This design comes from an exercise in tuning for small area on the open sky130 flow, not from production work. RTL that was checked went through simulation tests only; none was proved equivalent to the original. The series may have gaps, and a smaller design here may also do less where the tests do not look. No functional check of the RTL was part of runs 2 and 3. Power and IR drop assume default switching activity.

$ cat flow/constraint.sdc
create_clock -name core_clock -period 8.5 [get_ports {clk}]
set_input_delay 1.7000 -clock core_clock [delete_from_list [all_inputs] [get_ports {clk}]]
set_output_delay 1.7000 -clock core_clock [all_outputs]
set_load 0.01 [all_outputs]
$ cat flow/design.v
`timescale 1ns / 1ps
module alu(a,b,aluctrl,o_p,zero,shift_amt,flag,shift_ctrl);
input [31:0] a,b;
input [4:0] shift_amt;
input [3:0] aluctrl;
input shift_ctrl;
output reg [31:0]o_p;
output reg zero;
output reg flag;
always@(*)
begin
flag = 1'b0;
case(aluctrl)
default :begin
o_p = 32'b0;
zero = 1'b0;
end 
4'b0000 : begin
{flag,o_p} = a + b;
zero = (o_p==32'b0);
end
4'b0001 : begin
o_p = a-b;
zero = (o_p==32'b0);
end
4'b0010 : begin
o_p = a & b;
end
4'b0011 : begin
o_p = a | b;
end
4'b0100 : begin
if(shift_ctrl==1'b0)
begin
o_p = ($signed(b)>>>shift_amt);
end
else
begin
o_p = ($signed(b)>>>a);
end
end
4'b0101 : begin
o_p = ~(a | b);
end
4'b0110 : begin 
o_p = a^b;
end
4'b0111 : begin
if(shift_ctrl==1'b0)
begin
o_p = (b<<shift_amt);
end
else
begin
o_p = (b<<a);
end
end 
4'b1000 : begin
if(shift_ctrl==1'b0)
begin
o_p = (b>>shift_amt);
end
else
begin
o_p = (b>>a);
end
end
4'b1001 : begin
o_p = ($signed(a) > $signed(b));
end
4'b1010 : begin
o_p= ($signed(a) < $signed(b));
end
4'b1011 : begin
o_p= (a==b);
end
4'b1100 : begin
o_p= (a!=b);
end
4'b1101 : begin
o_p= (a<b);
end
4'b1110 : begin
o_p= ($signed(a) <= $signed(b));
end
endcase
if(o_p==32'b0)
begin
zero = 1'b1;
end
else
begin
zero=1'b0;
end
end
endmodule
`timescale 1ns / 1ps
module decode(instr,immi,rs,rt,rd,aluselect,regdest,memwrite,regwrite,memtoreg,branch,jump,aluctrl,shift,targ_addr,offset,shift_ctrl,immidiate);
input [31:0] instr;
output reg [31:0] immi;
output reg [4:0] rs,rt,rd;
output  reg [4:0] shift;
output reg  [25:0] targ_addr;
output  reg aluselect,regdest,memwrite,regwrite,memtoreg;
output  reg [3:0] aluctrl;
output  reg branch,jump;
output reg [15:0] offset;
output reg shift_ctrl,immidiate;
always@(instr)
begin
 rs = instr[25:21];
 rt =instr[20:16];
 rd =instr[15:11];
 shift=instr[10:6];
targ_addr=instr[25:0];
immi=32'h0000;
branch = 0;
jump=0;
aluselect=1'b0;
regdest=1'b0;
memwrite=0;
regwrite=0;
memtoreg=1'b0;
aluctrl=4'b0000;
immidiate=0;
shift_ctrl=0;
offset=instr[15:0];
if(instr[15]==1)
begin
 immi={16'hFFFF,instr[15:0]};
end
else if(instr[15]==0)
begin
immi={16'h0000,instr[15:0]};
end
if(instr[31:26]==6'b000000)   
begin
branch = 0;
jump=0;
aluselect=0;
regdest=1;
memwrite=0;
regwrite=1;
memtoreg=0;
if(instr[5:0]==6'b100000)	 
begin
aluctrl=4'b0000;
end
else if(instr[5:0]==6'b100010)  
begin
aluctrl=4'b0001;
end
else if(instr[5:0]==6'b101010)  
begin
aluctrl=4'b1010;
end
else if(instr[5:0]==6'b101011)  
begin
aluctrl=4'b1101;
end
else if(instr[5:0]==6'b100100)	 
begin
aluctrl = 4'b0010;
immidiate=1;
end
else if(instr[5:0]==6'b100101)	 
begin
aluctrl = 4'b0011;
immidiate=1;
end
else if(instr[5:0]==6'b100111)		 
begin
aluctrl = 4'b0101;
end
else if(instr[5:0]==6'b100110)		 
begin
aluctrl = 4'b0110;
immidiate=1;
end
else if(instr[5:0]==6'b000000)		 
begin
if(instr[10:6]==5'b00000)				
begin
shift_ctrl=1'b1;
end
aluctrl = 4'b0111;
end
else if(instr[5:0]==6'b000010)		 
begin
if(instr[10:6]==5'b00000)
begin
shift_ctrl=1'b1;
end
aluctrl = 4'b1000;
end
else if(instr[5:0]==6'b000011)		 
begin
if(instr[10:6]==5'b00000)
begin
shift_ctrl=1'b1;
end
aluctrl = 4'b0100;
end
end
else if (instr[31:26]==6'b001000)   
begin
branch=0;
jump=0;
aluctrl=4'b0000;
aluselect=1;
regdest=0;
memwrite=0;
regwrite=1;
memtoreg=0;
end
else if(instr[31:26]==6'b001100)  
begin
branch=0;
jump=0;
aluctrl=4'b0010;
aluselect=1;
regdest=0;
memwrite=0;
regwrite=1;
memtoreg=0;
immidiate=1;
end
else if(instr[31:26]==6'b001101)  
begin
branch=0;
jump=0;
aluctrl=4'b0011;
aluselect=1;
regdest=0;
memwrite=0;
regwrite=1;
memtoreg=0;
immidiate=1;
end
else if(instr[31:26]==6'b001110)  
begin
branch=0;
jump=0;
aluctrl=4'b0110;
aluselect=1;
regdest=0;
memwrite=0;
regwrite=1;
memtoreg=0;
immidiate=1;
end
else if(instr[31:26]==6'b001010)  
begin
branch=0;
jump=0;
aluctrl=4'b1010;
aluselect=1;
regdest=0;
memwrite=0;
regwrite=1;
memtoreg=0;
end
else if(instr[31:26]==6'b001011)  
begin
branch=0;
jump=0;
aluctrl=4'b1101;
aluselect=1;
regdest=0;
memwrite=0;
regwrite=1;
memtoreg=0;
immidiate=1;
end
else if(instr[31:26]==6'b100011)  
begin
branch=0;
jump=0;
aluctrl=4'b0000;
aluselect=1;
regdest=0;
memwrite=0;
regwrite=1;
memtoreg=1;
end
else if(instr[31:26]==6'b101011)  
begin
branch=0;
jump=0;
aluctrl=4'b0000;
aluselect=1;
regdest=0;
memwrite=1;
regwrite=0;
memtoreg=0;
end
else if(instr[31:26]==6'b000100)  
begin
branch=1;
jump=0;
aluctrl=4'b0001;
aluselect=0;
regdest=0;
memwrite=0;
regwrite=0;
memtoreg=0;
end
else if(instr[31:26]==6'b000101)  
begin
branch=1;
jump=0;
aluctrl=4'b1011;
aluselect=0;
regdest=0;
memwrite=0;
regwrite=0;
memtoreg=0;
end
else if(instr[31:26]==6'b000110)  
begin
branch=1;
jump=0;
aluselect=0;
regdest=0;
memwrite=0;
regwrite=0;
memtoreg=0;
aluctrl=4'b1001;
end
else if(instr[31:26]==6'b000111)  
begin
branch=1;
jump=0;
aluselect=0;
regdest=0;
memwrite=0;
regwrite=0;
memtoreg=0;
aluctrl=4'b1110;
end
else if(instr[31:26]==6'b000010)  
begin
branch=0;
jump=1;
aluctrl=4'b0000;
aluselect=0;
regdest=0;
memwrite=0;
regwrite=0;
memtoreg=0;
end
end
endmodule
`timescale 1ns / 1ps
module exe(clk,rst,o_p,instr,imem_addr,imem_data,dmem_addr,dmem_wdata,dmem_we,dmem_re,dmem_rdata);
input clk;
input rst;
output [31:0] instr;
output reg [31:0] o_p;
output [31:0] imem_addr;
input [31:0] imem_data;
output [31:0] dmem_addr;
output [31:0] dmem_wdata;
output dmem_we;
output dmem_re;
input [31:0] dmem_rdata;
  wire branch,jump,flag,zero;
 wire [31:0] immi;
 wire [4:0] rs,rt,rd;
  wire [4:0] shift;
 wire  [25:0] targ_addr;
  wire aluselect,regdest,memwrite,regwrite,memtoreg,shift_ctrl,immidiate;
  wire [3:0] aluctrl;
 wire [15:0] offset;
reg [4:0] Rd;
wire [31:0] A;
wire [31:0] o_p_alu,o_p_mem;
wire [31:0] reg_B;
reg [31:0] B;
reg [31:0] reg_file[1:31];    
reg [31:0] pc;
wire [29:0] PC_add;
wire [29:0] PC_jump;
reg [29:0] PC_1;
reg [29:0] PC_2;
reg [31:0] instr_out;
assign PC_jump = {pc[31:28],targ_addr[25:0]};
assign PC_add = pc[31:2] + 30'd1;
always@(*)
begin
if(branch == 1'b1 & zero == 1'b1)
begin
PC_1 = PC_add + {{14{offset[15]}},offset[15:0]}-1;
end
else
begin
PC_1 = PC_add;
end
end
always@(*)
begin
if(jump == 1'b1)
begin
PC_2 = PC_jump;
end
else
begin
PC_2 = PC_1;
end
end
always@(posedge clk)
begin
if(rst)
begin
instr_out <= 32'b0;
pc <= 32'b0;
end
else
begin
instr_out <= imem_data;
pc[31:0] <= {PC_2,{2{1'b0}}};
end
end
assign imem_addr = pc;
assign instr = instr_out;
decode modu(instr,immi,rs,rt,rd,aluselect,regdest,memwrite,regwrite,memtoreg,branch,jump,aluctrl,shift,targ_addr,offset,shift_ctrl,immidiate);
assign A = (rs == 5'd0) ? 32'b0 : reg_file[rs];
assign reg_B = (rt == 5'd0) ? 32'b0 : reg_file[rt];
always@(*)
begin
if(regdest==1)
begin
Rd=rd;
end
else
begin
Rd=rt;
end
if(aluselect==1)
begin
if(immidiate==0)
begin
B=immi;
end
else
begin
B={16'b0,offset};
end
end
else
begin
B=reg_B;
end
end
alu g1(A,B,aluctrl,o_p_alu,zero,shift,flag,shift_ctrl);
assign o_p_mem = dmem_rdata;
assign dmem_addr = o_p_alu;
assign dmem_wdata = reg_B;
assign dmem_we = memwrite & ~rst;
assign dmem_re = regwrite & memtoreg & ~rst;
always@(posedge clk)
begin
if(rst)
begin
o_p <= 32'b0;
end
else
begin
if(regwrite==1 && memtoreg==0)
begin
o_p <= o_p_alu;
end
if(regwrite==1 && memtoreg==1)
begin
o_p <= o_p_mem;
end
if(memwrite==1)
begin
o_p <= reg_B;
end
end
end
always@(posedge clk)
begin
if(!rst && regwrite==1 && Rd != 5'd0)
begin
if(memtoreg==0)
reg_file[Rd] <= o_p_alu;
else
reg_file[Rd] <= o_p_mem;
end
end
endmodule
$ cat flow/config.mk
export PLATFORM = sky130hd
export DESIGN_NAME = exe
export DESIGN_NICKNAME = exe
export VERILOG_FILES = /design/flow/design.v
export SDC_FILE = /design/flow/constraint.sdc
export NUM_CORES = 8
export LEC_CHECK = 0
export CAP_MARGIN = 20
export CORE_MARGIN = 2
export CORE_UTILIZATION = 40
export SETUP_SLACK_MARGIN = 0.3
export SLEW_MARGIN = 20
$ cat flow/run.sh
#!/bin/bash
# synth_recipe.tcl (not shown) runs the flow's synth.tcl, then flattens the netlist and writes it again
# the make line also repeats each setting of config.mk as NAME=value (left out here)
make -C /OpenROAD-flow-scripts/flow DESIGN_CONFIG=/design/flow/config.mk WORK_HOME=/design/flow/orfs CLKGATE_MAP_FILE= SYNTH_SCRIPT=/design/flow/synth_recipe.tcl finish
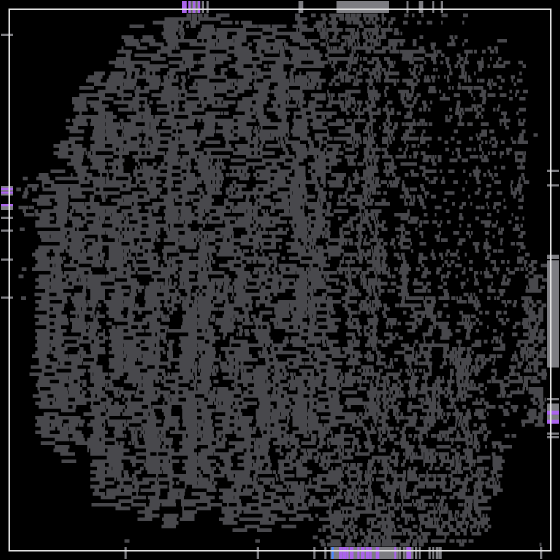
run_1/pinout.png
Pins as bars across the die edge, other pins in gray.
Purple is imem_data, pins 32, direction input, edge 19 bottom, 6 top, 4 right, 3 left. Blue is dmem_re, pins 1, direction output, edge bottom.
All pins by edge: 77 right, 75 bottom, 63 top, 13 left.
DIE HEIGHT: 405 µm
Port-buffer cells: 225
Die Wd: 405 µm

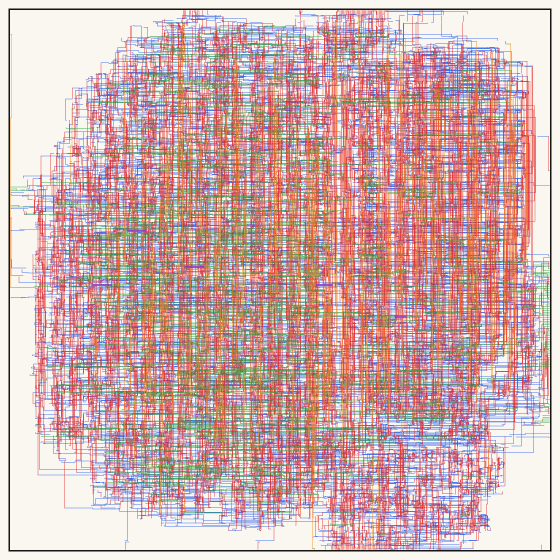
run_1/layers.png
Blue is M1, wire length 111 mm. Green is M3, wire length 34.3 mm. Purple is M5, wire length 58.9 µm. Orange is M4, wire length 25.8 mm. Red is M2, wire length 137 mm.
WL per Instance: 38.1 µm
drt total wl: 308,000 µm

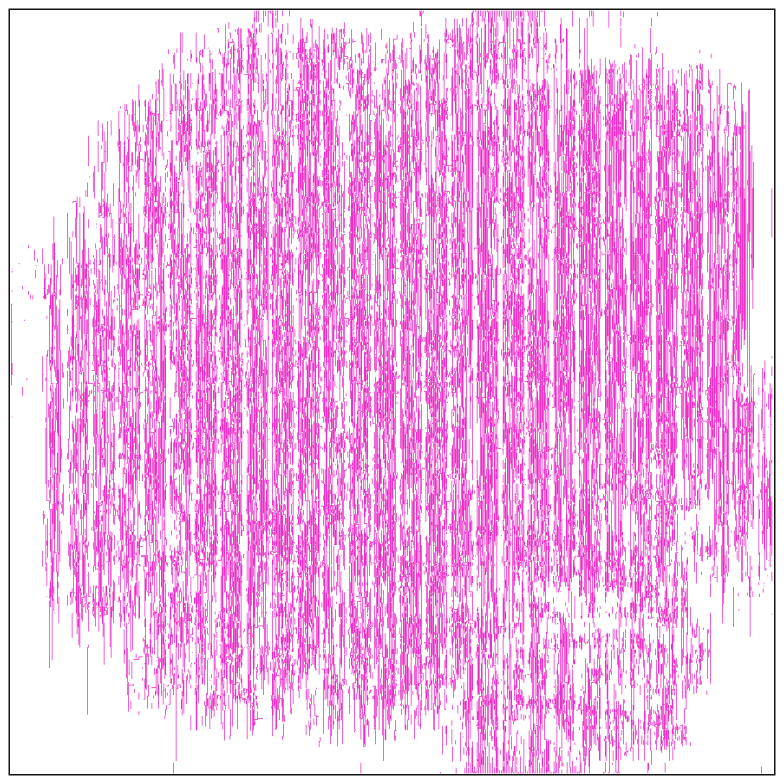
run_1/m2.png
The layer carries 137 mm of wire. The longest straight run is 187 µm. The wires run mostly vertical. The layer holds 44% of the routed length. 5,265 nets have wire on it.
met2 global-route usage: 56.3%
vias post-DR: 54,238

==> run 1: metal layers <==
layer	wire (µm)	share of wire, %	vias to the layer above
li1	-	-	21820
met1	111000	36	27398
met2	137000	44	3999
met3	34300	11	1011
met4	25800	8.4	10
met5	58	0.019	-
==> run 1: cells in the mapped netlist, types with 41 or more instances <==
master / n
a211oi_1: 84
a21oi_1: 228
a221oi_1: 70
a22o_1: 41
a22oi_1: 93
a31oi_1: 48
buf_2: 96
buf_6: 49
clkbuf_1: 169
dfxtp_1: 94
edfxtp_1: 992
ha_1: 154
inv_1: 169
mux2_2: 79
mux2i_1: 316
mux4_2: 379
nand2_1: 262
nand3_1: 93
nor2_1: 398
nor2b_1: 62
nor3_1: 110
o211ai_1: 49
o21ai_0: 152
o22ai_1: 59
xnor2_1: 46
==> run 1: cells by family after synthesis <==
logic type | after synthesis | share of synthesized area, %
other | 1 | 0.00582
xor gates and xnor gates | 76 | 1.03
adders and majority gates | 157 | 3.09
DFF | 1086 | 49.2
muxes | 801 | 20.0
buffers and inverters | 561 | 4.30
AOI/OAI and AO/OA | 1205 | 13.3
and+or+nand+nor | 1208 | 9.09
==> run 1: final timing paths <==
kind	start	endpoint	slack [ns]
worst max register to register	instr_out[18]	pc[27]	0.77
worst max-delay path	instr_out[18]	dmem_addr[31]	0.19
worst min register to register	o_p[3]	o_p[3]	0.51
worst min-delay path	o_p[3]	o_p[3]	0.51
==> run 1: critical path: cells and delay by family, from the launching register on <==
family | cells | cell delay, ns
AOI/OAI and AO/OA | 12 | 2.29
xor gates and xnor gates | 1 | 0.13
adders and majority gates | 1 | 0.30
buffers and inverters | 9 | 1.59
DFF | 1 | 0.50
muxes | 1 | 0.08
and+or+nand+nor | 4 | 0.92
==> run 1: sequential cells by signal, indices dropped and copies added (netlist names) <==
signal     count
o_p           32
pc            30
instr_out     32
reg_file     992
==> run 1: area by class of cell <==
type	count	area, µm²	share of cell area [%]
diodes	7	17.5	0.0220
clock buffers	143	3090	3.87
clock inverters	75	767	0.962
inverters	187	702	0.880
multi-input cells	3450	31600	39.6
flip-flops and latches	1086	31700	39.8
well taps	2160	2700	3.39
repair buffers	988	9180	11.5
==> run 1: where the power goes <==
group          internal, W  leakage (nW)  switching (W)
Sequential         0.00660          9.76      0.0000693
Clock              0.00293          1.86        0.00225
Combinational      0.00198          16.3        0.00353
==> impl_metrics.py, run 1 <==
metrics = {
    "run_status": {
        "run_status": "no timing/DRC/antenna violations",
    },
    "synth": {
        "synthArstFlopShare_pct": 0,
        "synth_area_um2": 64400,
        "synth_seq_cells": 1086,
        "yosys_warnings": 3,
        "synth_largest_area_cell": "edfxtp_1",
        "synth.area.top_cells": "edfxtp_1 46%, mux4_2 13%, mux2i_1 4.9%",
        "yosysSeqAreaShare_pct": 49.2,
    },
    "sta": {
        "finalCritPeriodShare_pct": 97.7,
        "rsz0062_at_grt": "yes",
        "tns_ns": 0,
        "setup_ws_ns": 0.192,
        "slew_headroom_pct": 21.8,
        "tightest_slew_ns": 1.17,
        "hold_viol_final": 0,
        "setup_viol": 0,
        "slew_violations": 0,
        "finalCriticalPeriod_ns": 8.31,
        "holdWs_ns": 0.514,
        "skew_ns": 0.0583,
        "fmax_mhz": 120,
    },
    "worst_hold_path": {
        "hold_path_depth": 2,
        "holdCritPathClass": "reg2reg",
    },
    "clock_network": {
        "root_buffer": "clkbuf_16",
        "clock_latency_ns": 0.78,
        "holdBufCountCts": 0,
        "cts_max_level": 3,
        "clk_pin_slew_ns": 0.07,
        "clock_path_buffers": 3,
        "postCtsSetupRepairBufs": 97,
        "cts_buffers": 118,
        "cts_tree": "done",
    },
    "setup_path": {
        "crit_fanout": 15,
        "r2r_cells": 33,
        "critical_path_required_ns": 6.80,
        "crit_top_cell": "buf_4",
        "cp_data_arrival_time_ns": 6.61,
        "cpMaxStageDelayCell": "dfxtp_4",
        "start_kind": "register",
        "crit_type": "reg2out",
        "slowest_delay_ns": 0.50,
    },
    "place": {
        "pre_cts_ws_ns": -0.196,
        "placed_area_um2": 72900,
        "dp_cells": 7712,
        "dp_hpwl_um": 216000,
    },
    "finish": {
        "final_cell_mix": "992 x edfxtp_1, 654 x buf_4, 379 x mux4_2",
        "finalInstanceArea_um2": 79700,
        "fill_cells": 13914,
        "final_common_cell": "edfxtp_1",
        "drive_gt1_share_pct": 29.0,
        "area_delta_synth_final_pct": 23.8,
    },
    "power_and_ir_drop": {
        "power_w": 0.0174,
        "p_per_area_nw_per_um2": 218,
    },
    "drt": {
        "drcViolationCount": 0,
        "dr.first_iter.drc_count": 7473,
        "dr.pass1.iters": 8,
    },
    "global_routing": {
        "grt_overflow": 0,
        "grt.total_usage_pct": 36.8,
        "antenna_found_initial": 14,
        "grt-busiest-layer": "met2",
        "grt_start_max_net_pins": 46,
        "grt.met1_usage_pct": 45.7,
        "use_met3_pct": 8.80,
    },
    "floorplanning": {
        "core_um2": 160000,
        "fp-row-count": 147,
        "fp.dieArea_um2": 164000,
    },
    "run": {
        "maxCapViolCount": 0,
    },
}
run_1/placed.png
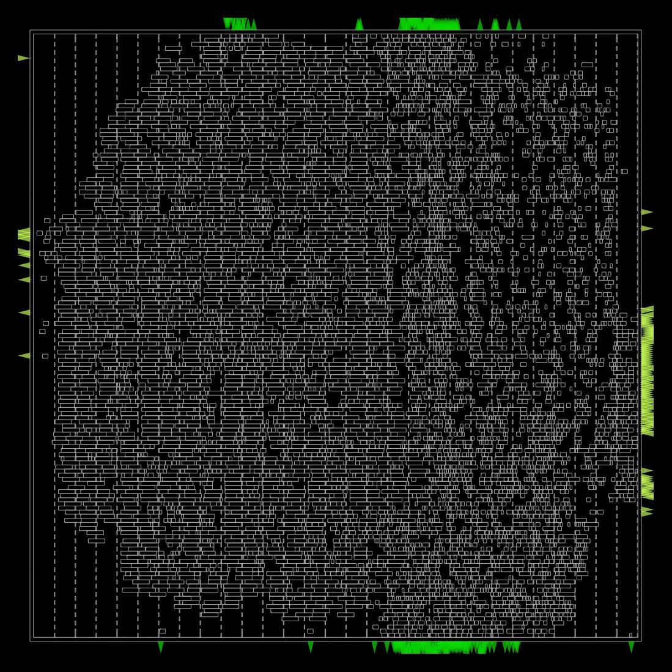

## Run 2: files that changed since run 1, shown whole
==> flow/design.v <==
module alu (
    input  [31:0] a,
    input  [31:0] b,           
    input  [31:0] rt,          
    input  [4:0]  sh,          
    input         sub,
    input         sel_add, sel_slt, sel_sltu,
    input         sel_and, sel_or, sel_xor, sel_nor,
    input         sel_sll, sel_srl, sel_sra,
    output [31:0] sum,         
    output [31:0] result,
    output        eq,          
    output        lt           
);
    wire [31:0] bx = b ^ {32{sub}};
    add32 u_add (.a(a), .b(bx), .ci(sub), .s(sum));
    wire [31:0] x = a ^ b;
    assign eq = ~|x;
    assign lt = (a[31] ^ b[31]) ? a[31] : sum[31];
    wire ltu  = (a[31] ^ b[31]) ? b[31] : sum[31];
    wire        var_sh = (sh == 5'd0);
    wire [4:0]  amt    = var_sh ? a[4:0] : sh;
    wire        big    = var_sh & (|a[31:5]);
    wire        fill   = sel_sra & rt[31];
    wire [31:0] rt_rev;
    genvar i;
    generate
        for (i = 0; i < 32; i = i + 1) begin : g_rev
            assign rt_rev[i] = rt[31 - i];
        end
    endgenerate
    wire [31:0] s0 = sel_sll ? rt_rev : rt;
    wire [31:0] s1 = amt[0] ? {fill, s0[31:1]} : s0;
    wire [31:0] s2 = amt[1] ? {{2{fill}}, s1[31:2]} : s1;
    wire [31:0] s3 = amt[2] ? {{4{fill}}, s2[31:4]} : s2;
    wire [31:0] s4 = amt[3] ? {{8{fill}}, s3[31:8]} : s3;
    wire [31:0] s5 = amt[4] ? {{16{fill}}, s4[31:16]} : s4;
    wire [31:0] sr = big ? {32{fill}} : s5;
    wire [31:0] sl;
    generate
        for (i = 0; i < 32; i = i + 1) begin : g_rev2
            assign sl[i] = sr[31 - i];
        end
    endgenerate
    assign result = ({32{sel_add}} & sum)
                  | ({32{sel_and}} & (a & b))
                  | ({32{sel_or}}  & (a | b))
                  | ({32{sel_xor}} & x)
                  | ({32{sel_nor}} & ~(a | b))
                  | ({32{sel_sll}} & sl)
                  | ({32{sel_srl | sel_sra}} & sr)
                  | {31'b0, (sel_slt & lt) | (sel_sltu & ltu)};
endmodule
module add32 (
    input  [31:0] a,
    input  [31:0] b,
    input         ci,
    output [31:0] s
);
    wire [31:0] p = a ^ b;
    wire [31:0] g = a & b;
    reg  [31:0] G, P;
    integer i, d;
    always @(*) begin
        G = g;
        P = p;
        G[0] = g[0] | (p[0] & ci);
        for (d = 1; d < 32; d = d * 2)
            for (i = 0; i < 32; i = i + 1)
                if ((i / d) % 2 == 1) begin
                    G[i] = G[i] | (P[i] & G[(i / d) * d - 1]);
                    P[i] = P[i] & P[(i / d) * d - 1];
                end
    end
    assign s = p ^ {G[30:0], ci};
endmodule
module decode (
    input  [31:0] instr,
    output        regwrite,    
    output        regdest,     
    output        memwrite,    
    output        memread,     
    output        use_imm,     
    output        imm_zext,    
    output        sub,         
    output        sel_add,     
    output        sel_slt,     
    output        sel_sltu,    
    output        sel_and,
    output        sel_or,
    output        sel_xor,
    output        sel_nor,
    output        sel_sll,
    output        sel_srl,
    output        sel_sra,
    output        branch,
    output        jump
);
    wire [5:0] op = instr[31:26];
    wire [5:0] fn = instr[5:0];
    wire rtype = (op == 6'b000000);
    wire addi  = (op == 6'b001000);
    wire andi  = (op == 6'b001100);
    wire ori   = (op == 6'b001101);
    wire xori  = (op == 6'b001110);
    wire slti  = (op == 6'b001010);
    wire sltiu = (op == 6'b001011);
    wire lw    = (op == 6'b100011);
    wire sw    = (op == 6'b101011);
    wire r_sub  = rtype & (fn == 6'b100010);
    wire r_slt  = rtype & (fn == 6'b101010);
    wire r_sltu = rtype & (fn == 6'b101011);
    wire r_and  = rtype & (fn == 6'b100100);
    wire r_or   = rtype & (fn == 6'b100101);
    wire r_nor  = rtype & (fn == 6'b100111);
    wire r_xor  = rtype & (fn == 6'b100110);
    wire r_sll  = rtype & (fn == 6'b000000);
    wire r_srl  = rtype & (fn == 6'b000010);
    wire r_sra  = rtype & (fn == 6'b000011);
    wire r_add  = rtype & ~(r_sub | r_slt | r_sltu | r_and | r_or | r_nor | r_xor |
                            r_sll | r_srl | r_sra);
    assign branch   = (op[5:2] == 4'b0001);
    assign jump     = (op == 6'b000010);
    assign regwrite = rtype | addi | andi | ori | xori | slti | sltiu | lw;
    assign regdest  = rtype;
    assign memwrite = sw;
    assign memread  = lw;
    assign use_imm  = ~rtype & ~branch;
    assign imm_zext = andi | ori | xori | sltiu;
    assign sub      = r_sub | r_slt | r_sltu | slti | sltiu | branch;
    assign sel_add  = r_add | r_sub | addi;
    assign sel_slt  = r_slt | slti;
    assign sel_sltu = r_sltu | sltiu;
    assign sel_and  = r_and | andi;
    assign sel_or   = r_or | ori;
    assign sel_xor  = r_xor | xori;
    assign sel_nor  = r_nor;
    assign sel_sll  = r_sll;
    assign sel_srl  = r_srl;
    assign sel_sra  = r_sra;
endmodule
module exe (clk, rst, o_p, instr, imem_addr, imem_data, dmem_addr, dmem_wdata,
            dmem_we, dmem_re, dmem_rdata);
    input         clk;
    input         rst;
    output reg [31:0] o_p;
    output [31:0] instr;
    output [31:0] imem_addr;
    input  [31:0] imem_data;
    output [31:0] dmem_addr;
    output [31:0] dmem_wdata;
    output        dmem_we;
    output        dmem_re;
    input  [31:0] dmem_rdata;
    reg [31:0] instr_q;
    reg [29:0] pc;                  
    reg [31:0] rf [1:31];           
    assign instr     = instr_q;
    assign imem_addr = {pc, 2'b00};
    wire regwrite, regdest, memwrite, memread, use_imm, imm_zext, sub;
    wire sel_add, sel_slt, sel_sltu, sel_and, sel_or, sel_xor, sel_nor;
    wire sel_sll, sel_srl, sel_sra, branch, jump;
    decode u_dec (
        .instr(instr_q), .regwrite(regwrite), .regdest(regdest),
        .memwrite(memwrite), .memread(memread), .use_imm(use_imm),
        .imm_zext(imm_zext), .sub(sub), .sel_add(sel_add), .sel_slt(sel_slt),
        .sel_sltu(sel_sltu), .sel_and(sel_and), .sel_or(sel_or),
        .sel_xor(sel_xor), .sel_nor(sel_nor), .sel_sll(sel_sll),
        .sel_srl(sel_srl), .sel_sra(sel_sra), .branch(branch), .jump(jump));
    wire [4:0]  rs  = instr_q[25:21];
    wire [4:0]  rt  = instr_q[20:16];
    wire [4:0]  rd  = instr_q[15:11];
    wire [15:0] imm = instr_q[15:0];
    reg [31:0] a, rtv;
    integer k;
    always @(*) begin
        a   = 32'd0;
        rtv = 32'd0;
        for (k = 1; k < 32; k = k + 1) begin
            a   = a   | ({32{rs == k}} & rf[k]);
            rtv = rtv | ({32{rt == k}} & rf[k]);
        end
    end
    wire [31:0] immx = {imm_zext ? 16'd0 : {16{imm[15]}}, imm};
    wire [31:0] b   = use_imm ? immx : rtv;
    wire [31:0] sum, result;
    wire        eq, lt;
    alu u_alu (
        .a(a), .b(b), .rt(rtv), .sh(instr_q[10:6]), .sub(sub),
        .sel_add(sel_add), .sel_slt(sel_slt), .sel_sltu(sel_sltu),
        .sel_and(sel_and), .sel_or(sel_or), .sel_xor(sel_xor), .sel_nor(sel_nor),
        .sel_sll(sel_sll), .sel_srl(sel_srl), .sel_sra(sel_sra),
        .sum(sum), .result(result), .eq(eq), .lt(lt));
    wire cond  = instr_q[27] ? (lt | eq) : eq;
    wire taken = branch & (cond ^ instr_q[26]);
    wire [29:0] pc_seq;
    wire [31:0] pc_br_s;
    wire [30:0] inc_c;    
    assign inc_c[0] = 1'b1;
    genvar gi;
    generate
        for (gi = 0; gi < 30; gi = gi + 1) begin : g_inc
            assign inc_c[gi + 1] = inc_c[gi] & pc[gi];
            assign pc_seq[gi]    = pc[gi] ^ inc_c[gi];
        end
    endgenerate
    add32 u_pcadd (.a({2'b00, pc}), .b({{16{imm[15]}}, imm}), .ci(1'b0), .s(pc_br_s));
    wire [29:0] pc_br = pc_br_s[29:0];
    wire [29:0] pc_next = jump ? {pc[29:26], instr_q[25:0]} : (taken ? pc_br : pc_seq);
    always @(posedge clk) begin
        if (rst) begin
            instr_q <= 32'd0;
            pc      <= 30'd0;
        end else begin
            instr_q <= imem_data;
            pc      <= pc_next;
        end
    end
    assign dmem_addr  = sum;
    assign dmem_wdata = rtv;
    assign dmem_we    = memwrite & ~rst;
    assign dmem_re    = memread & ~rst;
    wire [31:0] wdata = memread ? dmem_rdata : result;
    wire [4:0]  wreg  = regdest ? rd : rt;
    always @(posedge clk) begin
        if (rst)
            o_p <= 32'd0;
        else if (regwrite)
            o_p <= wdata;
        else if (memwrite)
            o_p <= rtv;
    end
    always @(posedge clk) begin
        if (!rst && regwrite && wreg != 5'd0)
            rf[wreg] <= wdata;
    end
endmodule
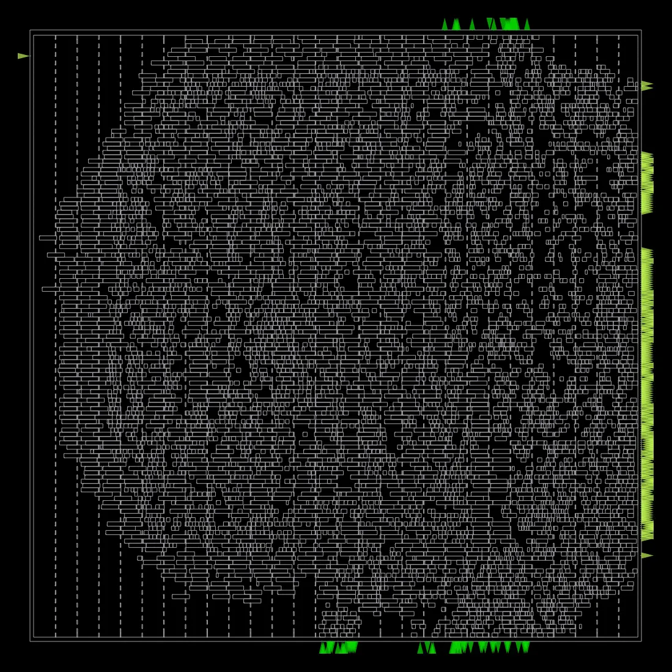
run_2/placed.png
flip-flop and latch count: 1,086
tapcell count: 1,930
Non-Filler Instances: 7,951
CORE AREA: 148,000 µm²
post-layout util: 49.6%

==> run 2 against run 1 <==
Synthesized cell count increased by 4.9%. Clock power is 11% higher. Utilization shrank 0.14 points. First-iteration DRC count grew 77%. Clock skew increased by 0.016 ns. Count of clock-buffer cells in the layout shrank 13. Flip-flop and latch count unchanged. Wire length grew 17%. Global-route usage up 9.1 points. Sequential power decreased by 7.8%. Via count is 12% higher. Critical path type unchanged. Largest cell class unchanged. Largest power group unchanged.
==> impl_metrics.py, run 2 <==
metrics = {
    "run_status": {
        "run_status": "no timing/DRC/antenna violations",
    },
    "floorplanning": {
        "fp.dieArea_um2": 152000,
    },
    "sta": {
        "hold_viol_final": 0,
        "finalCriticalPeriod_ns": 8.37,
        "fmax_mhz": 119,
        "setup_ws_ns": 0.131,
        "slew_violations": 0,
        "setup_viol": 0,
        "rsz0062_at_grt": "yes",
        "finalCritPeriodShare_pct": 98.5,
        "tns_ns": 0,
    },
    "finish": {
        "fill_cells": 13136,
        "nonClkBufAreaFrac_pct": 10.3,
        "drive_gt1_share_pct": 18.9,
        "sh_seq_area_pct": 43.2,
        "multi_input_area_um2": 26800,
        "multi_input_area_share_pct": 36.5,
        "nonClockInverterCount": 126,
        "dominant_cells": "registers",
        "area_delta_synth_final_pct": 23.3,
        "clockBufferCount": 130,
        "diodes": 52,
    },
    "worst_hold_path": {
        "hold_path_depth": 2,
        "holdCritPathClass": "reg2reg",
        "min-delay-start": "o_p[21]",
        "whs_endpoint": "o_p[21]",
    },
    "power_and_ir_drop": {
        "p_per_area_nw_per_um2": 210,
        "power.switching_w": 0.00488,
        "power_w": 0.0154,
        "clock_power_share_pct": 37.3,
        "combPwrFrac_pct": 22.7,
        "internal_power_w": 0.0105,
    },
    "setup_path": {
        "crit_top_cell": "buf_4",
        "cp_top_family": "buffers and inverters",
        "cp_data_arrival_time_ns": 6.67,
        "r2r_cells": 17,
        "reg2reg_slack_ns": 1.13,
        "critical_path_required_ns": 6.80,
        "start_kind": "register",
        "slowest_delay_ns": 0.57,
        "r2r-end": "rf[17][28]",
        "cpMaxStageDelayCell": "nor2_2",
    },
    "synth": {
        "synthArstFlopShare_pct": 0,
        "yosys_warnings": 2,
        "synth.area.top_cells": "edfxtp_1 50%, and3_1 10%, a2111oi_0 3.9%",
        "synth_seq_cells": 1086,
        "synthTopCellsByCount": "992 x edfxtp_1, 987 x and3_1, 354 x clkbuf_1",
        "yosysSeqAreaShare_pct": 53.3,
        "yosys.cell_count.top_type": "edfxtp_1",
    },
    "clock_network": {
        "clk_pin_slew_ns": 0.07,
        "cts_max_level": 3,
        "root_buffer": "clkbuf_16",
    },
    "global_routing": {
        "grt_start_max_net_pins": 60,
    },
    "place": {
        "dp_hpwl_um": 240000,
    },
    "drt": {
        "dr.pass1.iters": 13,
        "drcViolationCount": 0,
    },
}
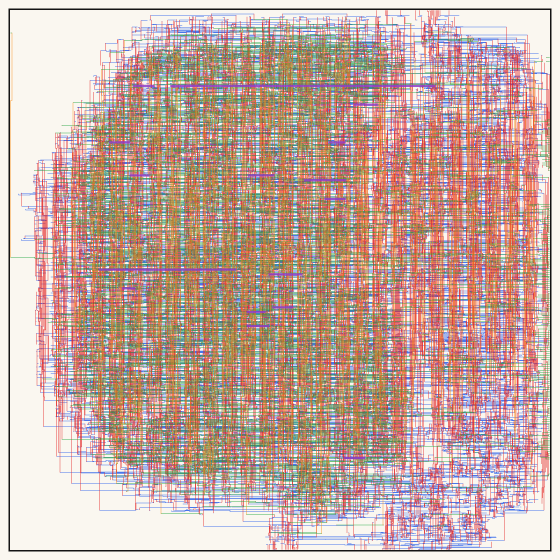
run_2/layers.png
vias post-DR: 60,905
WL per Instance: 45.6 µm

run 2: changes by cell type after synthesis, sizes merged, moves of 117 or more:
cell / change
mux4: -374
mux2i: -254
buf: -117
a2111oi: +251
clkbuf: +188
and3: +946
run 2: how the worst max path moves through the flow:
stage	startpoint	to	depth (start not counted)
finish	instr_q[23]	dmem_addr[23]	23
global route	instr_q[23]	dmem_addr[15]	21
CTS	instr_q[17]	dmem_addr[18]	23
detailed placement	instr_q[18]	dmem_addr[19]	23
global placement	instr_q[18]	dmem_addr[19]	20
floorplan	instr_q[17]	dmem_addr[9]	21
run 2: cells by family (layout without fill, tap and decap cells):
group,Yosys count,count (layout),synth area share [%]
fa+ha+maj,159,159,3.47
compound gates,1211,1211,15.8
simple gates,2160,2168,20.9
buf+inv,571,1188,3.97
xor+xnor,71,71,1.05
mux,84,84,1.55
other cells,1,54,0.00631
flops,1086,1086,53.3
run 2: power by group through the flow:
stage | combinational, W | clock (W) | sequential (W)
after global placement | 0.00316 | 0 | 0.00626
after global routing | 0.00353 | 0.00592 | 0.00615
after CTS | 0.00325 | 0.00570 | 0.00614
after detailed placement | 0.00316 | 0 | 0.00626
final | 0.00350 | 0.00574 | 0.00615
after floorplan | 0.00138 | 0 | 0.00626
run 2: metrics by stage:
| stage | utilization, % | cells | area (µm²) | hold slack (ns) |
|---|---|---|---|---|
| finish | 49.6 | 7951 | 73300 | 0.503 |
| global route | 49.6 | 7913 | 73200 | 0.527 |
| CTS | 49.1 | 7864 | 72400 | 0.504 |
| detailed placement | 45.5 | 7571 | 67200 | 0.495 |
| global placement | 45.4 | 7565 | 67100 | 0.489 |
| floorplan | - | 5344 | 59500 | 0.518 |
run 2: metal layers:
| metal | wire length [µm] | GRT usage (%) | share of wire (%) | vias to the layer above |
|---|---|---|---|---|
| met2 | 139000 | 61.9 | 38 | 6885 |
| met4 | 39800 | 38.4 | 11 | 32 |
| met5 | 499 | 1.85 | 0.14 | - |
| li1 | - | - | - | 22559 |
| met1 | 119000 | 53.4 | 33 | 29254 |
| met3 | 63500 | 23.4 | 18 | 2175 |
run 2: timing repair:
action	CTS	global route
pin swaps	28	24
resized for setup	127	118
endpoints found under the setup margin	24	22
gates cloned	6	2
hold endpoints to repair	0	0
buffers inserted	64	29
hold buffers	0	0
run_2/pinout.png
Pins as bars across the die edge, other pins in gray.
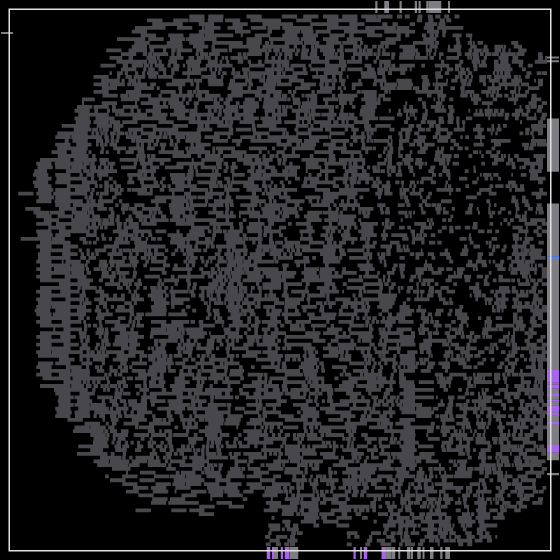

==> run 3: changes to the inputs <==
--- a/flow/design.v
+++ b/flow/design.v
@@ -13,7 +13,7 @@
     output        lt           
 );
     wire [31:0] bx = b ^ {32{sub}};
-    add32 u_add (.a(a), .b(bx), .ci(sub), .s(sum));
+    assign sum = a + bx + {31'b0, sub};
     wire [31:0] x = a ^ b;
     assign eq = ~|x;
     assign lt = (a[31] ^ b[31]) ? a[31] : sum[31];
@@ -50,29 +50,6 @@
                   | ({32{sel_sll}} & sl)
                   | ({32{sel_srl | sel_sra}} & sr)
                   | {31'b0, (sel_slt & lt) | (sel_sltu & ltu)};
-endmodule
-module add32 (
-    input  [31:0] a,
-    input  [31:0] b,
-    input         ci,
-    output [31:0] s
-);
-    wire [31:0] p = a ^ b;
-    wire [31:0] g = a & b;
-    reg  [31:0] G, P;
-    integer i, d;
-    always @(*) begin
-        G = g;
-        P = p;
-        G[0] = g[0] | (p[0] & ci);
-        for (d = 1; d < 32; d = d * 2)
-            for (i = 0; i < 32; i = i + 1)
-                if ((i / d) % 2 == 1) begin
-                    G[i] = G[i] | (P[i] & G[(i / d) * d - 1]);
-                    P[i] = P[i] & P[(i / d) * d - 1];
-                end
-    end
-    assign s = p ^ {G[30:0], ci};
 endmodule
 module decode (
     input  [31:0] instr,
@@ -155,6 +132,9 @@
     reg [31:0] instr_q;
     reg [29:0] pc;                  
     reg [31:0] rf [1:31];           
+    wire [31:0] wdata;
+    wire [4:0]  wreg;
+    wire        rf_we;
     assign instr     = instr_q;
     assign imem_addr = {pc, 2'b00};
     wire regwrite, regdest, memwrite, memread, use_imm, imm_zext, sub;
@@ -171,15 +151,29 @@
     wire [4:0]  rt  = instr_q[20:16];
     wire [4:0]  rd  = instr_q[15:11];
     wire [15:0] imm = instr_q[15:0];
-    reg [31:0] a, rtv;
+    wire [4:0] rs_f = imem_data[25:21];
+    wire [4:0] rt_f = imem_data[20:16];
+    reg [31:0] a_f, rt_fv;
     integer k;
     always @(*) begin
-        a   = 32'd0;
-        rtv = 32'd0;
+        a_f   = 32'd0;
+        rt_fv = 32'd0;
         for (k = 1; k < 32; k = k + 1) begin
-            a   = a   | ({32{rs == k}} & rf[k]);
-            rtv = rtv | ({32{rt == k}} & rf[k]);
-        end
+            a_f   = a_f   | ({32{rs_f == k}} & rf[k]);
+            rt_fv = rt_fv | ({32{rt_f == k}} & rf[k]);
+        end
+    end
+    assign rf_we = ~rst & regwrite;
+    wire wr_any = rf_we & (wreg != 5'd0);
+    wire fwd_a  = wr_any & (wreg == rs_f);
+    wire fwd_b  = wr_any & (wreg == rt_f);
+    reg [31:0] a, rtv;              
+    always @(posedge clk) begin
+        a <= fwd_a ? wdata : a_f;
+        if (rst)
+            rtv <= 32'd0;
+        else
+            rtv <= fwd_b ? wdata : rt_fv;
     end
     wire [31:0] immx = {imm_zext ? 16'd0 : {16{imm[15]}}, imm};
     wire [31:0] b   = use_imm ? immx : rtv;
@@ -193,9 +187,8 @@
         .sum(sum), .result(result), .eq(eq), .lt(lt));
     wire cond  = instr_q[27] ? (lt | eq) : eq;
     wire taken = branch & (cond ^ instr_q[26]);
-    wire [29:0] pc_seq;
-    wire [31:0] pc_br_s;
-    wire [30:0] inc_c;    
+    wire [29:0] pc_seq;             
+    wire [30:0] inc_c;
     assign inc_c[0] = 1'b1;
     genvar gi;
     generate
@@ -204,8 +197,7 @@
             assign pc_seq[gi]    = pc[gi] ^ inc_c[gi];
         end
     endgenerate
-    add32 u_pcadd (.a({2'b00, pc}), .b({{16{imm[15]}}, imm}), .ci(1'b0), .s(pc_br_s));
-    wire [29:0] pc_br = pc_br_s[29:0];
+    wire [29:0] pc_br   = pc + {{14{imm[15]}}, imm};
     wire [29:0] pc_next = jump ? {pc[29:26], instr_q[25:0]} : (taken ? pc_br : pc_seq);
     always @(posedge clk) begin
         if (rst) begin
@@ -220,8 +212,8 @@
     assign dmem_wdata = rtv;
     assign dmem_we    = memwrite & ~rst;
     assign dmem_re    = memread & ~rst;
-    wire [31:0] wdata = memread ? dmem_rdata : result;
-    wire [4:0]  wreg  = regdest ? rd : rt;
+    assign wdata = memread ? dmem_rdata : result;
+    assign wreg  = regdest ? rd : rt;
     always @(posedge clk) begin
         if (rst)
             o_p <= 32'd0;
@@ -231,7 +223,7 @@
             o_p <= rtv;
     end
     always @(posedge clk) begin
-        if (!rst && regwrite && wreg != 5'd0)
+        if (rf_we && wreg != 5'd0)
             rf[wreg] <= wdata;
     end
 endmodule
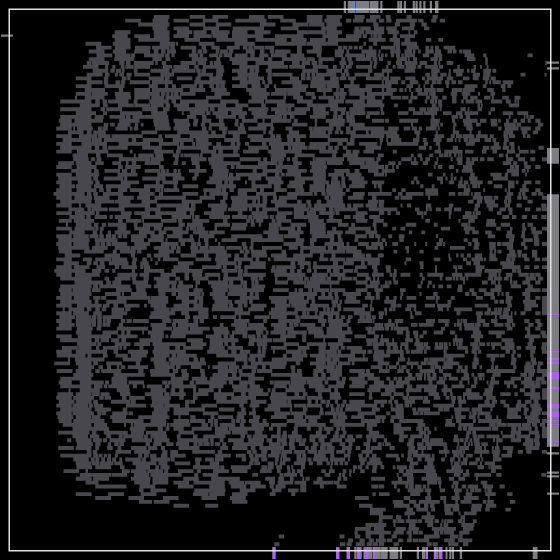
run_3/pinout.png
Pins as bars across the die edge, other pins in gray.
Purple is imem_data, pins 32, direction input, edge 17 right, 15 bottom. Blue is dmem_re, pins 1, direction output, edge top.
Die Wd: 382 µm
DIE HEIGHT: 382 µm

==> run 3 against run 2 <==
Via count decreased by 14%. Design area decreased by 8.6%. Synthesized area decreased by 4.1%. Non-clock buffer count decreased by 384. Flip-flop and latch count increased by 64. Maximum frequency increased by 7.1%. Setup slack improved by 0.56 ns. Largest cell class unchanged.
==> impl_metrics.py, run 3 <==
metrics = {
    "worst_hold_path": {
        "holdCritPathClass": "reg2reg",
    },
    "power_and_ir_drop": {
        "power_w": 0.0148,
        "p_per_area_nw_per_um2": 221,
        "power.switching_w": 0.00437,
        "clock_power_share_pct": 36.6,
        "combPwrFrac_pct": 18.8,
        "internal_power_w": 0.0104,
    },
    "synth": {
        "synth.area.top_cells": "edfxtp_1 52%, dfxtp_1 5.5%, a221oi_1 5.4%",
        "synth.distinct_cells": 92,
        "synth_top_area_share_pct": 52.2,
        "synthTopCellsByCount": "992 x edfxtp_1, 353 x a221oi_1, 323 x a22o_1",
        "synthArstFlopShare_pct": 0,
        "yosys_warnings": 1,
        "yosysSeqAreaShare_pct": 57.8,
        "synth_edf_count": 992,
        "yosys.cell_count.top_type": "edfxtp_1",
        "synth_seq_cells": 1150,
    },
    "setup_path": {
        "cp_top_family": "simple AND/OR/NAND/NOR gates",
        "reg2reg_slack_ns": 1.74,
        "start_kind": "register",
        "slowest_delay_ns": 0.67,
        "cp_data_arrival_time_ns": 6.11,
        "critical_path_required_ns": 6.80,
        "cpMaxStageDelayCell": "clkdlybuf4s50_1",
    },
    "sta": {
        "hold_viol_final": 0,
        "holdWs_ns": 0.496,
        "fmax_mhz": 128,
        "setup_viol": 0,
        "finalCritPeriodShare_pct": 91.9,
        "slew_violations": 0,
        "tns_ns": 0,
        "finalCriticalPeriod_ns": 7.81,
        "setup_ws_ns": 0.689,
        "rsz0062_at_grt": "no",
        "tightest_slew_ns": 1.32,
    },
    "drt": {
        "vias_per_cell": 7.64,
        "drcViolationCount": 0,
        "wl_per_cell_um": 43.9,
        "dr_total_vias": 52321,
        "dr.pass1.iters": 12,
    },
    "clock_network": {
        "cts_max_level": 3,
        "root_buffer": "clkbuf_16",
        "cts_buffers": 116,
        "clk_pin_slew_ns": 0.07,
    },
    "finish": {
        "final_cell_mix": "992 x edfxtp_1, 353 x a221oi_1, 323 x a22o_1",
        "area_delta_synth_final_pct": 17.5,
        "final_common_cell": "edfxtp_1",
        "final_nets": 5061,
        "drive_gt1_share_pct": 12.7,
    },
    "place": {
        "dp_hpwl_um": 181000,
        "pre_cts_ws_ns": 1.34,
    },
    "floorplanning": {
        "fp.dieArea_um2": 146000,
    },
    "global_routing": {
        "grt_start_max_net_pins": 53,
        "antenna_found_initial": 20,
        "grt_pass1_wl_um": 403000,
    },
    "run_status": {
        "run_status": "no timing/DRC/antenna violations",
    },
}
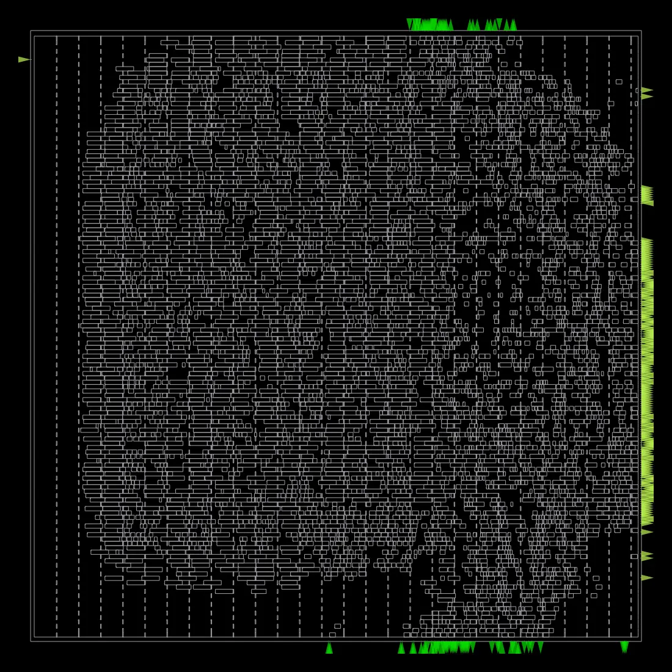
run_3/placed.png
CORE AREA: 142,000 µm²
# rows: 138
Layout fillers: 12,514
post-layout util: 47.3%

[run 3: changes by cell type in the layout (fill, tap and decap cells not counted), sizes merged, moves of 98 or more]
cell	delta
a2111oi	-258
a221oi	+230
a22o	+314
a22oi	+98
and3	-972
buf	-384
[run 3: worst register-to-register path: stages, from the launching register on]
cell      delay (ns)
dfxtp_1         0.48
or3_1           0.53
nor2_4          0.49
mux2i_1         0.46
xnor2_1         0.13
ha_1            0.37
a21o_1          0.21
a21o_1          0.18
a21o_1          0.18
or4_1           0.45
o21ai_1         0.43
o31ai_1         0.26
nand4b_1        0.15
nand4_1         0.18
o22ai_1         1.00
inv_1           0.80
[run 3: worst paths after layout]
kind | from | to | cells after the start
hold reg to reg | o_p[0] | o_p[0] | 2
hold / removal | o_p[0] | o_p[0] | 2
setup reg to reg | instr_q[29] | rf[21][28] | 15
setup / recovery | instr_q[29] | dmem_addr[31] | 14
[run 3: what timing repair did]
item / 4_1_cts / 5_1_grt
endpoints found under the setup margin: 0 / 2
hold buffers: 0 / 0
resized for setup: 0 / 1
buffers inserted: 0 / 0
[run 3: power groups by stage]
stage               clock [W]  combinational, W  sequential [W]
finish                0.00541           0.00278         0.00661
global route          0.00562           0.00288         0.00661
CTS                   0.00539           0.00266         0.00660
detailed placement          0           0.00265         0.00672
global placement            0           0.00265         0.00672
floorplan                   0           0.00138         0.00665
[run 3: layer usage]
layer	routed length, µm	global-route usage (%)	share of wire (%)
met1	100000	47.8	33
met2	122000	57.5	41
met3	48400	15.8	16
met4	29200	28.7	9.7
met5	257	0.529	0.086
[run 3: final cells by class]
class / instances / area (µm²)
clock inverters: 73 / 845
multi-input cells: 2997 / 23100
clock buffers: 148 / 3140
fillers: 12514 / 74600
inverters: 122 / 458
diodes: 11 / 27.5
repair buffers: 455 / 4090
flip-flops and latches: 1150 / 33000
well taps: 1890 / 2360
[run 3: logic make-up after synthesis]
logic type      Yosys count  share of synthesized area [%]
xor+xnor                 84                           1.31
buf+inv                 468                           3.19
simple gates           1005                           8.85
mux                     110                           2.80
fa+ha+maj               154                           3.40
other cells               1                        0.00658
flops                  1150                           57.8
compound gates         1642                           22.7
[run 3: per-stage QoR]
stage | instances | instance area (µm²)
3_3_place_gp | 6610 | 62900
3_5_place_dp | 6611 | 62900
2_1_floorplan | 4615 | 57000
4_1_cts | 6832 | 66900
6_report | 6846 | 67000
5_1_grt | 6835 | 67000
run_3/layers.png
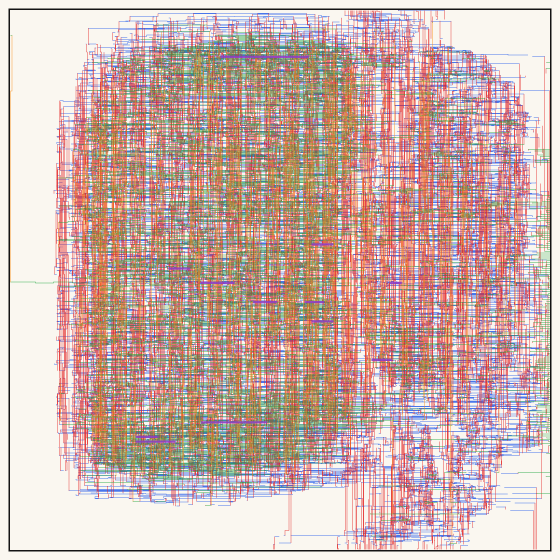

==> run 4: changes to the inputs <==
--- a/flow/design.v
+++ b/flow/design.v
@@ -187,16 +187,7 @@
         .sum(sum), .result(result), .eq(eq), .lt(lt));
     wire cond  = instr_q[27] ? (lt | eq) : eq;
     wire taken = branch & (cond ^ instr_q[26]);
-    wire [29:0] pc_seq;             
-    wire [30:0] inc_c;
-    assign inc_c[0] = 1'b1;
-    genvar gi;
-    generate
-        for (gi = 0; gi < 30; gi = gi + 1) begin : g_inc
-            assign inc_c[gi + 1] = inc_c[gi] & pc[gi];
-            assign pc_seq[gi]    = pc[gi] ^ inc_c[gi];
-        end
-    endgenerate
+    wire [29:0] pc_seq  = pc + 30'd1;
     wire [29:0] pc_br   = pc + {{14{imm[15]}}, imm};
     wire [29:0] pc_next = jump ? {pc[29:26], instr_q[25:0]} : (taken ? pc_br : pc_seq);
     always @(posedge clk) begin
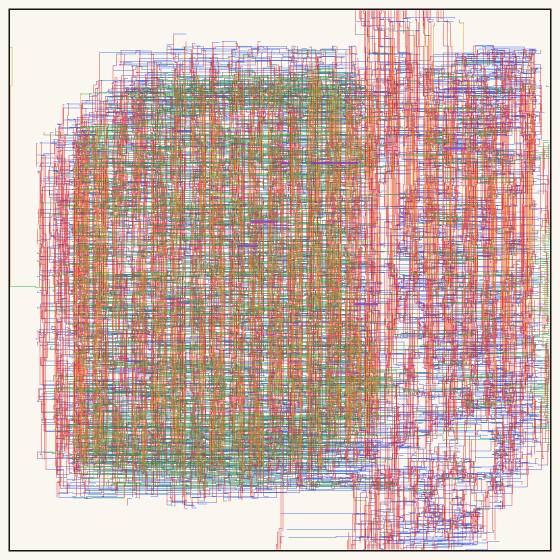
run_4/layers.png
Blue is M1, wire length 95.9 mm. Green is M3, wire length 48.3 mm. Purple is M5, wire length 94.8 µm. Orange is M4, wire length 26.7 mm. Red is M2, wire length 119 mm.
vias post-DR: 49,715
WL per Instance: 44.1 µm
total track usage: 39.4%
drt total wl: 290,000 µm

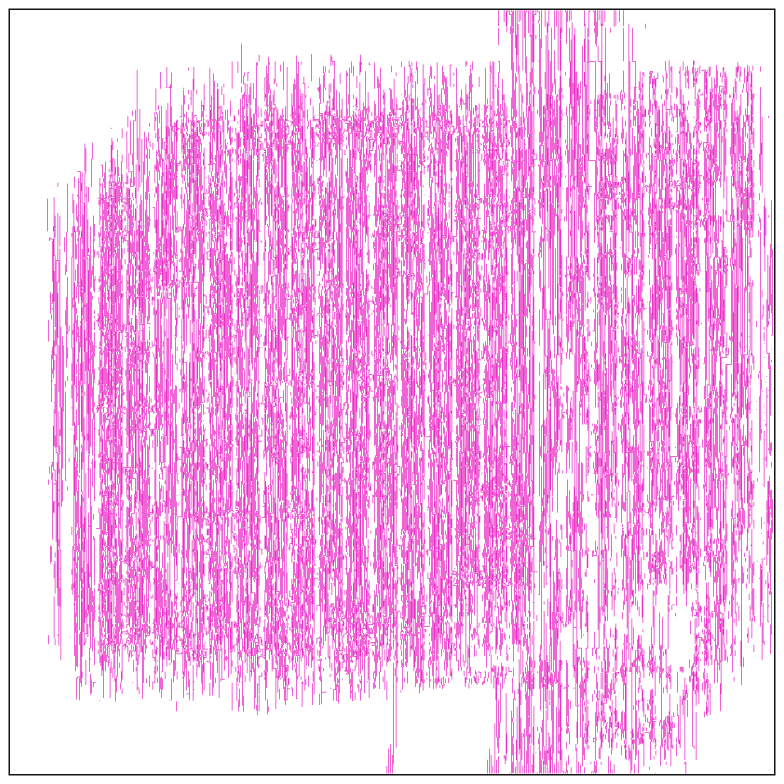
run_4/m2.png
met2 global-route usage: 57.2%

==> run 4 against run 3 <==
Clock power increased by 4.6%. Worst hold slack got worse by 0.0071 ns. Setup slack got worse by 0.097 ns. Global-route usage down 0.31 points. Flip-flop and latch count is the same. Non-clock buffer count is 1 higher. Maximum frequency shrank 1.2%. Via count is 5.0% lower. Register-to-register slack worse by 0.98 ns. Design area shrank 1.6%. Total power grew 0.85%. Largest power group unchanged.
==> impl_metrics.py, run 4 <==
metrics = {
    "drt": {
        "dr.pass1.iters": 13,
        "drcViolationCount": 0,
        "dr.first_iter.drc_count": 11224,
        "vias_per_cell": 7.56,
        "ant_nets": 0,
    },
    "synth": {
        "synth_area_um2": 55700,
        "synth_largest_area_cell": "edfxtp_1",
        "synth_top_family_by_area": "compound AO/OA/AOI/OAI gates",
        "synth_compound_area_share_pct": 21.7,
        "synthArstFlopShare_pct": 0,
        "ys.flop_type": "edfxtp_1",
        "yosys.cell_count.top_type": "edfxtp_1",
        "synthCells": 4425,
        "yosys.area_share.simple_pct": 7.55,
        "synth.distinct_cells": 87,
        "muxShareOfSynthArea_pct": 4.24,
        "synth_edf_count": 992,
        "synthAdderAreaFrac_pct": 2.83,
        "synthTopCellsByCount": "992 x edfxtp_1, 418 x a221oi_1, 380 x a22o_1",
        "synth.area.top_cells": "edfxtp_1 53%, a221oi_1 6.6%, a22o_1 6.0%",
        "synth_seq_cells": 1150,
        "postSynthAreaPerCell_um2": 12.6,
        "synth_top_area_share_pct": 53.4,
        "synthXorXnorAreaFrac_pct": 1.51,
        "yosys_warnings": 1,
        "yosysSeqAreaShare_pct": 59.1,
    },
    "clock_network": {
        "cts_max_level": 3,
        "clkSinkCount": 1150,
        "clock_latency_ns": 0.81,
        "cts_tree": "done",
        "clock_path_buffers": 3,
        "root_buffer": "clkbuf_16",
        "cts_buffers": 119,
        "clk_pin_slew_ns": 0.05,
    },
    "finish": {
        "final_cell_mix": "992 x edfxtp_1, 417 x a221oi_1, 380 x a22o_1",
        "final_nets": 4864,
        "finalInstanceArea_um2": 65900,
        "largest_reg_flops": 992,
        "area_delta_synth_final_pct": 18.2,
        "fill_cells": 12172,
        "largest-register": "rf",
        "drive_gt1_share_pct": 12.7,
        "multi_input_area_um2": 22000,
        "final_common_cell": "edfxtp_1",
        "fin_cells": 6575,
        "register_area_um2": 33000,
    },
    "worst_hold_path": {
        "holdCritPathClass": "reg2reg",
    },
    "place": {
        "io_buffers": 225,
        "placed_area_um2": 61600,
        "dp_cells": 6343,
        "pre_cts_ws_ns": 0.278,
        "gp_congestion": 0.997,
        "dp_hpwl_um": 175000,
    },
    "power_and_ir_drop": {
        "irDropWorstVdd_v": 0.000188,
        "p_leak_nw": 23.0,
        "p_per_area_nw_per_um2": 227,
    },
    "sta": {
        "finalCriticalPeriod_ns": 7.91,
        "tns_ns": 0,
        "hold_viol_final": 0,
        "tightest_slew_ns": 1.41,
        "slew_headroom_pct": 4.96,
        "slew_violations": 0,
        "finalCritPeriodShare_pct": 93.0,
        "skew_ns": 0.0843,
        "setup_ws_ns": 0.592,
        "setup_viol": 0,
        "holdWs_ns": 0.489,
        "fmax_mhz": 126,
        "rsz0062_at_grt": "yes",
    },
    "setup_path": {
        "end_kind": "output pin",
        "crit_type": "reg2out",
        "start_kind": "register",
        "critical_path_required_ns": 6.80,
        "crit_top_cell": "xnor2_1",
        "slowest_delay_ns": 0.69,
        "cpMaxStageDelayCell": "a221oi_1",
        "crit_fanout": 30,
        "cp_data_arrival_time_ns": 6.21,
        "path_cells": "o21bai_1, and2_1, buf_12, mux2i_1, xnor2_1, ha_1, a21o_1, a21oi_1, nor2_1, a311oi_1, o31a_1, buf_4, o21ai_1, a221oi_1, o31ai_1, xnor2_1, clkdlybuf4s50_1",
    },
    "global_routing": {
        "grt_start_max_net_pins": 54,
        "grt_pass1_vias": 46187,
        "grt_pass1_wl_um": 386000,
        "grt_overflow": 0,
        "antenna_found_initial": 12,
    },
    "floorplanning": {
        "io_pins": 228,
        "start_util_pct": 40.4,
        "core_um2": 138000,
        "fp.dieArea_um2": 142000,
        "die_y_um": 377,
        "dieWidth_um": 377,
        "fp-row-count": 136,
    },
    "run": {
        "maxCapViolCount": 0,
    },
    "run_status": {
        "run_status": "no timing/DRC/antenna violations",
    },
}
## run 4: cell types whose count changed after synthesis, moves of 40 or more
cell      delta
mux2i_1    +132
a22oi_1    -131
a221oi_1    +65
a22o_1      +57
nor2_1      -57
nand3_1     -40
## run 4: power breakdown
| part | switching (W) | internal, W |
|---|---|---|
| Sequential | 0.000144 | 0.00644 |
| Combinational | 0.00180 | 0.000894 |
| Clock | 0.00240 | 0.00326 |
| Total | 0.00434 | 0.0106 |
## run 4: area by class of cell
class	instances	share of cell area (%)
clock inverters	85	1.70
flip-flops and latches	1150	50.0
well taps	1794	3.41
repair buffers	456	6.21
inverters	115	0.655
diodes	5	0.0190
multi-input cells	2831	33.4
clock buffers	139	4.65
## run 4: kinds of logic after synthesis
| kind of cell | after synthesis |
|---|---|
| compound gates | 1529 |
| xor+xnor | 96 |
| fa+ha+maj | 125 |
| buf+inv | 445 |
| flops | 1150 |
| mux | 230 |
| other cells | 1 |
| simple gates | 849 |
## run 4: metal layers
layer | global-route usage [%] | part of all wire, %
met5 | 0 | 0.032
met4 | 27.3 | 9.2
met3 | 17.8 | 17
met2 | 57.2 | 41
met1 | 46.3 | 33
## run 4: critical path, delay by kind of cell (launching register included)
kind | cells | cell delay, ns
compound gates | 8 | 2.13
xor+xnor | 2 | 0.71
fa+ha+maj | 1 | 0.29
buf+inv | 3 | 1.07
flops | 1 | 0.52
mux | 1 | 0.35
simple gates | 2 | 0.33
## run 4: stage by stage
stage,total power (W),util (%)
global route,0.0152,47.8
CTS,0.0148,47.7
floorplan,0.00791,-
detailed placement,0.00925,44.7
global placement,0.00925,44.7
finish,0.0149,47.8
## run 4: path summary, 6_finish.rpt
check	start	to	slack [ns]	cells after the start
worst max-delay path	instr_q[28]	dmem_addr[25]	0.59	17
worst min-delay path	instr_q[19]	pc[19]	0.49	2
worst min register to register	instr_q[19]	pc[19]	0.49	2
worst max register to register	instr_q[2]	pc[26]	0.76	33
## run 4: timing repair
item | CTS | global route
setup endpoints to repair | 2 | 12
buffers inserted | 0 | 1
pin swaps | 0 | 0
gates resized for setup | 2 | 10
hold buffers | 0 | 0
==> run 5: changes to the inputs <==
--- a/flow/config.mk
+++ b/flow/config.mk
@@ -7,6 +7,9 @@
 export LEC_CHECK = 0
 export CAP_MARGIN = 20
 export CORE_MARGIN = 2
-export CORE_UTILIZATION = 40
+export CORE_UTILIZATION = 75
+export CTS_BUF_LIST = sky130_fd_sc_hd__clkbuf_8
+export CTS_CLUSTER_DIAMETER = 80
+export CTS_CLUSTER_SIZE = 30
 export SETUP_SLACK_MARGIN = 0.3
 export SLEW_MARGIN = 20
==> run 5 against run 4 <==
The run now fails in 5_1_grt. Synthesized area stayed put. Synthesized cell count stayed put.
==> impl_metrics.py, run 5 <==
metrics = {
    "run_status": {
        "run_status": "stopped before the end",
        "lastStage": "5_1_grt",
        "stop_error": "[ERROR GRT-0232] Routing congestion too high. Check the congestion heatmap in the GUI.",
    },
    "place": {
        "dp_hpwl_um": 155000,
        "placed_area_um2": 60100,
        "io_buffers": 225,
        "gp_congestion": 1.06,
    },
    "sta": {
        "endpoint_type": "sequential cell input",
        "grt_worst_setup_endpoint": "pc[26]$_SDFFE_PP0N_/D",
    },
    "synth": {
        "synth_seq_cells": 1150,
        "synth_largest_area_cell": "edfxtp_1",
        "yosysSeqAreaShare_pct": 59.1,
        "synth.area.top_cells": "edfxtp_1 53%, a221oi_1 6.6%, a22o_1 6.0%",
        "postSynthAreaPerCell_um2": 12.6,
        "synthArstFlopShare_pct": 0,
        "yosys.cell_count.top_type": "edfxtp_1",
        "synthCells": 4425,
        "synth.distinct_cells": 87,
        "synthTopCellsByCount": "992 x edfxtp_1, 418 x a221oi_1, 380 x a22o_1",
        "yosys_warnings": 1,
        "synth_area_um2": 55700,
        "ys.flop_type": "edfxtp_1",
        "synth_top_area_share_pct": 53.4,
        "synth_edf_count": 992,
    },
    "floorplanning": {
        "die_y_um": 277,
        "fp-row-count": 99,
        "io_pins": 228,
        "start_util_pct": 76.1,
        "dieWidth_um": 277,
    },
    "clock_network": {
        "clkSinkCount": 1150,
        "root_buffer": "clkbuf_8",
        "clock_path_buffers": 3,
        "cts_buffers": 48,
        "cts_max_level": 2,
    },
    "global_routing": {
        "antenna_found_initial": 40,
        "grt.total_usage_pct": 83.6,
        "grt_overflow": 101,
        "grt_start_max_net_pins": 88,
    },
}
-- run 5: kinds of logic after synthesis --
group / share of synthesized area [%]
AO/OA/AOI/OAI: 21.7
flip-flops: 59.1
multiplexers: 4.24
other: 0.00673
AND/OR/NAND/NOR: 7.55
adder cells (fa/ha/maj): 2.83
XOR/XNOR: 1.51
buffers and inverters: 3.06
-- run 5: power groups by stage --
stage | sequential, W | clock (W) | combinational [W]
4_1_cts | 0.00659 | 0.00225 | 0.00242
2_1_floorplan | 0.00665 | 0 | 0.00126
3_5_place_dp | 0.00672 | 0 | 0.00239
3_3_place_gp | 0.00671 | 0 | 0.00234
-- run 5: per-stage QoR --
step                      instances  total power [W]  worst slack [ns]  util [%]
after floorplan                4426          0.00791              1.28         -
after global placement         5453          0.00906             0.304      82.0
after detailed placement       5453          0.00911            0.0982      82.0
after CTS                      5531           0.0113             0.303      83.3
-- run 5: per-layer routing --
metal / GRT overflow / track usage [%]
met3: 11 / 76.5
met5: 0 / 53.6
met4: 36 / 79.6
met2: 43 / 94.2
met1: 11 / 83.4
-- run 5: how the worst min path moves through the flow --
stage,to,slack (ns)
after CTS,pc[22],0.47
after detailed placement,pc[19],0.47
after global placement,pc[19],0.46
after floorplan,pc[22],0.48
-- run 5: repair_timing --
item / CTS
pin swaps: 1
hold buffers: 0
setup buffers: 1
endpoints found under the setup margin: 3
resized for setup: 3
==> run 6: changes to the inputs <==
--- a/flow/design.v
+++ b/flow/design.v
@@ -7,6 +7,7 @@
     input         sel_add, sel_slt, sel_sltu,
     input         sel_and, sel_or, sel_xor, sel_nor,
     input         sel_sll, sel_srl, sel_sra,
+    input         sel_st,      
     output [31:0] sum,         
     output [31:0] result,
     output        eq,          
@@ -18,6 +19,14 @@
     assign eq = ~|x;
     assign lt = (a[31] ^ b[31]) ? a[31] : sum[31];
     wire ltu  = (a[31] ^ b[31]) ? b[31] : sum[31];
+    wire [3:0] f = {sel_and | sel_or, sel_or | sel_xor, sel_or | sel_xor, sel_nor};
+    wire [31:0] lg;
+    genvar j;
+    generate
+        for (j = 0; j < 32; j = j + 1) begin : g_lg
+            assign lg[j] = f[{a[j], b[j]}];
+        end
+    endgenerate
     wire        var_sh = (sh == 5'd0);
     wire [4:0]  amt    = var_sh ? a[4:0] : sh;
     wire        big    = var_sh & (|a[31:5]);
@@ -35,20 +44,22 @@
     wire [31:0] s3 = amt[2] ? {{4{fill}}, s2[31:4]} : s2;
     wire [31:0] s4 = amt[3] ? {{8{fill}}, s3[31:8]} : s3;
     wire [31:0] s5 = amt[4] ? {{16{fill}}, s4[31:16]} : s4;
-    wire [31:0] sr = big ? {32{fill}} : s5;
+    wire [31:0] sr = s5;
     wire [31:0] sl;
     generate
         for (i = 0; i < 32; i = i + 1) begin : g_rev2
             assign sl[i] = sr[31 - i];
         end
     endgenerate
+    wire sr_en  = (sel_srl | sel_sra) & ~big;
+    wire sl_en  = sel_sll & ~big;
+    wire fill_v = sel_sra & big & rt[31];
     assign result = ({32{sel_add}} & sum)
-                  | ({32{sel_and}} & (a & b))
-                  | ({32{sel_or}}  & (a | b))
-                  | ({32{sel_xor}} & x)
-                  | ({32{sel_nor}} & ~(a | b))
-                  | ({32{sel_sll}} & sl)
-                  | ({32{sel_srl | sel_sra}} & sr)
+                  | lg
+                  | ({32{sel_st}}  & rt)
+                  | ({32{sl_en}} & sl)
+                  | ({32{sr_en}} & sr)
+                  | {32{fill_v}}
                   | {31'b0, (sel_slt & lt) | (sel_sltu & ltu)};
 endmodule
 module decode (
@@ -153,28 +164,38 @@
     wire [15:0] imm = instr_q[15:0];
     wire [4:0] rs_f = imem_data[25:21];
     wire [4:0] rt_f = imem_data[20:16];
-    reg [31:0] a_f, rt_fv;
-    integer k;
+    reg [7:0] rs_lo, rt_lo;
+    reg [3:0] rs_hi, rt_hi;
+    integer k, h;
+    always @(posedge clk) begin
+        for (k = 0; k < 8; k = k + 1) begin
+            rs_lo[k] <= (rs_f[2:0] == k);
+            rt_lo[k] <= (rt_f[2:0] == k);
+        end
+        for (h = 0; h < 4; h = h + 1) begin
+            rs_hi[h] <= ~rst & (rs_f[4:3] == h);
+            rt_hi[h] <= ~rst & (rt_f[4:3] == h);
+        end
+    end
+    wire [31:0] rf0 = 32'd0;
+    reg [31:0] a, rtv;              
+    reg [31:0] ga, gb;
     always @(*) begin
-        a_f   = 32'd0;
-        rt_fv = 32'd0;
-        for (k = 1; k < 32; k = k + 1) begin
-            a_f   = a_f   | ({32{rs_f == k}} & rf[k]);
-            rt_fv = rt_fv | ({32{rt_f == k}} & rf[k]);
+        a   = 32'd0;
+        rtv = 32'd0;
+        for (h = 0; h < 4; h = h + 1) begin
+            ga = 32'd0;
+            gb = 32'd0;
+            for (k = 0; k < 8; k = k + 1)
+                if (h * 8 + k != 0) begin
+                    ga = ga | ({32{rs_lo[k]}} & rf[h * 8 + k]);
+                    gb = gb | ({32{rt_lo[k]}} & rf[h * 8 + k]);
+                end
+            a   = a   | ({32{rs_hi[h]}} & ga);
+            rtv = rtv | ({32{rt_hi[h]}} & gb);
         end
     end
     assign rf_we = ~rst & regwrite;
-    wire wr_any = rf_we & (wreg != 5'd0);
-    wire fwd_a  = wr_any & (wreg == rs_f);
-    wire fwd_b  = wr_any & (wreg == rt_f);
-    reg [31:0] a, rtv;              
-    always @(posedge clk) begin
-        a <= fwd_a ? wdata : a_f;
-        if (rst)
-            rtv <= 32'd0;
-        else
-            rtv <= fwd_b ? wdata : rt_fv;
-    end
     wire [31:0] immx = {imm_zext ? 16'd0 : {16{imm[15]}}, imm};
     wire [31:0] b   = use_imm ? immx : rtv;
     wire [31:0] sum, result;
@@ -184,12 +205,16 @@
         .sel_add(sel_add), .sel_slt(sel_slt), .sel_sltu(sel_sltu),
         .sel_and(sel_and), .sel_or(sel_or), .sel_xor(sel_xor), .sel_nor(sel_nor),
         .sel_sll(sel_sll), .sel_srl(sel_srl), .sel_sra(sel_sra),
+        .sel_st(1'b0),
         .sum(sum), .result(result), .eq(eq), .lt(lt));
     wire cond  = instr_q[27] ? (lt | eq) : eq;
     wire taken = branch & (cond ^ instr_q[26]);
     wire [29:0] pc_seq  = pc + 30'd1;
     wire [29:0] pc_br   = pc + {{14{imm[15]}}, imm};
-    wire [29:0] pc_next = jump ? {pc[29:26], instr_q[25:0]} : (taken ? pc_br : pc_seq);
+    wire        seq     = ~jump & ~taken;
+    wire [29:0] pc_next = ({30{jump}}  & {pc[29:26], instr_q[25:0]})
+                        | ({30{taken}} & pc_br)
+                        | ({30{seq}}   & pc_seq);
     always @(posedge clk) begin
         if (rst) begin
             instr_q <= 32'd0;
==> flow/config.mk (replaced) <==
export PLATFORM = sky130hd
export DESIGN_NAME = exe
export DESIGN_NICKNAME = exe
export VERILOG_FILES = /design/flow/design.v
export SDC_FILE = /design/flow/constraint.sdc
export NUM_CORES = 8
export LEC_CHECK = 0
export CAP_MARGIN = 20
export CORE_MARGIN = 2
export CORE_UTILIZATION = 50
export SETUP_SLACK_MARGIN = 0.3
export SLEW_MARGIN = 20
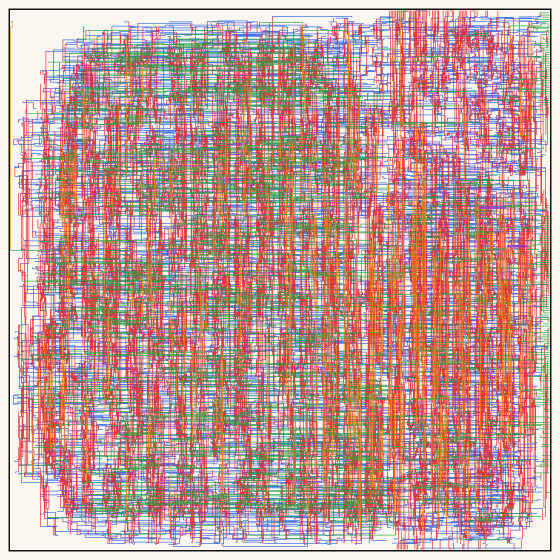
run_6/layers.png
total track usage: 40.8%
vias post-DR: 45,996
drt total wl: 238,000 µm
WL per Instance: 39.3 µm

==> run 6 against run 5 <==
The run now finishes clean. Synthesized area fell by 1.5%. Synthesized cell count fell by 0.75%.
==> impl_metrics.py, run 6 <==
metrics = {
    "run_status": {
        "run_status": "no timing/DRC/antenna violations",
    },
    "sta": {
        "slew_violations": 0,
        "tns_ns": 0,
        "finalCritPeriodShare_pct": 95.7,
        "setup_ws_ns": 0.366,
        "fmax_mhz": 123,
        "tightest_slew_ns": 1.25,
        "rsz0062_at_grt": "yes",
        "holdWs_ns": 0.544,
        "finalCriticalPeriod_ns": 8.13,
        "hold_viol_final": 0,
        "slew_headroom_pct": 17.0,
        "setup_viol": 0,
        "skew_ns": 0.0796,
    },
    "drt": {
        "ant_nets": 0,
        "drcViolationCount": 0,
        "wl_met1_um": 86100,
        "wl_met2_um": 103000,
        "vias_per_cell": 7.59,
        "dr.first_iter.drc_count": 8682,
        "dr.pass1.iters": 10,
        "highest_layer": "met5",
        "wl_met3_um": 33400,
    },
    "finish": {
        "top_regs": "rf (992), instr_q (32), o_p (32)",
        "final_cell_mix": "992 x edfxtp_1, 924 x a22oi_1, 224 x clkdlybuf4s50_1",
        "final_common_cell": "edfxtp_1",
        "post-route-util_pct": 58.0,
        "largest-register": "rf",
        "final_nets": 4679,
        "area_delta_synth_final_pct": 15.1,
        "fill_cells": 8770,
        "largest_reg_flops": 992,
        "drive_gt1_share_pct": 12.2,
    },
    "clock_network": {
        "holdBufCountCts": 0,
        "cts_buffers": 113,
        "cts_tree": "done",
        "clock_path_buffers": 3,
        "clkSinkCount": 1110,
        "cts_max_level": 3,
        "root_buffer": "clkbuf_16",
        "clock_latency_ns": 0.74,
        "clk_pin_slew_ns": 0.06,
    },
    "global_routing": {
        "grt_start_max_net_pins": 60,
        "grt_pass1_wl_um": 326000,
        "use_met3_pct": 11.2,
        "grt.met1_usage_pct": 53.7,
        "use_met2_pct": 61.4,
        "antenna_found_initial": 10,
        "grt_overflow": 0,
        "grt_pass1_vias": 43126,
        "grt-busiest-layer": "met2",
    },
    "synth": {
        "synthArstFlopShare_pct": 0,
        "ys.flop_type": "edfxtp_1",
        "synth_seq_cells": 1110,
        "yosys.cell_count.top_type": "edfxtp_1",
        "postSynthAreaPerCell_um2": 12.5,
        "yosysSeqAreaShare_pct": 58.6,
        "synth_edf_count": 992,
        "yosys_warnings": 1,
        "synth.area.top_cells": "edfxtp_1 54%, a22oi_1 13%, dfxtp_1 4.3%",
        "synth_area_um2": 54900,
        "synth.distinct_cells": 91,
        "synth_largest_area_cell": "edfxtp_1",
        "synthTopCellsByCount": "992 x edfxtp_1, 924 x a22oi_1, 233 x nor2_1",
        "synthCells": 4392,
        "synth_top_area_share_pct": 54.3,
    },
    "place": {
        "gp_congestion": 1.06,
        "dp_hpwl_um": 143000,
        "pre_cts_ws_ns": 0.909,
        "io_buffers": 225,
    },
    "worst_hold_path": {
        "holdCritPathClass": "reg2reg",
    },
    "floorplanning": {
        "die_y_um": 335,
        "fp.dieArea_um2": 112000,
        "start_util_pct": 50.4,
        "io_pins": 228,
        "dieWidth_um": 335,
    },
    "run": {
        "maxCapViolCount": 0,
    },
    "power_and_ir_drop": {
        "irDropWorstVdd_v": 0.000215,
        "p_per_area_nw_per_um2": 223,
        "p_leak_nw": 19.9,
    },
    "setup_path": {
        "end_kind": "output pin",
        "crit_type": "reg2out",
        "cp_data_arrival_time_ns": 6.43,
        "crit_fanout": 48,
        "start_kind": "register",
        "critical_path_required_ns": 6.80,
    },
}
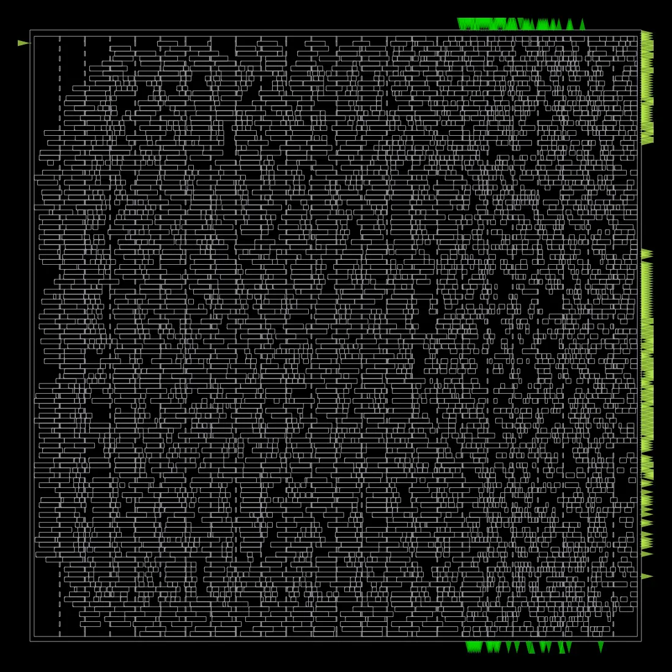
run_6/placed.png
# rows: 121
sequential share of cell area: 51.0%
Non-Filler Instances: 6,061
CORE AREA: 109,000 µm²

==> run 6: changes by cell type after synthesis, sizes merged, moves of 116 or more <==
cell	delta
a22oi	+784
a221oi	-401
a22o	-364
a41oi	+193
buf	+154
nand4	-116
==> run 6: cells by family (layout without fill, tap and decap cells) <==
| group | after synthesis | after routing | synth area share (%) |
|---|---|---|---|
| adder cells (fa/ha/maj) | 62 | 62 | 1.44 |
| multiplexers | 152 | 152 | 3.32 |
| other | 1 | 4 | 0.00683 |
| AND/OR/NAND/NOR | 693 | 693 | 6.27 |
| XOR/XNOR | 131 | 131 | 2.09 |
| flip-flops | 1110 | 1110 | 58.6 |
| buffers and inverters | 447 | 699 | 3.89 |
| AO/OA/AOI/OAI | 1796 | 1796 | 24.4 |
==> run 6: repair_timing <==
item,4_1_cts,5_1_grt
resized for setup,3,23
pin swaps,0,1
setup endpoints to repair,5,10
buffers inserted,4,8
==> run 6: final cells by class <==
cell class                 instances  area, µm²  share of cell area, %
tap                             1414       1770                   2.80
clock buffer                     136       3000                   4.75
antenna                            2       5.00                0.00792
sequential                      1110      32200                   51.0
timing repair buffer             454       4200                   6.65
multi-input combinational       2836      21100                   33.3
inverter                          36        136                  0.216
clock inverter                    73        800                   1.27
==> run 6: where the power goes <==
part           internal, W  leakage, nW  switching, W
registers          0.00631         10.0      0.000125
logic             0.000854         8.10       0.00170
clock network      0.00292         1.84       0.00220
==> run 6: critical path, cell delays in order, from the launching register on <==
cell and delay [ns]:
dfxtp_4 1.00, a22oi_1 0.21, a41oi_1 0.28, or4_1 0.55
o21ai_0 0.29, xnor2_1 0.23, ha_1 0.39, nand2_1 0.19
nor3_1 0.22, nand2_1 0.12, or4_1 0.56, a211oi_4 0.39
o21ai_0 0.21, nand3_1 0.15, nor2b_1 0.25, clkdlybuf4s50_1 0.59
==> run 6: worst paths after layout <==
kind / from / end / slack (ns) / cells after the start
worst max-delay path: rt_lo[0] / dmem_addr[31] / 0.37 / 15
worst min-delay path: instr_q[23] / pc[23] / 0.54 / 2
worst max register to register: rt_lo[0] / pc[17] / 1.69 / 19
worst min register to register: instr_q[23] / pc[23] / 0.54 / 2
==> run 6: through the flow <==
stage	std cells	cell area (µm²)	total power (W)
2_1_floorplan	4393	54900	0.00781
3_3_place_gp	5838	59100	0.00898
3_5_place_dp	5838	59100	0.00899
4_1_cts	6051	63000	0.0140
5_1_grt	6059	63200	0.0144
6_report	6061	63200	0.0141
run_6/gates.png
The bar under the picture is 100 µm long.
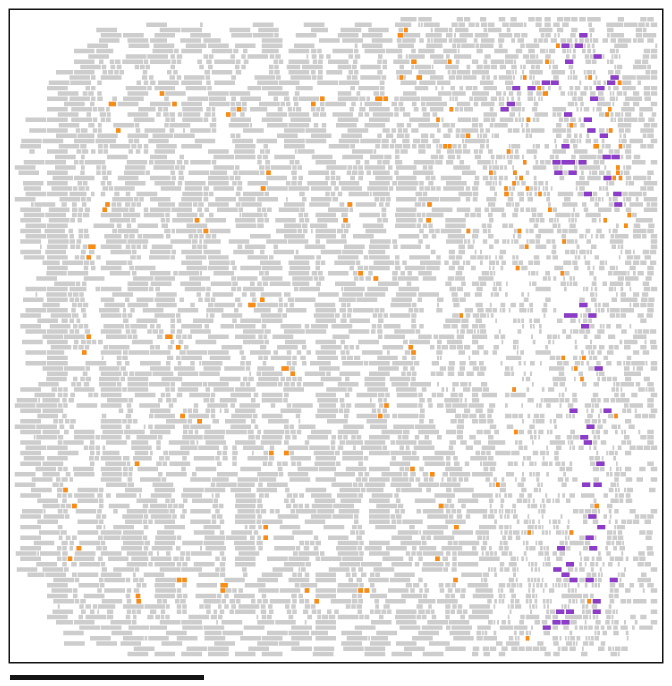

==> run 7: changes to the inputs <==
--- a/flow/config.mk
+++ b/flow/config.mk
@@ -8,5 +8,9 @@
 export CAP_MARGIN = 20
 export CORE_MARGIN = 2
 export CORE_UTILIZATION = 50
+export CTS_BUF_LIST = sky130_fd_sc_hd__clkbuf_8
+export CTS_CLUSTER_DIAMETER = 60
+export CTS_CLUSTER_SIZE = 15
+export PLACE_DENSITY = 0.8
 export SETUP_SLACK_MARGIN = 0.3
 export SLEW_MARGIN = 20
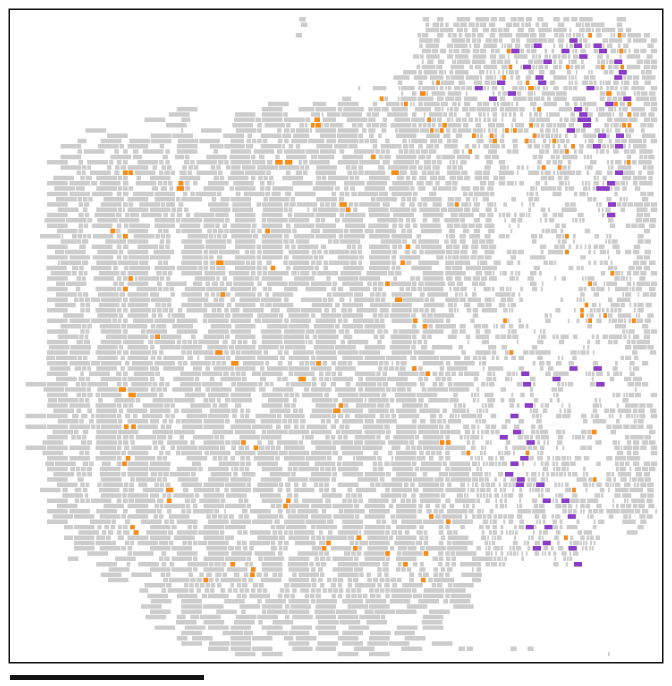
run_7/gates.png
The bar under the picture is 100 µm long.
Orange is and/or cells, cells 126, most used or4_1, where spread over the die. Purple is fa/ha/maj cells, cells 62, most used ha_1, where a column on the right.
multi-input logic portion of the cell area: 34.4%
commonest non-fill, non-tap cell in the layout: edfxtp_1
Non-Filler Instances: 6,002

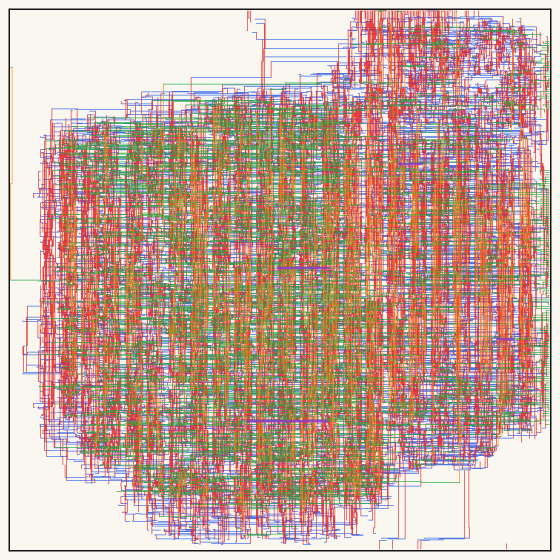
run_7/layers.png
Red is M2, wire length 93.4 mm. Green is M3, wire length 40.2 mm. Blue is M1, wire length 72.2 mm. Orange is M4, wire length 20.6 mm. Purple is M5, wire length 102 µm.
drt total wl: 226,000 µm
total track usage: 38.5%
WL per Instance: 37.7 µm
vias post-DR: 47,102

==> run 7 against run 6 <==
Still clean. Flip-flop and latch count did not move. Register-to-register slack improved by 0.05 ns. Critical path depth stayed put. Final cell count decreased by 0.97%. Setup slack got worse by 0.030 ns. Clock skew fell by 0.015 ns. Sequential power is essentially flat. Worst hold slack worse by 0.0021 ns. Global-route usage fell by 2.4 points. Synthesized cell count unchanged. Largest cell class unchanged. Largest power group unchanged.
==> impl_metrics.py, run 7 <==
metrics = {
    "place": {
        "dp_hpwl_um": 136000,
        "io_buffers": 225,
        "gp_congestion": 1.10,
        "pre_cts_ws_ns": 0.865,
    },
    "finish": {
        "largest_reg_flops": 992,
        "final_cell_mix": "992 x edfxtp_1, 924 x a22oi_1, 224 x clkdlybuf4s50_1",
        "largest-register": "rf",
        "top_regs": "rf (992), instr_q (32), o_p (32)",
        "area_delta_synth_final_pct": 11.8,
    },
    "sta": {
        "fmax_mhz": 122,
        "setup_ws_ns": 0.336,
        "slew_headroom_pct": 15.6,
        "finalCritPeriodShare_pct": 96.1,
        "skew_ns": 0.0643,
    },
    "clock_network": {
        "clkSinkCount": 1110,
        "clk_pin_slew_ns": 0.10,
        "holdBufCountCts": 0,
        "cts_tree": "done",
        "cts_buffers": 98,
        "root_buffer": "clkbuf_8",
        "cts_max_level": 3,
    },
    "synth": {
        "postSynthAreaPerCell_um2": 12.5,
        "synth_area_um2": 54900,
        "yosys.cell_count.top_type": "edfxtp_1",
        "synth_largest_area_cell": "edfxtp_1",
        "synthCells": 4392,
        "synth_top_area_share_pct": 54.3,
        "yosysSeqAreaShare_pct": 58.6,
    },
    "setup_path": {
        "crit_top_cell": "a21o_1",
        "r2r-end": "pc[8]",
        "end_kind": "output pin",
        "slowest_delay_ns": 0.89,
        "critical_path_required_ns": 6.80,
        "crit_end": "dmem_addr[31]",
        "cp.depth": 15,
        "crit_fanout": 36,
        "r2r_cells": 18,
        "r2r-start": "rs_lo[0]",
        "cp_data_arrival_time_ns": 6.46,
        "reg2reg_slack_ns": 1.74,
        "cpMaxStageDelayCell": "dfxtp_4",
        "start_kind": "register",
    },
    "global_routing": {
        "grt_pass1_vias": 44006,
        "grt_pass1_wl_um": 312000,
        "antenna_found_initial": 10,
        "grt_overflow": 0,
    },
    "run_status": {
        "run_status": "no timing/DRC/antenna violations",
    },
    "drt": {
        "ant_nets": 0,
        "vias_per_cell": 7.85,
        "dr.first_iter.drc_count": 10808,
    },
    "power_and_ir_drop": {
        "power_w": 0.0122,
    },
    "floorplanning": {
        "io_pins": 228,
        "dieWidth_um": 335,
        "fp-row-count": 121,
        "start_util_pct": 50.4,
    },
    "run": {
        "maxCapViolCount": 0,
    },
}
==> run 7: worst min path at each step <==
stage / to / slack, ns / cells past startpoint / from
2_1_floorplan: pc[23] / 0.50 / 2 / instr_q[23]
3_3_place_gp: pc[23] / 0.53 / 2 / instr_q[23]
3_5_place_dp: pc[23] / 0.53 / 2 / instr_q[23]
4_1_cts: pc[23] / 0.54 / 2 / instr_q[23]
5_1_grt: pc[23] / 0.57 / 2 / instr_q[23]
6_report: pc[23] / 0.54 / 2 / instr_q[23]
==> run 7: layout make-up <==
class	instances	area, µm²
Antenna cell	9	22.5
Clock buffer	100	1380
Clock inverter	56	567
Fill cell	8498	47500
Inverter	36	138
Multi-Input combinational cell	2836	21100
Sequential cell	1110	32200
Tap cell	1414	1770
Timing Repair Buffer	441	4190
==> run 7: metrics by stage <==
| stage | cell area [µm²] | hold slack, ns |
|---|---|---|
| after global placement | 58900 | 0.528 |
| after global routing | 61400 | 0.565 |
| after floorplan | 54900 | 0.503 |
| final | 61400 | 0.542 |
| after detailed placement | 58900 | 0.526 |
| after CTS | 61100 | 0.536 |
==> run 7: logic make-up after synthesis <==
| group | share of synthesized area [%] |
|---|---|
| other | 0.00683 |
| buffers and inverters | 3.89 |
| multiplexers | 3.32 |
| adder cells (fa/ha/maj) | 1.44 |
| AND/OR/NAND/NOR | 6.27 |
| flip-flops | 58.6 |
| AO/OA/AOI/OAI | 24.4 |
| XOR/XNOR | 2.09 |
==> run 7: what timing repair did <==
action | CTS | global route
endpoints found under the setup margin | 4 | 9
setup buffers | 8 | 7
gates resized for setup | 7 | 31
pin swaps | 0 | 1
==> run 7: power breakdown <==
group          total [W]  internal (W)  switching [W]
registers        0.00643       0.00631       0.000124
clock network    0.00324       0.00130        0.00195
logic            0.00255      0.000841        0.00171
total             0.0122       0.00844        0.00378
==> run 7: layer usage <==
metal / vias up / wire (µm) / global-route usage [%]
li1: 18373 / - / -
met1: 21978 / 72200 / 46.5
met2: 5297 / 93400 / 56.2
met3: 1446 / 40200 / 15.5
met4: 8 / 20600 / 26.6
met5: - / 102 / 0.217
run_7/placed.png
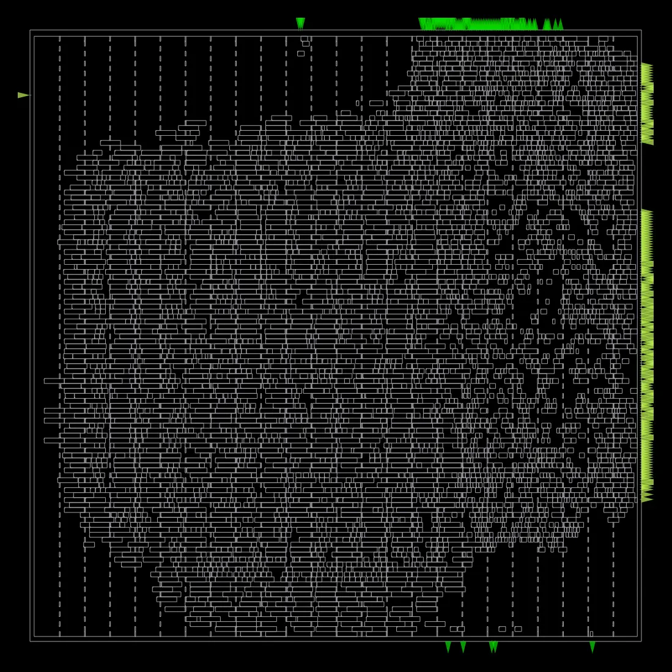

==> run 8: changes to the inputs <==
==> flow/flow/run.sh (new file) <==
#!/bin/bash
# Layout: the standard flow (synthesis unchanged) with two changes:
#  - ports are buffered with the smallest buffer (buf_1) instead of a delay cell,
#  - the clock tree uses clkbuf_8 with clusters of up to 30 sinks within 50 um
#    and no dummy loads.
# ORFS writes each tool's full log under orfs/logs/; make's output is in flow.log.
set -euo pipefail
bash standard.sh \
  "BUFFER_PORTS_ARGS=-buffer_cell sky130_fd_sc_hd__buf_1" \
  "CTS_ARGS=-sink_clustering_enable -repair_clock_nets -buf_list sky130_fd_sc_hd__clkbuf_8 -sink_clustering_size 30 -sink_clustering_max_diameter 50 -dont_use_dummy_load" \
  finish > flow.log 2>&1
==> flow/standard.sh (new file) <==
#!/bin/bash
# synth_recipe.tcl (not shown) runs the flow's synth.tcl, then flattens the netlist and writes it again
# the make line also repeats each setting of config.mk as NAME=value (left out here)
make -C /OpenROAD-flow-scripts/flow DESIGN_CONFIG=/design/flow/config.mk WORK_HOME=/design/flow/orfs CLKGATE_MAP_FILE= SYNTH_SCRIPT=/design/flow/synth_recipe.tcl "${@:-finish}"
--- a/flow/config.mk
+++ b/flow/config.mk
@@ -8,9 +8,5 @@
 export CAP_MARGIN = 20
 export CORE_MARGIN = 2
 export CORE_UTILIZATION = 50
-export CTS_BUF_LIST = sky130_fd_sc_hd__clkbuf_8
-export CTS_CLUSTER_DIAMETER = 60
-export CTS_CLUSTER_SIZE = 15
-export PLACE_DENSITY = 0.8
 export SETUP_SLACK_MARGIN = 0.3
 export SLEW_MARGIN = 20
removed: flow/run.sh
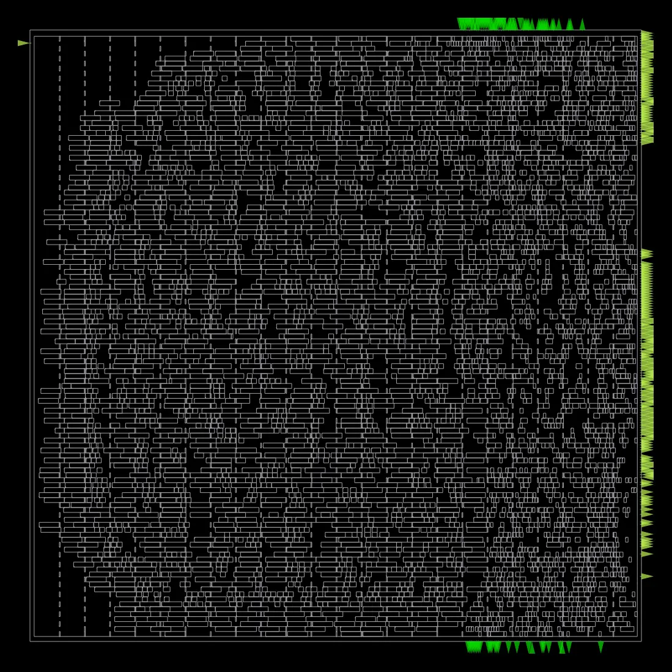
run_8/placed.png
flip-flop and latch count: 1,110
tapcell count: 1,414
sequential share of cell area: 54.1%
Layout fillers: 9,121

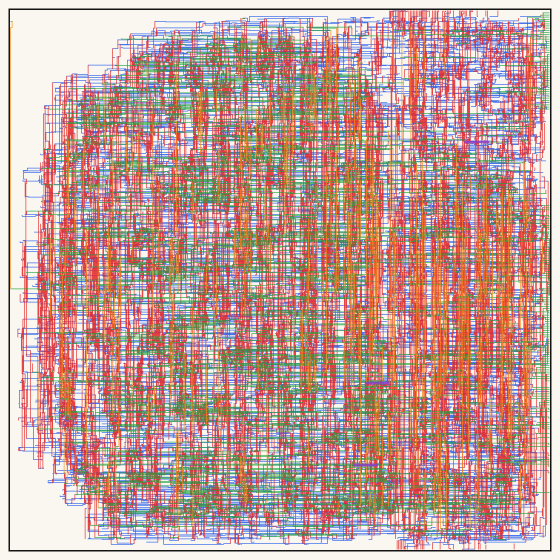
run_8/layers.png
drt total wl: 239,000 µm
vias post-DR: 46,213
total track usage: 41.0%

==> run 8 against run 7 <==
Still clean on timing, DRC and antenna. Synthesized area unchanged. Clock power fell by 11%. Final cell count down 0.63%. Flip-flop and latch count unchanged. Register-to-register slack worse by 0.45 ns. Critical endpoint is now dmem_addr[30].
==> impl_metrics.py, run 8 <==
metrics = {
    "clock_network": {
        "cts_buffers": 109,
        "clkSinkCount": 1110,
        "cts_tree": "done",
        "holdBufCountCts": 0,
        "clk_pin_slew_ns": 0.10,
        "root_buffer": "clkbuf_8",
        "clock_latency_ns": 0.87,
        "cts_max_level": 3,
    },
    "run": {
        "maxCapViolCount": 0,
    },
    "synth": {
        "yosys_warnings": 1,
        "yosysSeqAreaShare_pct": 58.6,
        "postSynthAreaPerCell_um2": 12.5,
        "synthTopCellsByCount": "992 x edfxtp_1, 924 x a22oi_1, 233 x nor2_1",
        "synth_compound_area_share_pct": 24.4,
        "synth.area.top_cells": "edfxtp_1 54%, a22oi_1 13%, dfxtp_1 4.3%",
        "synthCells": 4392,
        "synth_area_um2": 54900,
        "synth_top_area_share_pct": 54.3,
        "synth_largest_area_cell": "edfxtp_1",
        "synthAdderAreaFrac_pct": 1.44,
        "ys.flop_type": "edfxtp_1",
        "synthXorXnorAreaFrac_pct": 2.09,
        "synthArstFlopShare_pct": 0,
        "synth_top_family_by_area": "compound AO/OA/AOI/OAI gates",
        "yosys.area_share.simple_pct": 6.27,
        "synth_seq_cells": 1110,
        "yosys.cell_count.top_type": "edfxtp_1",
        "muxShareOfSynthArea_pct": 3.32,
    },
    "drt": {
        "dr.first_iter.drc_count": 8646,
        "wl_met1_um": 82400,
        "wl_per_cell_um": 40.0,
        "drcViolationCount": 0,
        "wl_met3_um": 36500,
        "ant_nets": 0,
        "vias_per_cell": 7.75,
        "highest_layer": "met5",
        "wl_met2_um": 102000,
    },
    "finish": {
        "final_nets": 4669,
        "register_area_um2": 32200,
        "largest_reg_flops": 992,
        "multi_input_area_um2": 21000,
        "area_delta_synth_final_pct": 8.47,
        "final_common_cell": "edfxtp_1",
        "final_cell_mix": "992 x edfxtp_1, 924 x a22oi_1, 224 x buf_1",
        "largest-register": "rf",
        "top_regs": "rf (992), instr_q (32), o_p (32)",
        "fin_cells": 5964,
    },
    "place": {
        "dp_hpwl_um": 144000,
        "dp_cells": 5833,
        "io_buffers": 225,
        "gp_congestion": 1.07,
    },
    "global_routing": {
        "grt_pass1_vias": 43196,
        "grt-busiest-layer": "met2",
        "grt_pass1_wl_um": 327000,
        "use_met3_pct": 13.3,
        "grt_overflow": 0,
        "antenna_found_initial": 22,
        "grt.met1_usage_pct": 52.0,
        "use_met2_pct": 60.5,
    },
    "setup_path": {
        "start_kind": "register",
        "critical_path_required_ns": 6.80,
        "crit_type": "reg2out",
        "end_kind": "output pin",
        "crit_fanout": 57,
        "cp_data_arrival_time_ns": 6.40,
    },
    "worst_hold_path": {
        "holdCritPathClass": "reg2reg",
    },
    "floorplanning": {
        "die_y_um": 335,
        "dieWidth_um": 335,
        "start_util_pct": 50.4,
        "fp-row-count": 121,
        "io_pins": 228,
    },
    "power_and_ir_drop": {
        "power_w": 0.0117,
        "p_leak_nw": 18.3,
        "p_per_area_nw_per_um2": 197,
    },
    "sta": {
        "slew_headroom_pct": 19.8,
        "holdWs_ns": 0.571,
        "fmax_mhz": 124,
        "skew_ns": 0.131,
        "finalCritPeriodShare_pct": 95.3,
    },
    "run_status": {
        "run_status": "no timing/DRC/antenna violations",
    },
}
run 8: cell counts after synthesis:
No cell type changed its count.
run 8: repair_timing:
action / in CTS / in global routing
endpoints found under the setup margin: 3 / 6
resized for setup: 5 / 13
setup buffers: 2 / 6
pin swaps: 0 / 1
run 8: final cells by class:
class | count | area share (%)
tap | 1414 | 2.97
clock buffer | 109 | 2.52
inverter | 36 | 0.227
sequential | 1110 | 54.1
timing repair buffer | 448 | 4.78
multi-input combinational | 2836 | 35.3
antenna | 11 | 0.0462
run 8: logic make-up after synthesis:
| group | Yosys count |
|---|---|
| muxes | 152 |
| other | 1 |
| AOI/OAI and AO/OA | 1796 |
| DFF | 1110 |
| buffers and inverters | 447 |
| xor gates and xnor gates | 131 |
| adders and majority gates | 62 |
| and+or+nand+nor | 693 |
run 8: path summary, 6_finish.rpt:
check / slack [ns] / to / startpoint / cells past startpoint
hold reg to reg: 0.57 / o_p[15] / o_p[15] / 2
hold / removal: 0.57 / o_p[15] / o_p[15] / 2
setup / recovery: 0.40 / dmem_addr[30] / rs_lo[6] / 18
setup reg to reg: 1.29 / pc[5] / rs_lo[4] / 16
run 8: through the flow:
stage / setup WS, ns / instance area (µm²) / util [%]
4_1_cts: 0.369 / 59300 / 54.4
6_report: 0.404 / 59500 / 54.7
5_1_grt: 0.294 / 59500 / 54.7
2_1_floorplan: 2.01 / 54900 / -
3_5_place_dp: 0.975 / 57700 / 53.0
3_3_place_gp: 0.993 / 57700 / 53.0
run 8: power by group:
| part | total, W | internal (W) | switching, W |
|---|---|---|---|
| clock network | 0.00288 | 0.00113 | 0.00175 |
| logic | 0.00240 | 0.000684 | 0.00172 |
| registers | 0.00643 | 0.00631 | 0.000125 |
| total | 0.0117 | 0.00812 | 0.00359 |
run 8: worst max-delay path: stages, from the launching register on:
cell and delay (ns):
dfxtp_4 1.10, buf_12 0.39, a22oi_1 0.12, a41oi_1 0.32, or4_1 0.54, inv_1 0.14, fa_1 0.45, nor2b_1 0.15
o21a_1 0.14, o21ai_0 0.13, a21oi_1 0.27, a41oi_1 0.20, o31ai_2 0.33, a21o_1 0.20, a41o_1 0.32, a211oi_1 0.13
xnor2_1 0.17, buf_4 0.20, buf_1 0.16
run_8/m2.png
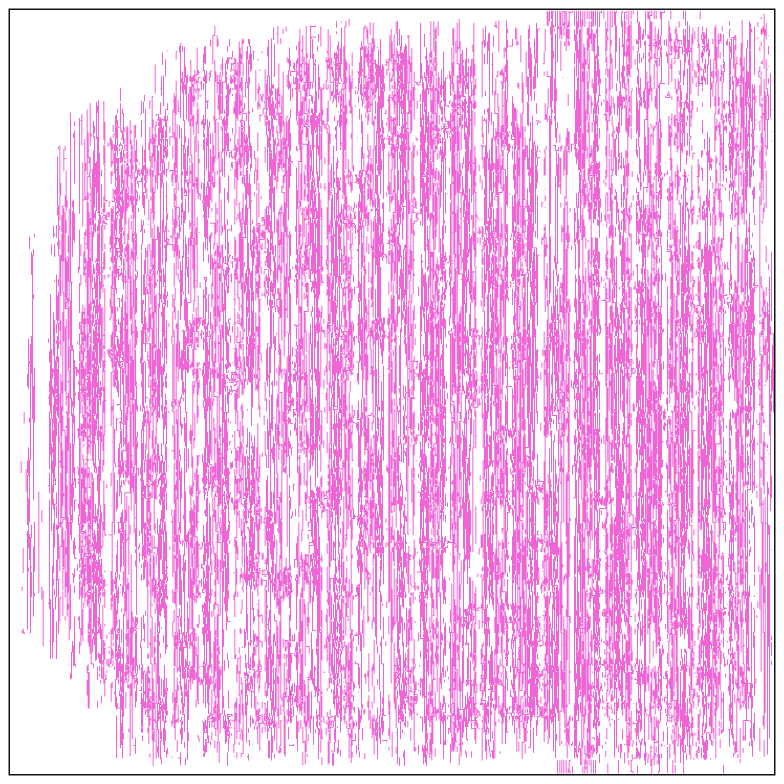

==> run 9: changes to the inputs <==
==> flow/flow/run.sh (replaced) <==
#!/bin/bash
# Layout: the standard flow (synthesis unchanged) with these changes:
#  - ports are buffered with the smallest buffer (buf_1) instead of a delay cell,
#  - global placement packs cells to a density of 0.8 (shorter wires),
#  - the clock tree uses clkbuf_8 with clusters of up to 15 sinks within 60 um
#    and no dummy loads.
# ORFS writes each tool's full log under orfs/logs/; make's output is in flow.log.
set -euo pipefail
bash standard.sh \
  "BUFFER_PORTS_ARGS=-buffer_cell sky130_fd_sc_hd__buf_1" \
  PLACE_DENSITY=0.8 \
  "CTS_ARGS=-sink_clustering_enable -repair_clock_nets -buf_list sky130_fd_sc_hd__clkbuf_8 -sink_clustering_size 15 -sink_clustering_max_diameter 60 -dont_use_dummy_load" \
  finish > flow.log 2>&1
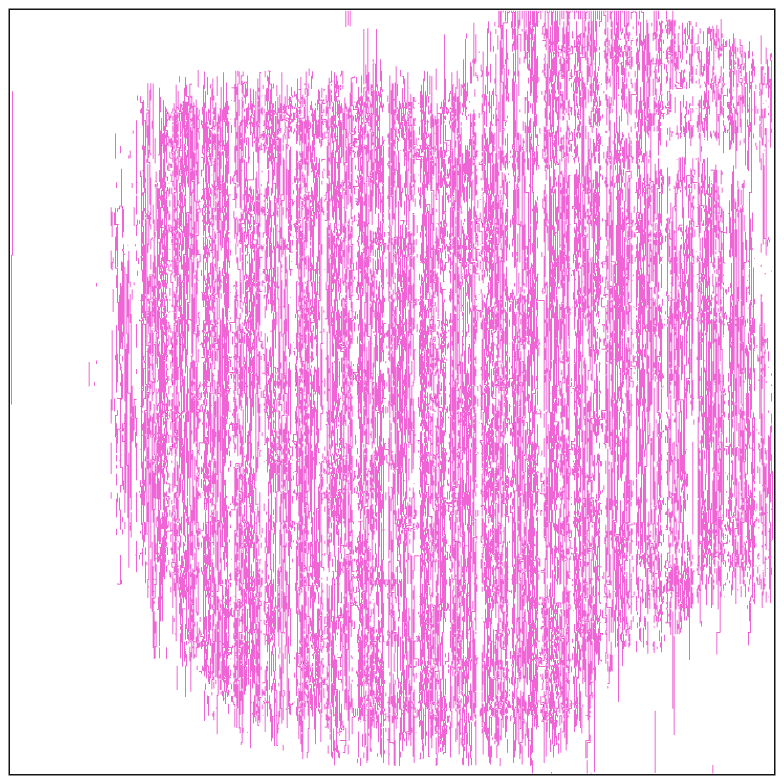
run_9/m2.png
vias post-DR: 46,423
met2 global-route usage: 54.1%
drt total wl: 218,000 µm

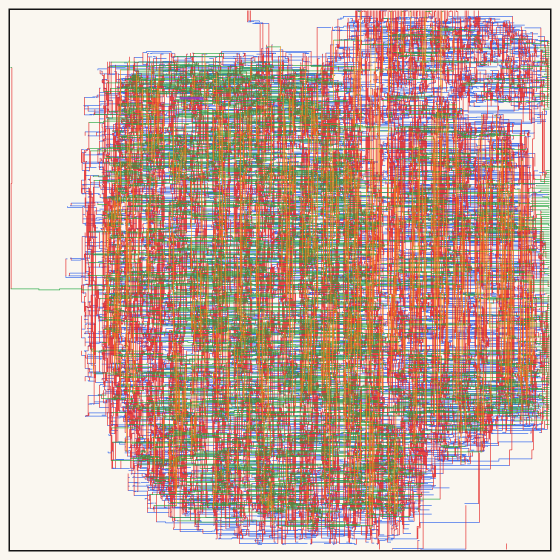
run_9/layers.png
Orange is M4, wire length 18,900 µm. Green is M3, wire length 38.6 mm. Blue is M1, wire length 69.7 mm. Purple is M5, wire length 12.9 µm. Red is M2, wire length 91.2 mm.
total track usage: 37.2%
WL per Instance: 37.2 µm

==> run 9 against run 8 <==
Utilization down 0.83 points. Via count up 0.45%. Register-to-register slack better by 0.18 ns. Total power down 3.0%. Flip-flop and latch count unchanged. Critical path type unchanged. Synthesized cell count unchanged. Wire length down 8.5%.
==> impl_metrics.py, run 9 <==
metrics = {
    "setup_path": {
        "critical_path_required_ns": 6.80,
        "slowest_delay_ns": 0.78,
        "cpMaxStageDelayCell": "or4_1",
        "start_kind": "register",
        "r2r-start": "rs_lo[6]",
        "r2r-end": "rf[4][15]",
        "crit_type": "reg2out",
        "cp_data_arrival_time_ns": 6.45,
        "reg2reg_slack_ns": 1.47,
        "end_kind": "output pin",
        "cp_top_family": "simple AND/OR/NAND/NOR gates",
        "path_cells": "inv_2, buf_4, a41oi_1, or4_1, mux2i_1, xnor2_1, ha_1, nand2_1, nor3_1, nand2_1, or4_1, a211oi_2, o21ai_0, nand3_1, nor2b_1, buf_1",
    },
    "synth": {
        "synth_compound_area_share_pct": 24.4,
        "synthArstFlopShare_pct": 0,
        "synth.area.top_cells": "edfxtp_1 54%, a22oi_1 13%, dfxtp_1 4.3%",
        "yosys.area_share.simple_pct": 6.27,
        "synth_top_area_share_pct": 54.3,
        "muxShareOfSynthArea_pct": 3.32,
        "yosysSeqAreaShare_pct": 58.6,
        "synth_largest_area_cell": "edfxtp_1",
        "synthTopCellsByCount": "992 x edfxtp_1, 924 x a22oi_1, 233 x nor2_1",
        "synth_seq_cells": 1110,
    },
    "floorplanning": {
        "die_y_um": 335,
        "dieWidth_um": 335,
        "fp-row-count": 121,
        "io_pins": 228,
        "start_util_pct": 50.4,
    },
    "drt": {
        "highest_layer": "met5",
        "ant_nets": 0,
        "wl_met1_um": 69700,
        "wl_met3_um": 38600,
        "drcViolationCount": 0,
        "dr.first_iter.drc_count": 10473,
    },
    "power_and_ir_drop": {
        "p_leak_nw": 17.9,
        "p_per_area_nw_per_um2": 194,
    },
    "global_routing": {
        "antenna_found_initial": 4,
        "grt_pass1_vias": 43428,
        "grt_pass1_wl_um": 304000,
        "grt_overflow": 0,
    },
    "clock_network": {
        "cts_max_level": 3,
        "cts_buffers": 89,
        "clkSinkCount": 1110,
    },
    "finish": {
        "largest-register": "rf",
        "final_nets": 4591,
        "final_cell_mix": "992 x edfxtp_1, 924 x a22oi_1, 224 x buf_1",
        "top_regs": "rf (992), instr_q (32), o_p (32)",
        "final_common_cell": "edfxtp_1",
        "finalInstanceArea_um2": 58600,
        "largest_reg_flops": 992,
        "area_delta_synth_final_pct": 6.83,
    },
    "worst_hold_path": {
        "whs_endpoint": "o_p[18]",
        "min-delay-start": "o_p[18]",
        "holdCritPathClass": "reg2reg",
    },
    "sta": {
        "fmax_mhz": 123,
        "finalCritPeriodShare_pct": 95.9,
        "holdWs_ns": 0.577,
        "skew_ns": 0.0935,
        "slew_headroom_pct": 19.5,
        "setup_ws_ns": 0.350,
    },
    "place": {
        "pre_cts_ws_ns": 1.14,
        "io_buffers": 225,
    },
    "run_status": {
        "run_status": "no timing/DRC/antenna violations",
    },
}
-- run 9: cell type report --
cell class                 instances  area, µm²
multi-input combinational       2836      21000
antenna                            3       7.51
inverter                          36        135
fill                            8822      50200
tap                             1414       1770
sequential                      1110      32200
clock buffer                      89       1220
timing repair buffer             390       2270
-- run 9: routing by layer --
metal	vias to the layer above	global-route usage (%)
li1	18180	-
met1	21788	46.1
met2	5160	54.1
met3	1293	13.4
met4	2	25.6
met5	-	0
-- run 9: how the worst max path moves through the flow --
stage                     to  slack (ns)  cells after the start
2_1_floorplan  dmem_addr[31]        2.01                     19
3_3_place_gp   dmem_addr[30]        1.21                     18
3_5_place_dp   dmem_addr[30]        1.14                     18
4_1_cts        dmem_addr[30]        0.34                     18
5_1_grt        dmem_addr[31]        0.30                     16
6_report       dmem_addr[31]        0.35                     16
-- run 9: report_power, final --
part	leakage, nW	switching (W)	internal [W]
clock network	0.640	0.00166	0.000934
logic	7.21	0.00169	0.000647
registers	10.0	0.000129	0.00631
total	17.9	0.00348	0.00789
-- run 9: worst register-to-register path, stage by stage, from the launching register on --
cell	delay (ns)
dfxtp_4	0.63
buf_4	0.56
buf_4	0.30
a222oi_1	0.34
a31oi_1	0.13
or4_1	0.79
buf_4	0.29
nor2_1	0.14
nand4_1	0.25
o31ai_2	0.73
nand2_1	0.66
nor2_1	0.60
a221oi_1	0.16
o21ai_1	0.13
o21a_1	0.92
-- run 9: cells by family (layout without fill, tap and decap cells) --
family,after synthesis,in the layout
compound gates,1796,1796
flops,1110,1110
simple gates,693,693
buf+inv,447,515
mux,152,152
xor+xnor,131,131
fa+ha+maj,62,62
other cells,1,5
-- run 9: repair_timing --
item                                    in CTS  in global routing
endpoints found under the setup margin       0                  5
setup buffers                                0                  3
resized for setup                            0                 10
-- run 9: stage by stage --
step | total power, W | util, % | instances
after floorplan | 0.00781 | - | 4393
after global placement | 0.00871 | 52.6 | 5783
after detailed placement | 0.00873 | 52.6 | 5783
after CTS | 0.0112 | 53.7 | 5872
after global routing | 0.0116 | 53.9 | 5877
final | 0.0114 | 53.9 | 5878

[afterwards: timing with drivers on the ports]
How much do the figures lean on ideal ports? The routed layouts below were timed once more, with nothing changed but the port constraints.
Step 1 (the two cells are an assumption about what drives the block):
set clk [get_ports {clk}]
set_driving_cell -lib_cell sky130_fd_sc_hd__clkbuf_16 $clk
set_driving_cell -lib_cell sky130_fd_sc_hd__buf_2 [delete_from_list [all_inputs] $clk]
Step 2 moves the port delays by t, midway between the first and last clock arrival at a register: inputs arrive t later, outputs are due t later. That takes back most of the time a late clock gives input paths.
Slacks: no drivers / after step 1 / after step 2; pairs: no drivers / after step 1.
| run | t (ns) | setup WS [ns] | worst setup path at the end | clock arrival spread, ns | worst slew at a driven data input, ns |
|---|---|---|---|---|---|
| run 1 | 0.838 | 0.192 / 0.108 / 0.771 | register to register | 0.059 / 0.059 | 0.17 |
| run 2 | 0.895 | 0.131 / 0.045 / 0.940 | register to output | 0.073 / 0.074 | 0.08 |
| run 3 | 0.831 | 0.689 / 0.609 / 1.440 | register to output | 0.045 / 0.046 | 0.15 |
| run 4 | 0.848 | 0.592 / 0.516 / 0.762 | register to register | 0.085 / 0.086 | 0.05 |
| run 6 | 0.775 | 0.366 / 0.294 / 1.070 | register to output | 0.079 / 0.079 | 0.10 |
| run 7 | 0.891 | 0.336 / 0.268 / 1.159 | register to output | 0.065 / 0.064 | 0.07 |
| run 8 | 0.875 | 0.404 / 0.335 / 1.211 | register to output | 0.131 / 0.131 | 0.13 |
| run 9 | 0.816 | 0.350 / 0.286 / 1.102 | register to output | 0.094 / 0.093 | 0.07 |
After both steps setup and hold are still met in every run listed.
